This is an optimization exercise on Yosys and OpenROAD, whose aim is small area, not a production implementation.
At most, simulation tests tie the RTL to the original design; equivalence was not proved.
Some runs may be left out. An edit can pass the tests and still lose a function that they never use.
No functional check of the RTL was part of run 2.
No activity file was given, so power comes from the tool's default toggle rates.

--- design/flow/config.mk ---
export PLATFORM = sky130hd
export DESIGN_NAME = CPU
export DESIGN_NICKNAME = CPU
export VERILOG_FILES = /design/flow/design.v
export SDC_FILE = /design/flow/constraint.sdc
export NUM_CORES = 4
export LEC_CHECK = 0
export CAP_MARGIN = 20
export CORE_MARGIN = 2
export CORE_UTILIZATION = 40
export SLEW_MARGIN = 20
--- design/flow/constraint.sdc ---
create_clock -name core_clock -period 9.0 [get_ports {clk}]
set_input_delay 1.8000 -clock core_clock [delete_from_list [all_inputs] [get_ports {clk}]]
set_output_delay 1.8000 -clock core_clock [all_outputs]
set_load 0.01 [all_outputs]
--- design/flow/design.v ---
`timescale 1ns / 1ps
module ALU(
    input                   [31 : 0]            alu_src0,
    input                   [31 : 0]            alu_src1,
    input                   [ 4 : 0]            alu_op,
    output      reg         [31 : 0]            alu_res
    );
    always @(*) begin
        case(alu_op)
            5'B00000  :
                alu_res = alu_src0 + alu_src1;
            5'B00010  :
                alu_res = alu_src0 - alu_src1;
            5'B00100  :
                alu_res = ($signed(alu_src0) < $signed(alu_src1));
            5'B00101  :
                alu_res = (alu_src0 < alu_src1);
            5'B01001  :
                alu_res = alu_src0 & alu_src1;
            5'B01010  :
                alu_res = alu_src0 | alu_src1;
            5'B01011  :
                alu_res = alu_src0 ^ alu_src1;
            5'B01110  :
                alu_res = alu_src0 << alu_src1[4:0];
            5'B01111  :
                alu_res = alu_src0 >> alu_src1[4:0];
            5'B10000  :
                alu_res = $signed(alu_src0) >>> alu_src1[4:0];
            5'B11110 :
                alu_res = alu_src1;
            default :
                alu_res = 32'H0;
        endcase
    end
endmodule
`timescale 1ns / 1ps
module DECODER(
    input                           [31 : 0]            inst,
    output              reg         [ 4 : 0]            alu_op,
    output              reg         [31 : 0]            imm,
    output              reg         [ 4 : 0]            rf_ra0,
    output              reg         [ 4 : 0]            rf_ra1,
    output              reg         [ 4 : 0]            rf_wa,
    output              reg         [ 0 : 0]            rf_we,
    output              reg         [ 0 : 0]            alu_src0_sel,        
    output              reg         [ 0 : 0]            alu_src1_sel         
);
    always @(*) begin
        alu_op       = 5'b11111;
        imm          = 32'h0;
        rf_ra0       = inst[19:15];
        rf_ra1       = inst[24:20];
        rf_wa        = inst[11:7];
        rf_we        = 1'b0;
        alu_src0_sel = 1'b0;
        alu_src1_sel = 1'b0;
        case (inst[6:0])
            7'b0110011 : case (inst[14:12])
                3'b000: case (inst[31:25])
                    7'b0000000: begin alu_op = 5'B00000; rf_we = 1'b1; end  
                    7'b0100000: begin alu_op = 5'B00010; rf_we = 1'b1; end  
                    default: ;
                endcase
                3'b001: if (inst[31:25] == 7'b0000000) begin alu_op = 5'B01110;  rf_we = 1'b1; end  
                3'b010: if (inst[31:25] == 7'b0000000) begin alu_op = 5'B00100;  rf_we = 1'b1; end  
                3'b011: if (inst[31:25] == 7'b0000000) begin alu_op = 5'B00101; rf_we = 1'b1; end  
                3'b100: if (inst[31:25] == 7'b0000000) begin alu_op = 5'B01011;  rf_we = 1'b1; end  
                3'b101: case (inst[31:25])
                    7'b0000000: begin alu_op = 5'B01111; rf_we = 1'b1; end  
                    7'b0100000: begin alu_op = 5'B10000; rf_we = 1'b1; end  
                    default: ;
                endcase
                3'b110: if (inst[31:25] == 7'b0000000) begin alu_op = 5'B01010;   rf_we = 1'b1; end  
                3'b111: if (inst[31:25] == 7'b0000000) begin alu_op = 5'B01001;  rf_we = 1'b1; end  
                default: ;
            endcase
            7'b0010011 : begin
                imm          = {{20{inst[31]}}, inst[31:20]};
                alu_src1_sel = 1'b1;
                case (inst[14:12])
                    3'b000: begin alu_op = 5'B00000;  rf_we = 1'b1; end  
                    3'b010: begin alu_op = 5'B00100;  rf_we = 1'b1; end  
                    3'b011: begin alu_op = 5'B00101; rf_we = 1'b1; end  
                    3'b100: begin alu_op = 5'B01011;  rf_we = 1'b1; end  
                    3'b110: begin alu_op = 5'B01010;   rf_we = 1'b1; end  
                    3'b111: begin alu_op = 5'B01001;  rf_we = 1'b1; end  
                    3'b001: begin
                        imm = {27'h0, inst[24:20]};
                        if (inst[31:25] == 7'b0000000) begin alu_op = 5'B01110; rf_we = 1'b1; end  
                    end
                    3'b101: begin
                        imm = {27'h0, inst[24:20]};
                        if (inst[31:25] == 7'b0000000) begin alu_op = 5'B01111; rf_we = 1'b1; end  
                        if (inst[31:25] == 7'b0100000) begin alu_op = 5'B10000; rf_we = 1'b1; end  
                    end
                    default: ;
                endcase
            end
            7'b0110111 : begin
                alu_op       = 5'b11110;
                imm          = {inst[31:12], 12'h0};
                rf_we        = 1'b1;
                alu_src1_sel = 1'b1;
            end  
            7'b0010111 : begin
                alu_op       = 5'B00000;
                imm          = {inst[31:12], 12'h0};
                rf_we        = 1'b1;
                alu_src0_sel = 1'b1;
                alu_src1_sel = 1'b1;
            end  
            default: ;
        endcase
    end
endmodule
`timescale 1ns / 1ps
module PC(
    input                   [ 0 : 0]            clk,
    input                   [ 0 : 0]            rst,
    input                   [ 0 : 0]            en,
    input                   [31 : 0]            npc,
    output      reg         [31 : 0]            pc
    );
    always @(posedge clk) begin
        if (rst)
            pc <= 32'h00400000;
        else if (en)
            pc <= npc;
        else
            pc <= pc;
end
endmodule
`timescale 1ns / 1ps
module MUX(
    input                   [ 0 : 0 ]   sel,
    input                   [ 31: 0 ]   src0, src1,
    output                  [ 31: 0 ]   res
    );
    assign res = sel ? src1 : src0;
endmodule
`timescale 1ns / 1ps
module REG_FILE(
    input                   [ 0 : 0]        clk,
    input                   [ 4 : 0]        rf_ra0,
    input                   [ 4 : 0]        rf_ra1,   
    input                   [ 4 : 0]        rf_wa,
    input                   [ 0 : 0]        rf_we,
    input                   [31 : 0]        rf_wd,
    output                  [31 : 0]        rf_rd0,
    output                  [31 : 0]        rf_rd1,
    input                   [ 4 : 0]        dbg_reg_ra,
    output                  [31 : 0]        dbg_reg_rd
    );
    reg [31:0] reg_file [31:0];
    assign rf_rd0 = reg_file[rf_ra0];
    assign rf_rd1 = reg_file[rf_ra1];
    always @(posedge clk) begin
        if(rf_we)
            reg_file[rf_wa] <= rf_wd;
        else
            reg_file[rf_wa] <= reg_file[rf_wa];
        reg_file[0] <= 32'b0;
    end
    assign dbg_reg_rd = reg_file[dbg_reg_ra];
endmodule
`timescale 1ns / 1ps
module CPU (
    input                   [ 0 : 0]            clk,
    input                   [ 0 : 0]            rst,
    input                   [ 0 : 0]            global_en,
    output                  [31 : 0]            imem_raddr,
    input                   [31 : 0]            imem_rdata,
    input                   [31 : 0]            dmem_rdata,
    output                  [ 0 : 0]            dmem_we,
    output                  [31 : 0]            dmem_addr,
    output                  [31 : 0]            dmem_wdata,
    output                  [ 0 : 0]            commit,
    output                  [31 : 0]            commit_pc,
    output                  [31 : 0]            commit_inst,
    output                  [ 0 : 0]            commit_halt,
    output                  [ 0 : 0]            commit_reg_we,
    output                  [ 4 : 0]            commit_reg_wa,
    output                  [31 : 0]            commit_reg_wd,
    output                  [ 0 : 0]            commit_dmem_we,
    output                  [31 : 0]            commit_dmem_wa,
    output                  [31 : 0]            commit_dmem_wd,
    input                   [ 4 : 0]            debug_reg_ra,
    output                  [31 : 0]            debug_reg_rd
);
    wire[4:0]   alu_op;
    wire[31:0]  imm;
    wire[31:0]  pc_wire;
    wire[0:0]   sel_0, sel_1;
    wire[0:0]   rf_we;
    wire[4:0]   rf_ra0, rf_ra1, rf_wa;
    wire[31:0]  rf_rd1, rf_rd0;
    wire[31:0]  alu_src0, alu_src1, alu_res;
    wire[31:0] npc;
    wire[0:0]  rf_we_en;
    assign imem_raddr = pc_wire;
    assign npc = pc_wire + 32'd4;
    assign rf_we_en = rf_we & global_en & ~rst;
    assign dmem_we    = 1'b0;
    assign dmem_addr  = 32'h0;
    assign dmem_wdata = 32'h0;
    DECODER decoder(
        .inst(imem_rdata),
        .alu_op(alu_op),
        .imm(imm),
        .rf_ra0(rf_ra0),
        .rf_ra1(rf_ra1),
        .rf_wa(rf_wa),
        .rf_we(rf_we),
        .alu_src0_sel(sel_0),
        .alu_src1_sel(sel_1)
    );
    PC pc(
        .clk(clk), 
        .rst(rst),
        .en(global_en),
        .npc(npc),
        .pc(pc_wire)
    );
    MUX mux_0(
        .sel(sel_0),
        .src0(rf_rd0),
        .src1(pc_wire),
        .res(alu_src0)
    );
    MUX mux_1(
        .sel(sel_1),
        .src0(rf_rd1),
        .src1(imm),
        .res(alu_src1)
    );
    REG_FILE reg_file(
        .clk(clk),
        .rf_ra0(rf_ra0),
        .rf_ra1(rf_ra1),   
        .rf_wa(rf_wa),
        .rf_we(rf_we_en),
        .rf_wd(alu_res),
        .rf_rd0(rf_rd0),
        .rf_rd1(rf_rd1),
        .dbg_reg_ra(debug_reg_ra),
        .dbg_reg_rd(debug_reg_rd)
    );
    ALU alu(
        .alu_src0(alu_src0),
        .alu_src1(alu_src1),
        .alu_op(alu_op),
        .alu_res(alu_res)
    );
    reg  [ 0 : 0]   commit_reg          ;
    reg  [31 : 0]   commit_pc_reg       ;
    reg  [31 : 0]   commit_inst_reg     ;
    reg  [ 0 : 0]   commit_halt_reg     ;
    reg  [ 0 : 0]   commit_reg_we_reg   ;
    reg  [ 4 : 0]   commit_reg_wa_reg   ;
    reg  [31 : 0]   commit_reg_wd_reg   ;
    always @(posedge clk) begin
        if (rst) begin
            commit_reg          <= 1'B0;
            commit_pc_reg       <= 32'H0;
            commit_inst_reg     <= 32'H0;
            commit_halt_reg     <= 1'B0;
            commit_reg_we_reg   <= 1'B0;
            commit_reg_wa_reg   <= 5'H0;
            commit_reg_wd_reg   <= 32'H0;
        end
        else if (global_en) begin
            commit_reg          <= 1'B1;
            commit_pc_reg       <= pc_wire;
            commit_inst_reg     <= imem_rdata;
            commit_halt_reg     <= (imem_rdata == 32'H00100073);    
            commit_reg_we_reg   <= rf_we;
            commit_reg_wa_reg   <= rf_wa;
            commit_reg_wd_reg   <= alu_res;
        end
        else
            commit_reg          <= 1'B0;
    end
    assign commit           = commit_reg;
    assign commit_pc        = commit_pc_reg;
    assign commit_inst      = commit_inst_reg;
    assign commit_halt      = commit_halt_reg;
    assign commit_reg_we    = commit_reg_we_reg;
    assign commit_reg_wa    = commit_reg_wa_reg;
    assign commit_reg_wd    = commit_reg_wd_reg;
    assign commit_dmem_we   = 1'B0;
    assign commit_dmem_wa   = 32'H0;
    assign commit_dmem_wd   = 32'H0;
endmodule
--- design/flow/run.sh ---
#!/bin/bash
# synth_recipe.tcl (not shown) runs the flow's synth.tcl, then flattens the netlist and writes it again
# the make line also repeats each setting of config.mk as NAME=value (left out here)
make -C /OpenROAD-flow-scripts/flow DESIGN_CONFIG=/design/flow/config.mk WORK_HOME=/design/flow/orfs CLKGATE_MAP_FILE= SYNTH_SCRIPT=/design/flow/synth_recipe.tcl finish
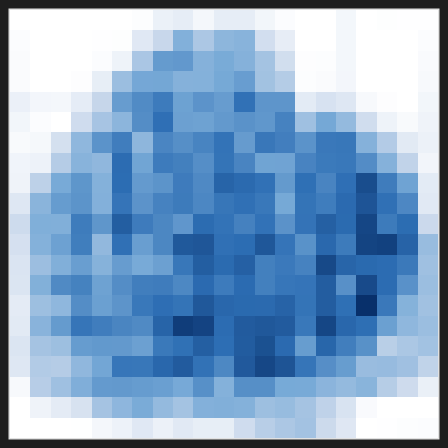
(run_1/route_heat.png)
The die is cut into 21 by 21 equal tiles; white is low, dark blue is high, scaled to the fullest tile. Values are wire area over tile area, all layers added.
mean over tiles: 0.29
emptiest ninth of the die: top right
nearly empty tiles: 13%
tiles over half the peak: 50%
fullest tile: 0.65
WL/cell: 37.58 um
final WL: 297.7 mm
DR vias: 54049

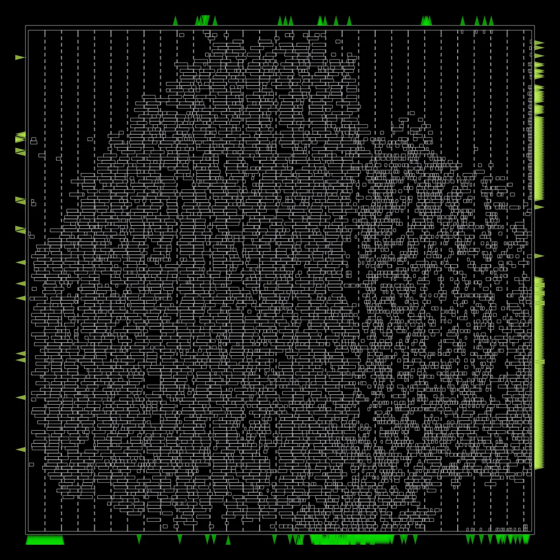
(run_1/placed.png)
CORE AREA: 176300 sq um
Site Rows: 154
total of fill cells in the finished design: 15545
Final Core Density: 45.99%
post-route insts no fill: 7921

==> reports/qor.csv, run 1 <==
metric;value;unit
outcome;no timing/DRC/antenna violations;
Routed Antenna Nets;0;
DIE AREA;181100;sq um
hold path start;commit_halt_reg;
Setup crit start;imem_rdata[23];
register area share after synthesis;45.48;%
CP Data Required Time;9.48;ns
Clock Skew;0.05020;ns
worst flop-to-flop path endpoint;reg_file.reg_file[14][30];
Die Y;425.6;um
Placer Congestion;1.016;
Sink Count;1119;
cell taking the most area after synthesis;edfxtp_1;
Final Hold Viols;0;
Net count, final;5653;
chip width;425.6;um
Crit. End Element;flip-flop;
ranking of synthesized cells by area;edfxtp_1 (42%), mux4_2 (21%), mux2i_1 (6.2%);
Yosys reg bits;1119;
largest net degree at the start of global routing;110;
Rel. slew slack;18.85;%
peak supply drop;0.0001643;V
CTS Hold Bufs;0;
Final WS setup;1.261;ns
GR Util met2;49.89;%
CTS resizes;0;
Setup TNS;0;ns
Worst R2R Path Depth;22;
GRT Total Usage;32.28;%
WP data arrival;8.22;ns
grt met3 use;7.805;%
Synth Instances;5197;
max-slew violation count;0;
GR Util met1;41.62;%
initial drt markers;8295;
CTS tree;yes;
overflow left after global routing;0;
post-synthesis area per instance;13.68;sq um
Worst Hold Class;flip-flop to flip-flop;
clk root buf;clkbuf_16;
fin crit period;7.739;ns
Synth Cell Area;71090;sq um
setup slack, reg-to-reg;2.58;ns
Setup Fix Bufs, Post-CTS;0;
WS Path Type;input pin to flip-flop;
post-synth cell types;118;
Final setup viols;0;
top cell type's share of synthesized area;41.91;%
maximum buffer depth of the clock tree;3;
gr busiest metal;met2;
first-pass GRT wire length;410.8;mm
DP HPWL;205.1;mm
Pwr Density;170.1;nW/um^2
Setup crit start kind;input pin;
Critical R2R Launch;reg_file.reg_file[9][3];
Ys Warns;5;
pre-CTS setup slack;0.6810;ns
commonest register cell after synthesis;edfxtp_1;
Hold EP;commit_halt_reg;
final period utilization;85.98;%
Max Cap Viol;0;
total power;13.79;mW
number of synthesized flops with an enable pin;992;
Worst-Skew Late Latency;0.80;ns
htree depth;4;
Vias per Instance;6.824;
P&R area growth vs syn;14.05;%
Worst Path Max Fanout;31;
drt first pass iters;6;
max reg flops;992;
effective utilization at floorplan;40.32;%
share of layout cells above drive strength 1;27.89;%
Fmax achieved;129.2;MHz
Worst Tran Pin Value;1.214;ns
CTS Buf Count;130;
Worst-path clk slew;0.06;ns
initial antenna violation count;13;
Worst Hold Depth;2;
vias in the first global route;51339;
LEAKAGE;29.03;nW
unrepaired setup endpoints after global routing;false;
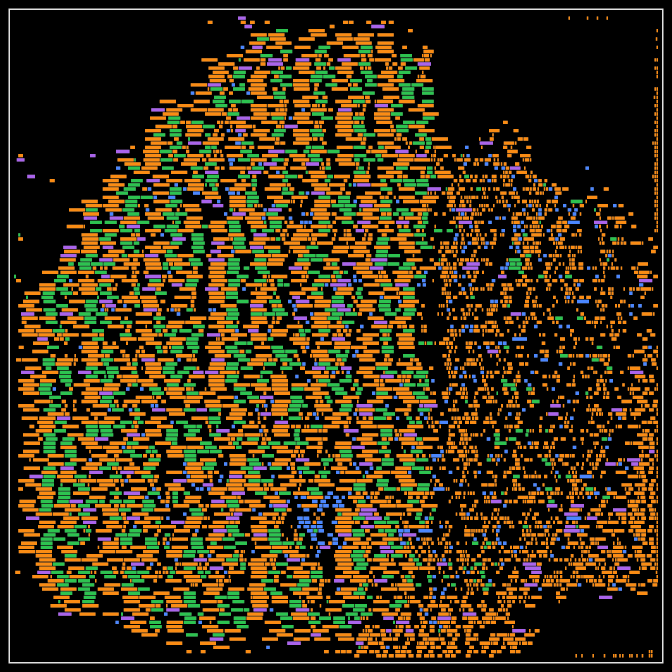
(run_1/sizing.png)
| colour | size | cells | share | most used |
|---|---|---|---|---|
| orange | x1 and smaller | 4024 | 72% | edfxtp_1 |
| green | x2 | 944 | 17% | mux4_2 |
| purple | x6 and larger | 203 | 3.6% | clkbuf_16 |
| blue | x3 and x4 | 409 | 7.3% | buf_4 |

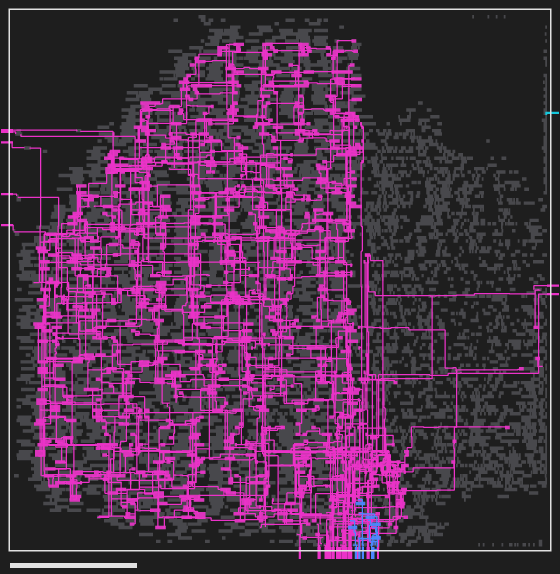
(run_1/port_trees.png)
The bar under the picture is 100 um long.
| colour | port | direction | edge | end cells | wire |
|---|---|---|---|---|---|
| magenta | `imem_rdata` | input | 25 bottom, 5 left, 2 right | 1066 | 31.3 mm |
| cyan | `dmem_we` | output | right | 1 | 2.40 um |
| blue | `commit_reg_wa` | output | bottom | 5 | 236 um |
I/O pins: 370
port bufs: 203

==> run 1: metal layers <==
metal | up-vias | part of all wire [%]
met5 | - | 0.034
met3 | 839 | 12
met2 | 4077 | 45
met1 | 27679 | 36
li1 | 21438 | -
met4 | 16 | 6.9
==> run 1: cells by family (layout without fill, tap and decap cells) <==
family,count (synthesis),count (layout),synth area share [%]
buf+inv,683,933,5.456
mux,1277,1277,30.02
simple gates,964,964,6.234
fa+ha+maj,103,103,1.834
compound gates,1001,1001,10.37
flops,1119,1119,45.48
other cells,1,135,0.005275
xor+xnor,49,49,0.6037
==> run 1: where the power goes <==
group          total (mW)  internal (mW)  switching, mW
logic                2.76           1.01           1.75
clock network        5.35           3.05           2.30
registers            5.68           5.67         0.0136
==> run 1: worst max-delay path: stages <==
cell             delay, ns
clkdlybuf4s50_1       0.45
buf_12                0.20
inv_4                 0.24
nor2_1                0.09
o311ai_1              0.71
a221o_1               0.67
inv_1                 0.22
buf_4                 0.23
ha_1                  0.22
or2_2                 0.28
o221ai_1              0.27
a211oi_1              0.13
buf_4                 0.18
o21ai_0               0.17
buf_4                 0.17
a21o_1                0.20
nor4_1                0.08
buf_4                 0.16
o41ai_1               0.66
a32oi_1               0.23
xnor2_1               0.22
a21oi_1               0.24
nand2_1               0.13
buf_12                0.18
==> run 1: area by class of cell <==
class / count / area, sq um / area share, %
Clock inverter: 71 / 787.0 / 0.9707
Timing Repair Buffer: 591 / 5429 / 6.696
Tap cell: 2340 / 2928 / 3.611
Multi-Input combinational cell: 3528 / 35710 / 44.04
Inverter: 108 / 420.4 / 0.5185
Clock buffer: 163 / 3472 / 4.283
Antenna cell: 1 / 2.502 / 0.003087
Sequential cell: 1119 / 32330 / 39.88
==> run 1: synthesized netlist by cell type, types with 58 or more instances <==
| library cell | count |
|---|---|
| edfxtp_1 | 992 |
| mux4_2 | 662 |
| mux2i_1 | 437 |
| nor2_1 | 332 |
| nand2_1 | 272 |
| buf_4 | 184 |
| clkbuf_1 | 174 |
| mux2_2 | 169 |
| a21oi_1 | 158 |
| dfxtp_1 | 127 |
| o21ai_0 | 115 |
| a22oi_1 | 114 |
| buf_2 | 106 |
| ha_1 | 101 |
| inv_1 | 96 |
| a22o_1 | 83 |
| nand3_1 | 82 |
| nor3_1 | 63 |
| buf_1 | 58 |
==> run 1: placed cells by master (no fill, tap or decap), drive strengths merged, types with 134 or more instances in the layout <==
master,n
nor2,335
conb,134
edfxtp,992
clkdlybuf4s50,188
mux4,662
buf,403
mux2i,445
nand2,273
mux2,170
clkbuf,163
a21oi,158
==> run 1: metrics by stage <==
step                      cell area (sq um)  cells  hold WS (ns)
after global placement                76710   7681        0.4391
after floorplan                       71580   5330        0.4623
final                                 81080   7921        0.4489
after CTS                             81030   7918        0.4541
after global routing                  81070   7920        0.4852
after detailed placement              76770   7684        0.4461
==> run 1: worst max-delay path by stage <==
stage | endpoint | slack (ns) | depth (start not counted)
3_5_place_dp | reg_file.reg_file[10][30] | 0.68 | 22
6_report | reg_file.reg_file[14][30] | 1.26 | 24
3_3_place_gp | reg_file.reg_file[10][30] | 0.67 | 22
2_1_floorplan | reg_file.reg_file[10][28] | 0.82 | 23
4_1_cts | reg_file.reg_file[30][30] | 1.47 | 22
5_1_grt | reg_file.reg_file[26][30] | 1.05 | 22
## Run 2: files that changed since run 1, shown whole
==> design/flow/design.v <==
module ALU (
    input      [31:0] a,
    input      [31:0] b,
    input             op_sub,
    input             op_add,
    input             op_slt,
    input             op_sltu,
    input             op_xor,
    input             op_or,
    input             op_and,
    input             op_sll,
    input             op_sr,
    input             op_sra,
    output     [31:0] res
);
    wire [31:0] bx = b ^ {32{op_sub}};
    wire [32:0] s  = {1'b0, a} + {1'b0, bx} + {32'h0, op_sub};
    wire        ltu = ~s[32];
    wire        lt  = (a[31] ^ b[31]) ? a[31] : ltu;
    wire [31:0] ar;
    genvar i;
    generate
        for (i = 0; i < 32; i = i + 1) begin : rv
            assign ar[i] = a[31 - i];
        end
    endgenerate
    wire [31:0] sin  = op_sll ? ar : a;
    wire        fill = op_sra & a[31] & ~op_sll;
    wire [63:0] sw   = {{32{fill}}, sin} >> b[4:0];
    wire [31:0] sr   = sw[31:0];
    wire [31:0] sl;
    generate
        for (i = 0; i < 32; i = i + 1) begin : rv2
            assign sl[i] = sr[31 - i];
        end
    endgenerate
    assign res = (s[31:0]  & {32{op_add}})
               | ((a ^ b)  & {32{op_xor}})
               | ((a | b)  & {32{op_or}})
               | ((a & b)  & {32{op_and}})
               | (sr       & {32{op_sr}})
               | (sl       & {32{op_sll}})
               | {31'h0, (lt & op_slt) | (ltu & op_sltu)};
endmodule
module DECODER (
    input      [31:0] inst,
    output reg        rf_we,
    output     [31:0] imm,
    output            a_rs1,     
    output            a_pc,      
    output            b_rs2,     
    output            op_sub,    
    output            op_add,
    output            op_slt,
    output            op_sltu,
    output            op_xor,
    output            op_or,
    output            op_and,
    output            op_sll,
    output            op_sr,
    output            op_sra
);
    wire [6:0] opc = inst[6:0];
    wire [2:0] f3  = inst[14:12];
    wire [6:0] f7  = inst[31:25];
    wire       u   = inst[2];            
    wire       r   = inst[5] & ~inst[2];  
    always @(*) begin
        rf_we = 1'b0;
        case (opc)
            7'b0110011: case (f3)
                3'b000, 3'b101: rf_we = (f7 == 7'b0000000) | (f7 == 7'b0100000);
                default:        rf_we = (f7 == 7'b0000000);
            endcase
            7'b0010011: case (f3)
                3'b001:  rf_we = (f7 == 7'b0000000);
                3'b101:  rf_we = (f7 == 7'b0000000) | (f7 == 7'b0100000);
                default: rf_we = 1'b1;
            endcase
            7'b0110111, 7'b0010111: rf_we = 1'b1;
            default: rf_we = 1'b0;
        endcase
    end
    assign imm   = u ? {inst[31:12], 12'h0} : {{20{inst[31]}}, inst[31:20]};
    assign a_rs1 = ~u;
    assign a_pc  = u & ~inst[5];
    assign b_rs2 = r;
    assign op_add  = u | (f3 == 3'b000);
    assign op_sub  = ~u & (((f3 == 3'b000) & r & inst[30]) | (f3 == 3'b010) | (f3 == 3'b011));
    assign op_slt  = ~u & (f3 == 3'b010);
    assign op_sltu = ~u & (f3 == 3'b011);
    assign op_xor  = ~u & (f3 == 3'b100);
    assign op_or   = ~u & (f3 == 3'b110);
    assign op_and  = ~u & (f3 == 3'b111);
    assign op_sll  = ~u & (f3 == 3'b001);
    assign op_sr   = ~u & (f3 == 3'b101);
    assign op_sra  = inst[30];
endmodule
module PC (
    input               clk,
    input               rst,
    input               en,
    output reg [31:2]   cpc,
    output     [31:2]   pc
);
    assign pc = cpc + 30'd1;
    always @(posedge clk) begin
        if (rst)
            cpc <= 30'h000FFFFF;
        else if (en)
            cpc <= pc;
    end
endmodule
module MUX (
    input      [4:0]     ra,
    input                ra_en,
    input      [31:0]    alt,
    input                alt_en,
    input      [32*32-1:0] regs,    
    output reg [31:0]    rd
);
    integer i;
    always @(*) begin
        rd = alt & {32{alt_en}};
        for (i = 1; i < 32; i = i + 1)
            rd = rd | (regs[32*i +: 32] & {32{ra_en & (ra == i)}});
    end
endmodule
module REG_FILE (
    input               clk,
    input      [4:0]    ra0,
    input               ra0_en,
    input      [31:0]   alt0,
    input               alt0_en,
    input      [4:0]    ra1,
    input               ra1_en,
    input      [31:0]   alt1,
    input               alt1_en,
    input      [4:0]    wa,
    input               we,
    input      [31:0]   wd,
    output     [31:0]   rd0,
    output     [31:0]   rd1,
    input      [4:0]    dbg_ra,
    output     [31:0]   dbg_rd
);
    reg  [31:0]      x [1:31];
    wire [32*32-1:0] regs;
    assign regs[31:0] = 32'h0;
    genvar g;
    generate
        for (g = 1; g < 32; g = g + 1) begin : w
            assign regs[32*g +: 32] = x[g];
            always @(posedge clk)
                if (we && wa == g)
                    x[g] <= wd;
        end
    endgenerate
    MUX p0 (.ra(ra0),    .ra_en(ra0_en), .alt(alt0),  .alt_en(alt0_en), .regs(regs), .rd(rd0));
    MUX p1 (.ra(ra1),    .ra_en(ra1_en), .alt(alt1),  .alt_en(alt1_en), .regs(regs), .rd(rd1));
    MUX pd (.ra(dbg_ra), .ra_en(1'b1),   .alt(32'h0), .alt_en(1'b0),    .regs(regs), .rd(dbg_rd));
endmodule
module CPU (
    input                   [ 0 : 0]            clk,
    input                   [ 0 : 0]            rst,
    input                   [ 0 : 0]            global_en,
    output                  [31 : 0]            imem_raddr,
    input                   [31 : 0]            imem_rdata,
    input                   [31 : 0]            dmem_rdata,
    output                  [ 0 : 0]            dmem_we,
    output                  [31 : 0]            dmem_addr,
    output                  [31 : 0]            dmem_wdata,
    output                  [ 0 : 0]            commit,
    output                  [31 : 0]            commit_pc,
    output                  [31 : 0]            commit_inst,
    output                  [ 0 : 0]            commit_halt,
    output                  [ 0 : 0]            commit_reg_we,
    output                  [ 4 : 0]            commit_reg_wa,
    output                  [31 : 0]            commit_reg_wd,
    output                  [ 0 : 0]            commit_dmem_we,
    output                  [31 : 0]            commit_dmem_wa,
    output                  [31 : 0]            commit_dmem_wd,
    input                   [ 4 : 0]            debug_reg_ra,
    output                  [31 : 0]            debug_reg_rd
);
    wire [31:0] inst = imem_rdata;
    wire [31:2] cpc;
    wire [31:2] pc;
    PC pc_u (.clk(clk), .rst(rst), .en(global_en), .cpc(cpc), .pc(pc));
    assign imem_raddr = {pc, 2'b00};
    wire        rf_we;
    wire [31:0] imm;
    wire        a_rs1, a_pc, b_rs2;
    wire        op_sub, op_add, op_slt, op_sltu, op_xor, op_or, op_and, op_sll, op_sr, op_sra;
    DECODER dec (
        .inst(inst), .rf_we(rf_we), .imm(imm),
        .a_rs1(a_rs1), .a_pc(a_pc), .b_rs2(b_rs2),
        .op_sub(op_sub), .op_add(op_add), .op_slt(op_slt), .op_sltu(op_sltu),
        .op_xor(op_xor), .op_or(op_or), .op_and(op_and),
        .op_sll(op_sll), .op_sr(op_sr), .op_sra(op_sra)
    );
    wire [31:0] src_a, src_b, alu_res;
    wire        wen = rf_we & global_en & ~rst;
    REG_FILE rf (
        .clk(clk),
        .ra0(inst[19:15]), .ra0_en(a_rs1), .alt0({pc, 2'b00}), .alt0_en(a_pc),
        .ra1(inst[24:20]), .ra1_en(b_rs2), .alt1(imm),         .alt1_en(~b_rs2),
        .wa(inst[11:7]), .we(wen), .wd(alu_res),
        .rd0(src_a), .rd1(src_b),
        .dbg_ra(debug_reg_ra), .dbg_rd(debug_reg_rd)
    );
    ALU alu (
        .a(src_a), .b(src_b),
        .op_sub(op_sub), .op_add(op_add), .op_slt(op_slt), .op_sltu(op_sltu),
        .op_xor(op_xor), .op_or(op_or), .op_and(op_and),
        .op_sll(op_sll), .op_sr(op_sr), .op_sra(op_sra),
        .res(alu_res)
    );
    reg        commit_r;
    reg [31:0] cinst_r;
    reg [31:0] cwd_r;
    reg        cwe_r;
    always @(posedge clk) begin
        commit_r <= global_en & ~rst;
        cinst_r  <= inst;
        cwd_r    <= alu_res;
        cwe_r    <= rf_we;
    end
    assign commit         = commit_r;
    assign commit_pc      = {cpc, 2'b00};
    assign commit_inst    = cinst_r;
    assign commit_halt    = (cinst_r == 32'h00100073);
    assign commit_reg_we  = cwe_r;
    assign commit_reg_wa  = cinst_r[11:7];
    assign commit_reg_wd  = cwd_r;
    assign dmem_we        = 1'b0;
    assign dmem_addr      = 32'h0;
    assign dmem_wdata     = 32'h0;
    assign commit_dmem_we = 1'b0;
    assign commit_dmem_wa = 32'h0;
    assign commit_dmem_wd = 32'h0;
endmodule
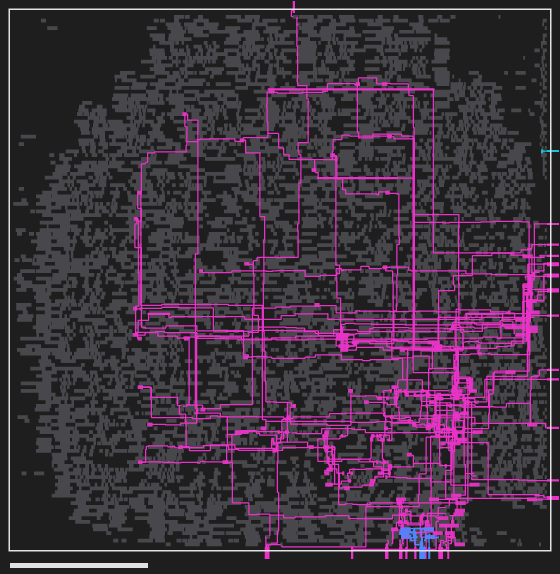
(run_2/port_trees.png)
The bar under the picture is 100 um long.
| colour | port | direction | edge | end cells | wire |
|---|---|---|---|---|---|
| blue | `commit_reg_wa` | output | bottom | 5 | 132 um |
| magenta | `imem_rdata` | input | 16 right, 15 bottom, 1 top | 209 | 13600 um |
| cyan | `dmem_we` | output | right | 1 | 5.80 um |

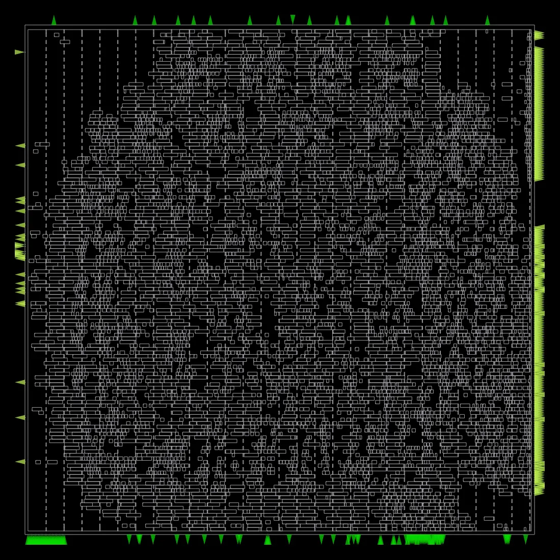
(run_2/placed.png)
CORE AREA: 149800 sq um
FF+latch count: 1088

==> run 2 against run 1 <==
Effect of this change: count of clock-buffer cells in the layout decreased by 19; clock power down 4.9%; sequential share of layout area increased by 3.7 points; critical path type unchanged; critical endpoint is now rf.x[30][30]; highest routed layer unchanged.
==> reports/qor.csv, run 2 <==
metric;value;unit;change
final period utilization;96.37;%;was 85.98%
WP depth;23;;was 24
effective utilization at floorplan;40.32;%;about the same
DR vias;65992;;was 54049
Top Metal Used;met5;;unchanged
Critical R2R Launch;pc_u.cpc[2];;was reg_file.reg_file[9][3]
Critical-path top delay cell;nor2b_4;;was o311ai_1
ranking of synthesized cells by area;edfxtp_1 (49%), a22oi_1 (9.2%), nand3_1 (6.6%);;was edfxtp_1 (42%), mux4_2 (21%), mux2i_1 (6.2%)
most instantiated cells after synthesis;edfxtp_1 (992), nand3_1 (791), a22oi_1 (743), nand4_1 (296), clkbuf_1 (281);;was edfxtp_1 (992), mux4_2 (662), mux2i_1 (437), nor2_1 (332), nand2_1 (272)
Max Cap Viol;0;;unchanged
Pwr Density;207.8;nW/um^2;was 170.1 nW/um^2
Placer Congestion;1.093;;was 1.016
LEAKAGE;25.01;nW;was 29.03 nW
Setup crit start kind;input pin;;unchanged
Final Hold Viols;0;;unchanged
Worst Path Max Fanout;32;;was 31
CTS tree;yes;;unchanged
Placed Cells;7800;;was 7684
Worst R2R Path Depth;22;;unchanged
outcome;no timing/DRC/antenna violations;;unchanged
Sink Count;1088;;was 1119
Routed Antenna Nets;0;;unchanged
met3 wire len;77.36;mm;was 34.80 mm
peak supply drop;0.0001542;V;was 0.0001643 V
DP HPWL;251.4;mm;was 205.1 mm
DIE AREA;154100;sq um;was 181100 sq um
chip width;392.5;um;was 425.6 um
Worst-Skew Late Latency;0.84;ns;was 0.80 ns
initial drt markers;16303;;was 8295
WP data arrival;9.19;ns;was 8.22 ns
count leader, synth;edfxtp_1;;unchanged
Max stage delay on crit path;1.01;ns;was 0.71 ns
largest net degree at the start of global routing;75;;was 110
CP delay by family, top;simple AND/OR/NAND/NOR gates;;was compound AO/OA/AOI/OAI gates
worst-path cell chain;clkdlybuf4s50_1 > nor2b_4 > and2_1 > buf_4 > a22oi_1 > and4_1 > nand4_1 > ha_1 > a21oi_1 > nor2b_1 > nand3b_1 > a41oi_1 > buf_4 > o31ai_1 > a2111oi_0 > or3_1 > o21ai_0 > buf_4 > nand2b_1 > mux2i_1 > a211oi_1 > o21ai_2 > buf_12;;was clkdlybuf4s50_1 > buf_12 > inv_4 > nor2_1 > o311ai_1 > a221o_1 > inv_1 > buf_4 > ha_1 > or2_2 > o221ai_1 > a211oi_1 > buf_4 > o21ai_0 > buf_4 > a21o_1 > nor4_1 > buf_4 > o41ai_1 > a32oi_1 > xnor2_1 > a21oi_1 > nand2_1 > buf_12
Synth Instances;5517;;was 5197
Die Y;392.5;um;was 425.6 um
most used cell, CP;buf_4;;unchanged
htree depth;3;;was 4
Final setup viols;0;;unchanged
commonest cells after routing, fill and taps aside;edfxtp_1 (992), nand3_1 (791), a22oi_1 (743), buf_4 (439), nand4_1 (296);;was edfxtp_1 (992), mux4_2 (662), mux2i_1 (437), buf_4 (354), nor2_1 (297)
hold path start;pc_u.cpc[25];;was commit_halt_reg
Site Rows;142;;was 154
Net count, final;6075;;was 5653
Ys Warns;6;;was 5
WS Path Type;input pin to flip-flop;;unchanged
initial antenna violation count;40;;was 13
Clock Skew;0.07655;ns;was 0.05020 ns
post-route insts no fill;8078;;was 7921
Crit. End Element;flip-flop;;unchanged
max reg flops;992;;unchanged
post-synthesis area per instance;10.94;sq um;was 13.68 sq um
number of synthesized flops with an enable pin;992;;unchanged
commonest register cell after synthesis;edfxtp_1;;unchanged
I/O pins;370;;unchanged
## run 2: changes by cell type after synthesis, moves of 92 or more
cell	delta
mux4_2	-655
a221oi_1	+92
clkbuf_1	+107
mux2i_1	-324
nand4_1	+281
mux2_2	-160
a22oi_1	+629
a21oi_1	-101
nand3_1	+709
nor2_1	-150
## run 2: worst register-to-register path, delay by kind of cell, from the launching register on
family | cells | cell delay [ns]
adder cells (fa/ha/maj) | 2 | 0.45
AND/OR/NAND/NOR | 8 | 2.38
AO/OA/AOI/OAI | 7 | 1.51
flip-flops | 1 | 0.55
buffers and inverters | 3 | 0.62
multiplexers | 1 | 0.14
XOR/XNOR | 1 | 0.66
## run 2: power breakdown
group | switching [mW] | leakage, nW | internal, mW
registers | 0.0746 | 9.79 | 6.13
logic | 2.55 | 13.3 | 1.28
clock network | 2.28 | 1.90 | 2.81
total | 4.90 | 25.0 | 10.2
## run 2: kinds of logic (layout without fill, tap and decap cells)
| family | after synthesis | count (layout) | share of synthesized area, % |
|---|---|---|---|
| flops | 1088 | 1088 | 52.52 |
| fa+ha+maj | 98 | 98 | 2.043 |
| compound gates | 1452 | 1452 | 18.74 |
| buf+inv | 704 | 1058 | 5.586 |
| mux | 132 | 132 | 2.370 |
| other cells | 1 | 192 | 0.006210 |
| xor+xnor | 107 | 107 | 1.552 |
| simple gates | 1935 | 1935 | 17.19 |
## run 2: area by class of cell
cell class | count | area, sq um
Tap cell | 2016 | 2522
Antenna cell | 58 | 145.1
Timing Repair Buffer | 748 | 7440
Clock inverter | 74 | 780.7
Fill cell | 13403 | 77010
Inverter | 92 | 350.3
Sequential cell | 1088 | 31710
Clock buffer | 144 | 3153
Multi-Input combinational cell | 3858 | 26670
## run 2: final timing paths
path         slack (ns)           end
max                0.33  rf.x[30][30]
min                0.59  pc_u.cpc[25]
max reg2reg        2.35  rf.x[30][30]
min reg2reg        0.59  pc_u.cpc[25]
## run 2: per-layer routing
layer	up-vias	track usage, %
li1	23064	-
met1	31429	57.62
met2	8692	63.84
met3	2771	31.43
met4	36	38.13
met5	-	2.871
## run 2: through the flow
stage               TNS [ns]  power (mW)  instance area (sq um)  utilization [%]  worst slack, ns
finish                     0       15.12                  72770            48.59           0.3266
global route               0       15.36                  72630            48.49           0.4819
CTS                        0       14.88                  72560            48.44           0.8048
detailed placement         0       9.927                  68620            45.82          0.02914
global placement      -2.065       9.898                  68540            45.76         -0.06875
floorplan                  0       7.932                  60880                -            1.251
## Run 3: files that changed since run 2, shown whole
==> design/flow/design.v <==
module ALU (
    input      [31:0] a,
    input      [31:0] b,
    input             op_sub,
    input             op_add,
    input             op_slt,
    input             op_sltu,
    input             op_lx,
    input             op_la,
    input             op_sll,
    input             op_sr,
    input             op_sra,
    output     [31:0] res
);
    wire [31:0] bx = b ^ {32{op_sub}};
    wire [31:0] p  = a ^ bx;
    wire [31:0] g0 = a & bx;
    wire [31:0] g  = {g0[31:1], g0[0] | (p[0] & op_sub)};
    reg  [31:0] GG, PP;
    integer l, i, d;
    always @(*) begin
        GG = g; PP = p;
        for (l = 0; l < 5; l = l + 1) begin
            d = 1 << l;
            for (i = 0; i < 32; i = i + 1)
                if (((i + 1) % (2*d)) == 0) begin
                    GG[i] = GG[i] | (PP[i] & GG[i-d]);
                    PP[i] = PP[i] & PP[i-d];
                end
        end
        for (l = 3; l >= 0; l = l - 1) begin
            d = 1 << l;
            for (i = 0; i < 32; i = i + 1)
                if (((i + 1) % (2*d)) == d && i >= 2*d) begin
                    GG[i] = GG[i] | (PP[i] & GG[i-d]);
                    PP[i] = PP[i] & PP[i-d];
                end
        end
    end
    wire [31:0] s = p ^ {GG[30:0], op_sub};
    wire        ltu = ~GG[31];
    wire        lt  = (a[31] ^ b[31]) ? a[31] : ltu;
    wire [31:0] ar, sr, sl;
    genvar k;
    generate
        for (k = 0; k < 32; k = k + 1) begin : rv
            assign ar[k] = a[31 - k];
            assign sl[k] = sr[31 - k];
        end
    endgenerate
    wire [31:0] s0 = op_sll ? ar : a;
    wire        f  = op_sra & a[31] & ~op_sll;
    wire [31:0] s1 = b[0] ? {f, s0[31:1]} : s0;
    wire [31:0] s2 = b[1] ? {{2{f}}, s1[31:2]} : s1;
    wire [31:0] s3 = b[2] ? {{4{f}}, s2[31:4]} : s2;
    wire [31:0] s4 = b[3] ? {{8{f}}, s3[31:8]} : s3;
    assign      sr = b[4] ? {{16{f}}, s4[31:16]} : s4;
    wire [31:0] lg = (p & {32{op_lx}}) | (g0 & {32{op_la}});
    assign res = (s  & {32{op_add}})
               | (sr & {32{op_sr}})
               | (sl & {32{op_sll}})
               | lg
               | {31'h0, (lt & op_slt) | (ltu & op_sltu)};
endmodule
module DECODER (
    input      [31:0] inst,
    output reg        rf_we,
    output     [31:0] imm,
    output            a_rs1,     
    output            a_pc,      
    output            b_rs2,     
    output            op_sub,    
    output            op_add,
    output            op_slt,
    output            op_sltu,
    output            op_lx,     
    output            op_la,     
    output            op_sll,
    output            op_sr,
    output            op_sra
);
    wire [6:0] opc = inst[6:0];
    wire [2:0] f3  = inst[14:12];
    wire [6:0] f7  = inst[31:25];
    wire       u   = inst[2];             
    wire       r   = inst[5] & ~inst[2];  
    always @(*) begin
        rf_we = 1'b0;
        case (opc)
            7'b0110011: case (f3)
                3'b000, 3'b101: rf_we = (f7 == 7'b0000000) | (f7 == 7'b0100000);
                default:        rf_we = (f7 == 7'b0000000);
            endcase
            7'b0010011: case (f3)
                3'b001:  rf_we = (f7 == 7'b0000000);
                3'b101:  rf_we = (f7 == 7'b0000000) | (f7 == 7'b0100000);
                default: rf_we = 1'b1;
            endcase
            7'b0110111, 7'b0010111: rf_we = 1'b1;
            default: rf_we = 1'b0;
        endcase
    end
    assign imm   = u ? {inst[31:12], 12'h0} : {{20{inst[31]}}, inst[31:20]};
    assign a_rs1 = ~u;
    assign a_pc  = u & ~inst[5];
    assign b_rs2 = r;
    assign op_add  = u | (f3 == 3'b000);
    assign op_sub  = ~u & (((f3 == 3'b000) & r & inst[30]) | (f3 == 3'b010) | (f3 == 3'b011));
    assign op_slt  = ~u & (f3 == 3'b010);
    assign op_sltu = ~u & (f3 == 3'b011);
    assign op_lx   = ~u & ((f3 == 3'b100) | (f3 == 3'b110));
    assign op_la   = ~u & ((f3 == 3'b111) | (f3 == 3'b110));
    assign op_sll  = ~u & (f3 == 3'b001);
    assign op_sr   = ~u & (f3 == 3'b101);
    assign op_sra  = inst[30];
endmodule
module DEC5 (
    input      [4:0]  a,
    input             en,
    output     [31:0] y
);
    wire [3:0] hi;
    wire [7:0] lo;
    genvar i, j;
    generate
        for (i = 0; i < 4; i = i + 1) begin : h
            assign hi[i] = en & (a[4:3] == i);
        end
        for (i = 0; i < 8; i = i + 1) begin : l
            assign lo[i] = (a[2:0] == i);
        end
        for (i = 0; i < 4; i = i + 1) begin : y4
            for (j = 0; j < 8; j = j + 1) begin : y8
                assign y[8*i + j] = hi[i] & lo[j];
            end
        end
    endgenerate
endmodule
module PC (
    input               clk,
    input               rst,
    input               en,
    output reg [31:2]   cpc,
    output     [31:2]   pc
);
    assign pc = cpc + 30'd1;
    always @(posedge clk) begin
        if (rst)
            cpc <= 30'h000FFFFF;
        else if (en)
            cpc <= pc;
    end
endmodule
module AOI222 (input a0, s0, a1, s1, a2, s2, output y);
    assign y = ~((a0 & s0) | (a1 & s1) | (a2 & s2));
endmodule
module AOI22 (input a0, s0, a1, s1, output y);
    assign y = ~((a0 & s0) | (a1 & s1));
endmodule
module NAND2 (input a0, s0, output y);
    assign y = ~(a0 & s0);
endmodule
module NAND4 (input a, b, c, d, output y);
    assign y = ~(a & b & c & d);
endmodule
module NAND3 (input a, b, c, output y);
    assign y = ~(a & b & c);
endmodule
module OR3 (input a, b, c, output y);
    assign y = a | b | c;
endmodule
module RDBIT #(parameter ALT = 1) (
    input  [31:0] d,
    input  [31:0] s,
    output        y
);
    wire [10:0] l;
    genvar k;
    generate
        for (k = 0; k < 10; k = k + 1) begin : g
            AOI222 u (.a0(d[3*k+1]), .s0(s[3*k+1]), .a1(d[3*k+2]), .s1(s[3*k+2]),
                      .a2(d[3*k+3]), .s2(s[3*k+3]), .y(l[k]));
        end
        if (ALT) begin : a
            AOI22 u (.a0(d[31]), .s0(s[31]), .a1(d[0]), .s1(s[0]), .y(l[10]));
        end else begin : n
            NAND2 u (.a0(d[31]), .s0(s[31]), .y(l[10]));
        end
    endgenerate
    wire h0, h1, h2;
    NAND4 c0 (.a(l[0]), .b(l[1]), .c(l[2]), .d(l[3]), .y(h0));
    NAND4 c1 (.a(l[4]), .b(l[5]), .c(l[6]), .d(l[7]), .y(h1));
    NAND3 c2 (.a(l[8]), .b(l[9]), .c(l[10]), .y(h2));
    OR3   c3 (.a(h0), .b(h1), .c(h2), .y(y));
endmodule
module MUX #(parameter ALT = 1) (
    input  [32*32-1:0] regs,
    input  [31:0]      sel,
    output [31:0]      rd
);
    genvar j, i;
    generate
        for (j = 0; j < 32; j = j + 1) begin : b
            wire [31:0] col;
            for (i = 0; i < 32; i = i + 1) begin : c
                assign col[i] = regs[32*i + j];
            end
            RDBIT #(.ALT(ALT)) u (.d(col), .s(sel), .y(rd[j]));
        end
    endgenerate
endmodule
module REG_FILE (
    input               clk,
    input      [31:0]   sel0,      
    input      [31:0]   alt0,
    input      [31:0]   sel1,
    input      [31:0]   alt1,
    input      [31:0]   wsel,      
    input      [31:0]   wd,
    output     [31:0]   rd0,
    output     [31:0]   rd1,
    input      [31:0]   dsel,      
    output     [31:0]   dbg_rd
);
    reg  [31:0]      x [1:31];
    wire [32*32-1:0] r0, r1;
    assign r0[31:0] = alt0;
    assign r1[31:0] = alt1;
    genvar g;
    generate
        for (g = 1; g < 32; g = g + 1) begin : w
            assign r0[32*g +: 32] = x[g];
            assign r1[32*g +: 32] = x[g];
            always @(posedge clk)
                if (wsel[g])
                    x[g] <= wd;
        end
    endgenerate
    MUX #(.ALT(1)) p0 (.regs(r0), .sel(sel0), .rd(rd0));
    MUX #(.ALT(1)) p1 (.regs(r1), .sel(sel1), .rd(rd1));
    MUX #(.ALT(0)) pd (.regs(r1), .sel(dsel), .rd(dbg_rd));
endmodule
module CPU (
    input                   [ 0 : 0]            clk,
    input                   [ 0 : 0]            rst,
    input                   [ 0 : 0]            global_en,
    output                  [31 : 0]            imem_raddr,
    input                   [31 : 0]            imem_rdata,
    input                   [31 : 0]            dmem_rdata,
    output                  [ 0 : 0]            dmem_we,
    output                  [31 : 0]            dmem_addr,
    output                  [31 : 0]            dmem_wdata,
    output                  [ 0 : 0]            commit,
    output                  [31 : 0]            commit_pc,
    output                  [31 : 0]            commit_inst,
    output                  [ 0 : 0]            commit_halt,
    output                  [ 0 : 0]            commit_reg_we,
    output                  [ 4 : 0]            commit_reg_wa,
    output                  [31 : 0]            commit_reg_wd,
    output                  [ 0 : 0]            commit_dmem_we,
    output                  [31 : 0]            commit_dmem_wa,
    output                  [31 : 0]            commit_dmem_wd,
    input                   [ 4 : 0]            debug_reg_ra,
    output                  [31 : 0]            debug_reg_rd
);
    wire [31:0] inst = imem_rdata;
    wire [31:2] cpc;
    wire [31:2] pc;
    PC pc_u (.clk(clk), .rst(rst), .en(global_en), .cpc(cpc), .pc(pc));
    assign imem_raddr = {pc, 2'b00};
    wire        rf_we;
    wire [31:0] imm;
    wire        a_rs1, a_pc, b_rs2;
    wire        op_sub, op_add, op_slt, op_sltu, op_lx, op_la, op_sll, op_sr, op_sra;
    DECODER dec (
        .inst(inst), .rf_we(rf_we), .imm(imm),
        .a_rs1(a_rs1), .a_pc(a_pc), .b_rs2(b_rs2),
        .op_sub(op_sub), .op_add(op_add), .op_slt(op_slt), .op_sltu(op_sltu),
        .op_lx(op_lx), .op_la(op_la),
        .op_sll(op_sll), .op_sr(op_sr), .op_sra(op_sra)
    );
    wire        wen = rf_we & global_en & ~rst;
    wire [31:0] sel0, sel1, wsel, dsel;
    DEC5 d0 (.a(inst[19:15]), .en(a_rs1), .y(sel0));
    DEC5 d1 (.a(inst[24:20]), .en(b_rs2), .y(sel1));
    DEC5 dw (.a(inst[11:7]),  .en(wen),   .y(wsel));
    DEC5 dd (.a(debug_reg_ra), .en(1'b1), .y(dsel));
    wire [31:0] src_a, src_b, alu_res;
    REG_FILE rf (
        .clk(clk),
        .sel0({sel0[31:1], a_pc}),   .alt0({pc, 2'b00}),
        .sel1({sel1[31:1], ~b_rs2}), .alt1(imm),
        .wsel(wsel), .wd(alu_res),
        .rd0(src_a), .rd1(src_b),
        .dsel(dsel), .dbg_rd(debug_reg_rd)
    );
    ALU alu (
        .a(src_a), .b(src_b),
        .op_sub(op_sub), .op_add(op_add), .op_slt(op_slt), .op_sltu(op_sltu),
        .op_lx(op_lx), .op_la(op_la),
        .op_sll(op_sll), .op_sr(op_sr), .op_sra(op_sra),
        .res(alu_res)
    );
    reg        commit_r;
    reg [31:0] cinst_r;
    reg [31:0] cwd_r;
    reg        cwe_r;
    always @(posedge clk) begin
        commit_r <= global_en & ~rst;
        cinst_r  <= inst;
        cwd_r    <= alu_res;
        cwe_r    <= rf_we;
    end
    assign commit         = commit_r;
    assign commit_pc      = {cpc, 2'b00};
    assign commit_inst    = cinst_r;
    assign commit_halt    = (cinst_r == 32'h00100073);
    assign commit_reg_we  = cwe_r;
    assign commit_reg_wa  = cinst_r[11:7];
    assign commit_reg_wd  = cwd_r;
    assign dmem_we        = 1'b0;
    assign dmem_addr      = 32'h0;
    assign dmem_wdata     = 32'h0;
    assign commit_dmem_we = 1'b0;
    assign commit_dmem_wa = 32'h0;
    assign commit_dmem_wd = 32'h0;
endmodule
==> design/flow/config.mk <==
export PLATFORM = sky130hd
export DESIGN_NAME = CPU
export DESIGN_NICKNAME = CPU
export VERILOG_FILES = /design/flow/design.v
export SDC_FILE = /design/flow/constraint.sdc
export NUM_CORES = 4
export LEC_CHECK = 0
export CAP_MARGIN = 20
export CORE_MARGIN = 2
export CORE_UTILIZATION = 40
export CTS_CLUSTER_DIAMETER = 80
export CTS_CLUSTER_SIZE = 30
export SLEW_MARGIN = 20
export SYNTH_HIERARCHICAL = 1
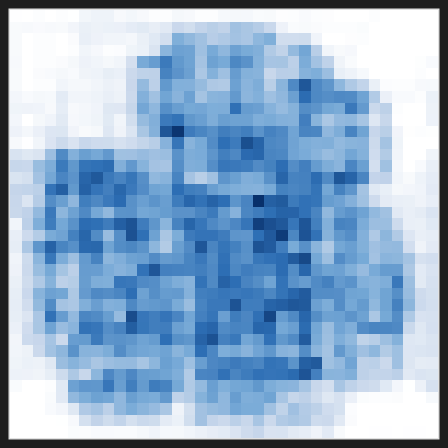
(run_3/route_heat.png)
The die is cut into 37 by 37 equal tiles; white is low, dark blue is high, scaled to the fullest tile. Values are wire area over tile area, all layers added.
fullest tile: 0.94
densest ninth of the die: middle
nearly empty tiles: 11%
tiles over half the peak: 39%
mean over tiles: 0.36
DR vias: 48747
final WL: 260.6 mm
WL/cell: 41.83 um
GRT Total Usage: 36.57%

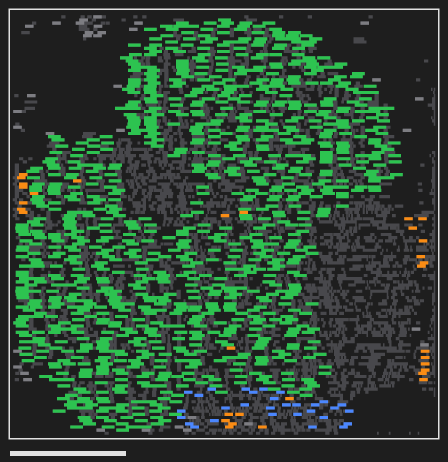
(run_3/ff_map.png)
The bar under the picture is 100 um long. Other sequential cells in the stronger grey, the rest of the logic in the fainter grey.
| colour | signal | sequential cells |
|---|---|---|
| blue | `pc_u.cpc` | 30 |
| green | `rf.x` | 992 |
| orange | `cinst_r` | 32 |

==> run 3 against run 2 <==
Effect of this change: non-clock buffer count decreased by 107; cell count shrank 23%; still clean; critical path type unchanged; die area down 12%; register-to-register slack better by 0.04 ns; design area decreased by 12%.
==> reports/qor.csv, run 3 <==
metric;value;unit;change
outcome;no timing/DRC/antenna violations;;unchanged
Net count, final;4531;;was 6075
worst flop-to-flop path endpoint;rf.x[30][30];;unchanged
Setup crit start kind;input pin;;unchanged
Final Hold Viols;0;;unchanged
initial drt markers;15266;;was 16303
DP HPWL;174.5;mm;was 251.4 mm
CORE AREA;131800;sq um;was 149800 sq um
Rel. slew slack;16.99;%;was 4.693%
max-slew violation count;0;;unchanged
Setup crit start;imem_rdata[16];;was imem_rdata[15]
Placer Congestion;1.029;;was 1.093
Worst Path Max Fanout;32;;unchanged
port bufs;203;;unchanged
drt first pass iters;17;;was 15
Vias per Instance;7.825;;was 8.169
post-synthesis area per instance;14.05;sq um;was 10.94 sq um
Ys Warns;12;;was 6
overflow left after global routing;0;;unchanged
Synth Instances;3793;;was 5517
clk root buf;clkbuf_16;;unchanged
commonest cells after routing, fill and taps aside;edfxtp_1 (992), a222oi_1 (978), buf_4 (365), nand4_1 (211), clkdlybuf4s50_1 (202);;was edfxtp_1 (992), nand3_1 (791), a22oi_1 (743), buf_4 (439), nand4_1 (296)
Synth Cell Area;53290;sq um;was 60380 sq um
Fmax achieved;123.5;MHz;was 115.3 MHz
share of layout cells above drive strength 1;18.03;%;was 15.17%
largest net degree at the start of global routing;46;;was 75
CTS Hold Bufs;0;;unchanged
Die Y;369.0;um;was 392.5 um
DIE AREA;136200;sq um;was 154100 sq um
CTS Buf Count;59;;was 117
CP Data Required Time;9.50;ns;was 9.52 ns
Site Rows;133;;was 142
CTS resizes;0;;unchanged
LEAKAGE;21.21;nW;was 25.01 nW
WP data arrival;8.60;ns;was 9.19 ns
I/O pins;370;;unchanged
max reg flops;992;;unchanged
setup slack, reg-to-reg;2.39;ns;was 2.35 ns
Setup TNS;0;ns;unchanged
design area;63740;sq um;was 72770 sq um
unrepaired setup endpoints after global routing;false;;unchanged
Hold Slack;0.5570;ns;was 0.5915 ns
Routed Antenna Nets;0;;unchanged
effective utilization at floorplan;40.43;%;was 40.32%
Worst R2R Path Depth;22;;unchanged
peak supply drop;0.0002091;V;was 0.0001542 V
vias in the first global route;43894;;was 58321
dpl cell area;61470;sq um;was 68620 sq um
maximum buffer depth of the clock tree;3;;unchanged
most common cell after layout, fill and taps aside;edfxtp_1;;unchanged
WS Path Type;input pin to flip-flop;;unchanged
-- run 3: cell count changes in the layout (fill, tap and decap cells not counted), moves of 83 or more --
cell / before / now
or3_1: 22 / 108
mux2i_1: 112 / 29
a22oi_1: 743 / 7
a22o_1: 110 / 0
a221oi_1: 129 / 8
nand4_1: 296 / 211
a222oi_1: 61 / 978
nand3_1: 791 / 137
-- run 3: stage by stage --
stage | setup slack, ns | util (%) | instances
2_1_floorplan | 0.2753 | - | 3935
3_3_place_gp | 0.4575 | 46.55 | 6100
3_5_place_dp | 0.3632 | 46.64 | 6104
4_1_cts | 1.140 | 48.33 | 6213
5_1_grt | 0.8129 | 48.33 | 6215
6_report | 0.9036 | 48.36 | 6230
-- run 3: worst max-delay path, stage by stage --
cell and delay [ns]:
clkdlybuf4s50_1 0.87, nand4bb_1 0.41, nor2_2 0.26, buf_12 0.25, a222oi_1 0.39, nand4_1 0.24, or3_1 0.56, mux2_2 0.35
fa_1 0.41, a211oi_1 0.22, buf_4 0.17, o211ai_1 0.10, a21oi_1 0.38, nand2b_1 0.20, nand2b_1 0.06, a21oi_1 0.21
inv_1 0.09, fa_1 0.43, a222oi_1 0.43, o221ai_1 0.19, a211o_1 0.33, buf_12 0.18
-- run 3: how the worst min path moves through the flow --
stage	from	to	slack (ns)	cells past startpoint
after floorplan	pc_u.cpc[28]	pc_u.cpc[28]	0.54	2
after global placement	pc_u.cpc[28]	pc_u.cpc[28]	0.53	2
final	pc_u.cpc[28]	pc_u.cpc[28]	0.56	2
after CTS	pc_u.cpc[28]	pc_u.cpc[28]	0.56	2
after detailed placement	pc_u.cpc[28]	pc_u.cpc[28]	0.54	2
after global routing	pc_u.cpc[28]	pc_u.cpc[28]	0.63	2
-- run 3: power by group --
part / total [mW] / internal, mW / switching [mW]
combinational: 3.41 / 1.13 / 2.28
sequential: 6.23 / 6.16 / 0.0686
clock: 3.41 / 1.40 / 2.02
total: 13.1 / 8.68 / 4.37
-- run 3: cell type report --
| class | instances | area [sq um] |
|---|---|---|
| clock inverter | 43 | 699.4 |
| inverter | 54 | 202.7 |
| multi-input combinational | 2566 | 21100 |
| sequential | 1088 | 31710 |
| antenna | 17 | 42.54 |
| timing repair buffer | 641 | 6259 |
| fill | 11461 | 68060 |
| clock buffer | 66 | 1524 |
| tap | 1755 | 2196 |
-- run 3: metal layers --
layer	global-route usage (%)	routed length (um)	part of all wire (%)
met1	45.94	86610	33
met2	51.75	106200	41
met3	15.61	46810	18
met4	22.61	20730	8.0
met5	0.1068	260	0.10
## Run 4: what changed since run 3
--- a/design/flow/design.v
+++ b/design/flow/design.v
@@ -145,9 +145,21 @@
 );
-    assign pc = cpc + 30'd1;
-    always @(posedge clk) begin
-        if (rst)
-            cpc <= 30'h000FFFFF;
-        else if (en)
-            cpc <= pc;
-    end
+    wire [29:0] q = cpc;
+    wire [30:0] c;           
+    assign c[0] = 1'b1;
+    genvar i;
+    generate
+        for (i = 0; i < 30; i = i + 1) begin : b
+            if (i % 4 == 0)
+                assign c[i+1] = c[i] & q[i];
+            else
+                assign c[i+1] = c[i - (i % 4)] & (&q[i:i - (i % 4)]);
+        end
+    endgenerate
+    assign pc = q ^ c[29:0];
+    wire [29:0] C = 30'h000FFFFF;
+    wire        le = rst | en;
+    wire [29:0] d = rst ? C : pc;
+    always @(posedge clk)
+        if (le)
+            cpc <= d;
 endmodule
--- a/design/flow/config.mk
+++ b/design/flow/config.mk
@@ -8,5 +8,6 @@
 export CAP_MARGIN = 20
+export CELL_PAD_IN_SITES_DETAIL_PLACEMENT = 1
 export CORE_MARGIN = 2
 export CORE_UTILIZATION = 40
-export CTS_CLUSTER_DIAMETER = 80
+export CTS_CLUSTER_DIAMETER = 70
 export CTS_CLUSTER_SIZE = 30
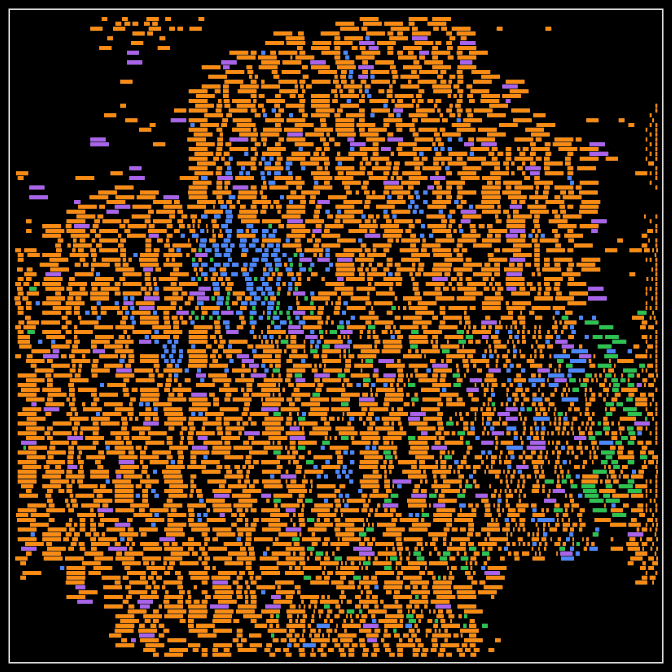
(run_4/sizing.png)
| colour | size | cells | share | most used |
|---|---|---|---|---|
| blue | x3 and x4 | 407 | 9.5% | buf_4 |
| green | x2 | 195 | 4.5% | a22oi_2 |
| orange | x1 and smaller | 3508 | 82% | edfxtp_1 |
| purple | x6 and larger | 179 | 4.2% | clkbuf_16 |

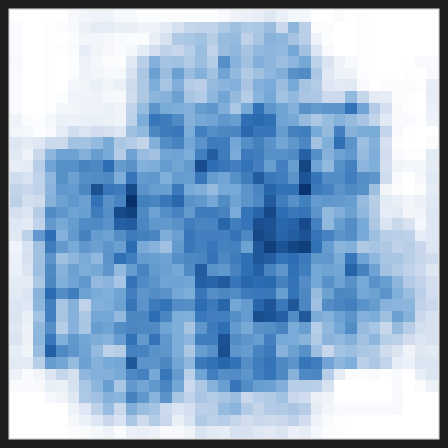
(run_4/route_heat.png)
The die is cut into 37 by 37 equal tiles; white is low, dark blue is high, scaled to the fullest tile. Values are wire area over tile area, all layers added.
tiles over half the peak: 39%
densest ninth of the die: middle
fullest tile: 1.0
mean over tiles: 0.38
final WL: 269.4 mm
GRT Total Usage: 38.14%
WL/cell: 44.42 um
DR vias: 49345

==> run 4 against run 3 <==
Effect of this change: count of clock-buffer cells in the layout increased by 16; hold slack improved by 0.095 ns; register-to-register slack improved by 0.07 ns; die area decreased by 0.42%; combinational power decreased by 14%; maximum frequency decreased by 6.3%; synthesized cell count decreased by 3.2%; core utilization decreased by 0.11 points; design area decreased by 0.36%; via count increased by 1.2%; critical endpoint is now rf.x[28][14]; largest cell class unchanged; highest routed layer unchanged.
==> reports/qor.csv, run 4 <==
metric;value;unit;change
outcome;no timing/DRC/antenna violations;;unchanged
unrepaired setup endpoints after global routing;false;;unchanged
Synth Cell Area;53060;sq um;was 53290 sq um
htree depth;3;;was 2
port bufs;203;;unchanged
DP HPWL;181.8;mm;was 174.5 mm
Clock Skew;0.09278;ns;was 0.08506 ns
maximum buffer depth of the clock tree;3;;unchanged
DIE AREA;135600;sq um;was 136200 sq um
vias in the first global route;46576;;was 43894
post-route insts no fill;6065;;was 6230
CTS tree;yes;;unchanged
sequential share of power;46.2;%;was 47.7%
I/O pins;370;;unchanged
Ys Warns;12;;unchanged
Clk network pwr share;31.9;%;was 26.1%
effective utilization at floorplan;40.31;%;was 40.43%
pre-CTS setup slack;0.03631;ns;was 0.3632 ns
Die Y;368.2;um;was 369.0 um
first-pass GRT wire length;368.0;mm;was 350.2 mm
Crit. End Element;flip-flop;;unchanged
chip width;368.2;um;was 369.0 um
Routed Antenna Nets;0;;unchanged
grt met3 use;16.70;%;was 15.61%
initial antenna violation count;42;;was 48
Final setup viols;0;;unchanged
Worst Path Max Fanout;32;;unchanged
gr busiest metal;met2;;unchanged
Residual DRC;0;;unchanged
internal power;8.996;mW;was 8.684 mW
initial drt markers;15151;;was 15266
Switching Share;32.78;%;was 33.46%
switching pwr;4.387;mW;was 4.367 mW
largest net degree at the start of global routing;54;;was 46
Vias per Instance;8.136;;was 7.825
Placer Congestion;1.035;;was 1.029
Placed Cells;5892;;was 6104
overflow left after global routing;0;;unchanged
WP data arrival;9.06;ns;was 8.60 ns
fin crit period;8.642;ns;was 8.096 ns
Worst Tran Pin Value;1.221;ns;was 1.244 ns
LEAKAGE;20.85;nW;was 21.21 nW
post-synthesis area per instance;14.45;sq um;was 14.05 sq um
commonest cells after routing, fill and taps aside;edfxtp_1 (1022), a222oi_1 (972), buf_4 (292), nand4_1 (204), clkdlybuf4s50_1 (202);;was edfxtp_1 (992), a222oi_1 (978), buf_4 (365), nand4_1 (211), clkdlybuf4s50_1 (202)
clk root buf;clkbuf_16;;unchanged
Synth Instances;3673;;was 3793
CTS Buf Count;81;;was 59
Final WS setup;0.3579;ns;was 0.9036 ns
Critical-path top delay cell;nor2_2;;was clkdlybuf4s50_1
Sink Count;1088;;unchanged
Rel. slew slack;18.39;%;was 16.99%
Final Hold Viols;0;;unchanged
Max stage delay on crit path;0.97;ns;was 0.87 ns
Setup crit start kind;input pin;;unchanged
Worst-Skew Late Latency;0.78;ns;was 0.82 ns
CP Data Required Time;9.42;ns;was 9.50 ns
GR Util met1;47.09;%;was 45.94%
P&R area growth vs syn;19.69;%;was 19.61%
Comb pwr share;21.9;%;was 26.1%
max reg flops;992;;unchanged
WS Path Type;input pin to flip-flop;;unchanged
most common cell after layout, fill and taps aside;edfxtp_1;;unchanged
share of layout cells above drive strength 1;18.21;%;was 18.03%
Worst-path clk slew;0.09;ns;was 0.11 ns
drt first pass iters;17;;unchanged
Pwr Density;210.7;nW/um^2;was 204.8 nW/um^2
worst-path cell chain;clkdlybuf4s50_1 > inv_1 > nor2_1 > nand4b_1 > nor2_2 > a222oi_1 > nand4_1 > or3_2 > mux2_2 > fa_1 > a211oi_1 > buf_4 > o211ai_1 > a21oi_1 > buf_4 > nand2b_1 > nand2b_1 > a21oi_1 > inv_1 > fa_1 > a222oi_1 > o221a_2 > o221ai_4 > buf_12;;was clkdlybuf4s50_1 > nand4bb_1 > nor2_2 > buf_12 > a222oi_1 > nand4_1 > or3_1 > mux2_2 > fa_1 > a211oi_1 > buf_4 > o211ai_1 > a21oi_1 > nand2b_1 > nand2b_1 > a21oi_1 > inv_1 > fa_1 > a222oi_1 > o221ai_1 > a211o_1 > buf_12
Final Core Density;48.25;%;was 48.36%
Worst Hold Class;flip-flop to flip-flop;;unchanged
Net count, final;4351;;was 4531
peak supply drop;0.0001989;V;was 0.0002091 V
CTS Hold Bufs;0;;unchanged
Max Cap Viol;0;;unchanged
Setup Fix Bufs, Post-CTS;0;;unchanged
max-slew violation count;0;;unchanged
Fmax achieved;115.7;MHz;was 123.5 MHz
final period utilization;96.02;%;was 89.96%
total of fill cells in the finished design;13048;;was 11461
GR Util met2;54.59;%;was 51.75%
CTS resizes;0;;unchanged
Site Rows;133;;unchanged
CORE AREA;131600;sq um;was 131800 sq um
## run 4: path summary, 6_finish.rpt
path / from / endpoint / slack, ns / depth (start not counted)
worst max-delay path: imem_rdata[5] / rf.x[28][14] / 0.36 / 24
worst min-delay path: pc_u.cpc[2] / pc_u.cpc[2] / 0.65 / 1
worst max register to register: pc_u.cpc[2] / rf.x[11][22] / 2.46 / 26
worst min register to register: pc_u.cpc[2] / pc_u.cpc[2] / 0.65 / 1
## run 4: critical path: cells and delay by family
kind / cells / cell delay, ns
simple gates: 7 / 2.80
compound gates: 8 / 1.81
buf+inv: 6 / 1.32
fa+ha+maj: 2 / 0.89
mux: 1 / 0.38
## run 4: routing by layer
metal  up-vias  part of all wire (%)
met4        26                   8.3
met2      5506                    41
met3      1167                    18
met5         -                 0.067
li1      18250                     -
met1     24396                    33
## run 4: power groups by stage
stage               clock, mW  sequential, mW  combinational, mW
floorplan                   0            6.35               1.17
detailed placement          0            6.30               2.77
global placement            0            6.30               2.71
finish                   4.27            6.18               2.94
global route             4.44            6.19               2.99
CTS                      4.28            6.19               2.78
## run 4: final cells by class
type | instances | area (sq um) | share of cell area, %
clock buffers | 82 | 2034 | 3.203
repair buffers | 535 | 5022 | 7.908
inverters | 42 | 157.7 | 0.2482
multi-input cells | 2474 | 20950 | 32.99
clock inverters | 68 | 1082 | 1.704
flip-flops and latches | 1088 | 32010 | 50.40
well taps | 1755 | 2196 | 3.458
diodes | 21 | 52.55 | 0.08274
## run 4: stage by stage
step | hold slack, ns | cell area (sq um) | total power [mW] | TNS [ns]
2_1_floorplan | 0.6413 | 53600 | 7.521 | 0
3_3_place_gp | 0.6326 | 60260 | 9.013 | -37.12
3_5_place_dp | 0.6339 | 60290 | 9.075 | 0
4_1_cts | 0.6535 | 63400 | 13.25 | 0
5_1_grt | 0.7016 | 63460 | 13.62 | 0
6_report | 0.6519 | 63510 | 13.38 | 0

==> screenshots <==
Sequential cells grouped by signal name.
The bar under the picture is 100 um long. Other sequential cells in the stronger grey, the rest of the logic in the fainter grey.
image #1
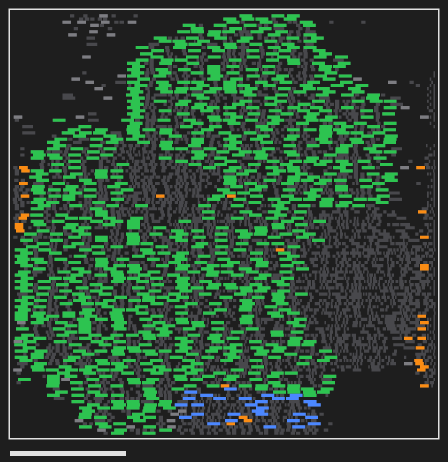
image #2
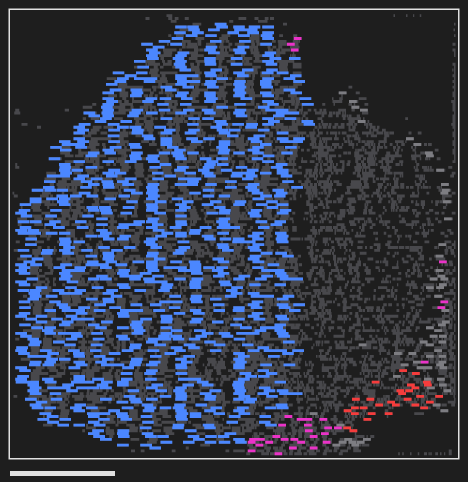
image #3
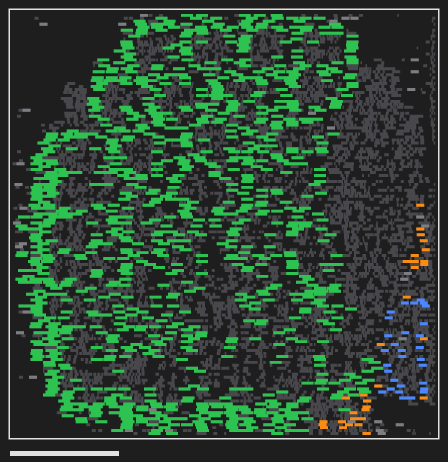
Image #3 is run 2.
Image #1 is run 4.
Image #2 is run 1.
The one with the largest die is image #2.

Key to image #3:
| colour | signal | sequential cells |
|---|---|---|
| green | `rf.x` | 992 |
| orange | `cinst_r` | 32 |
| blue | `pc_u.cpc` | 30 |
not coloured: 34

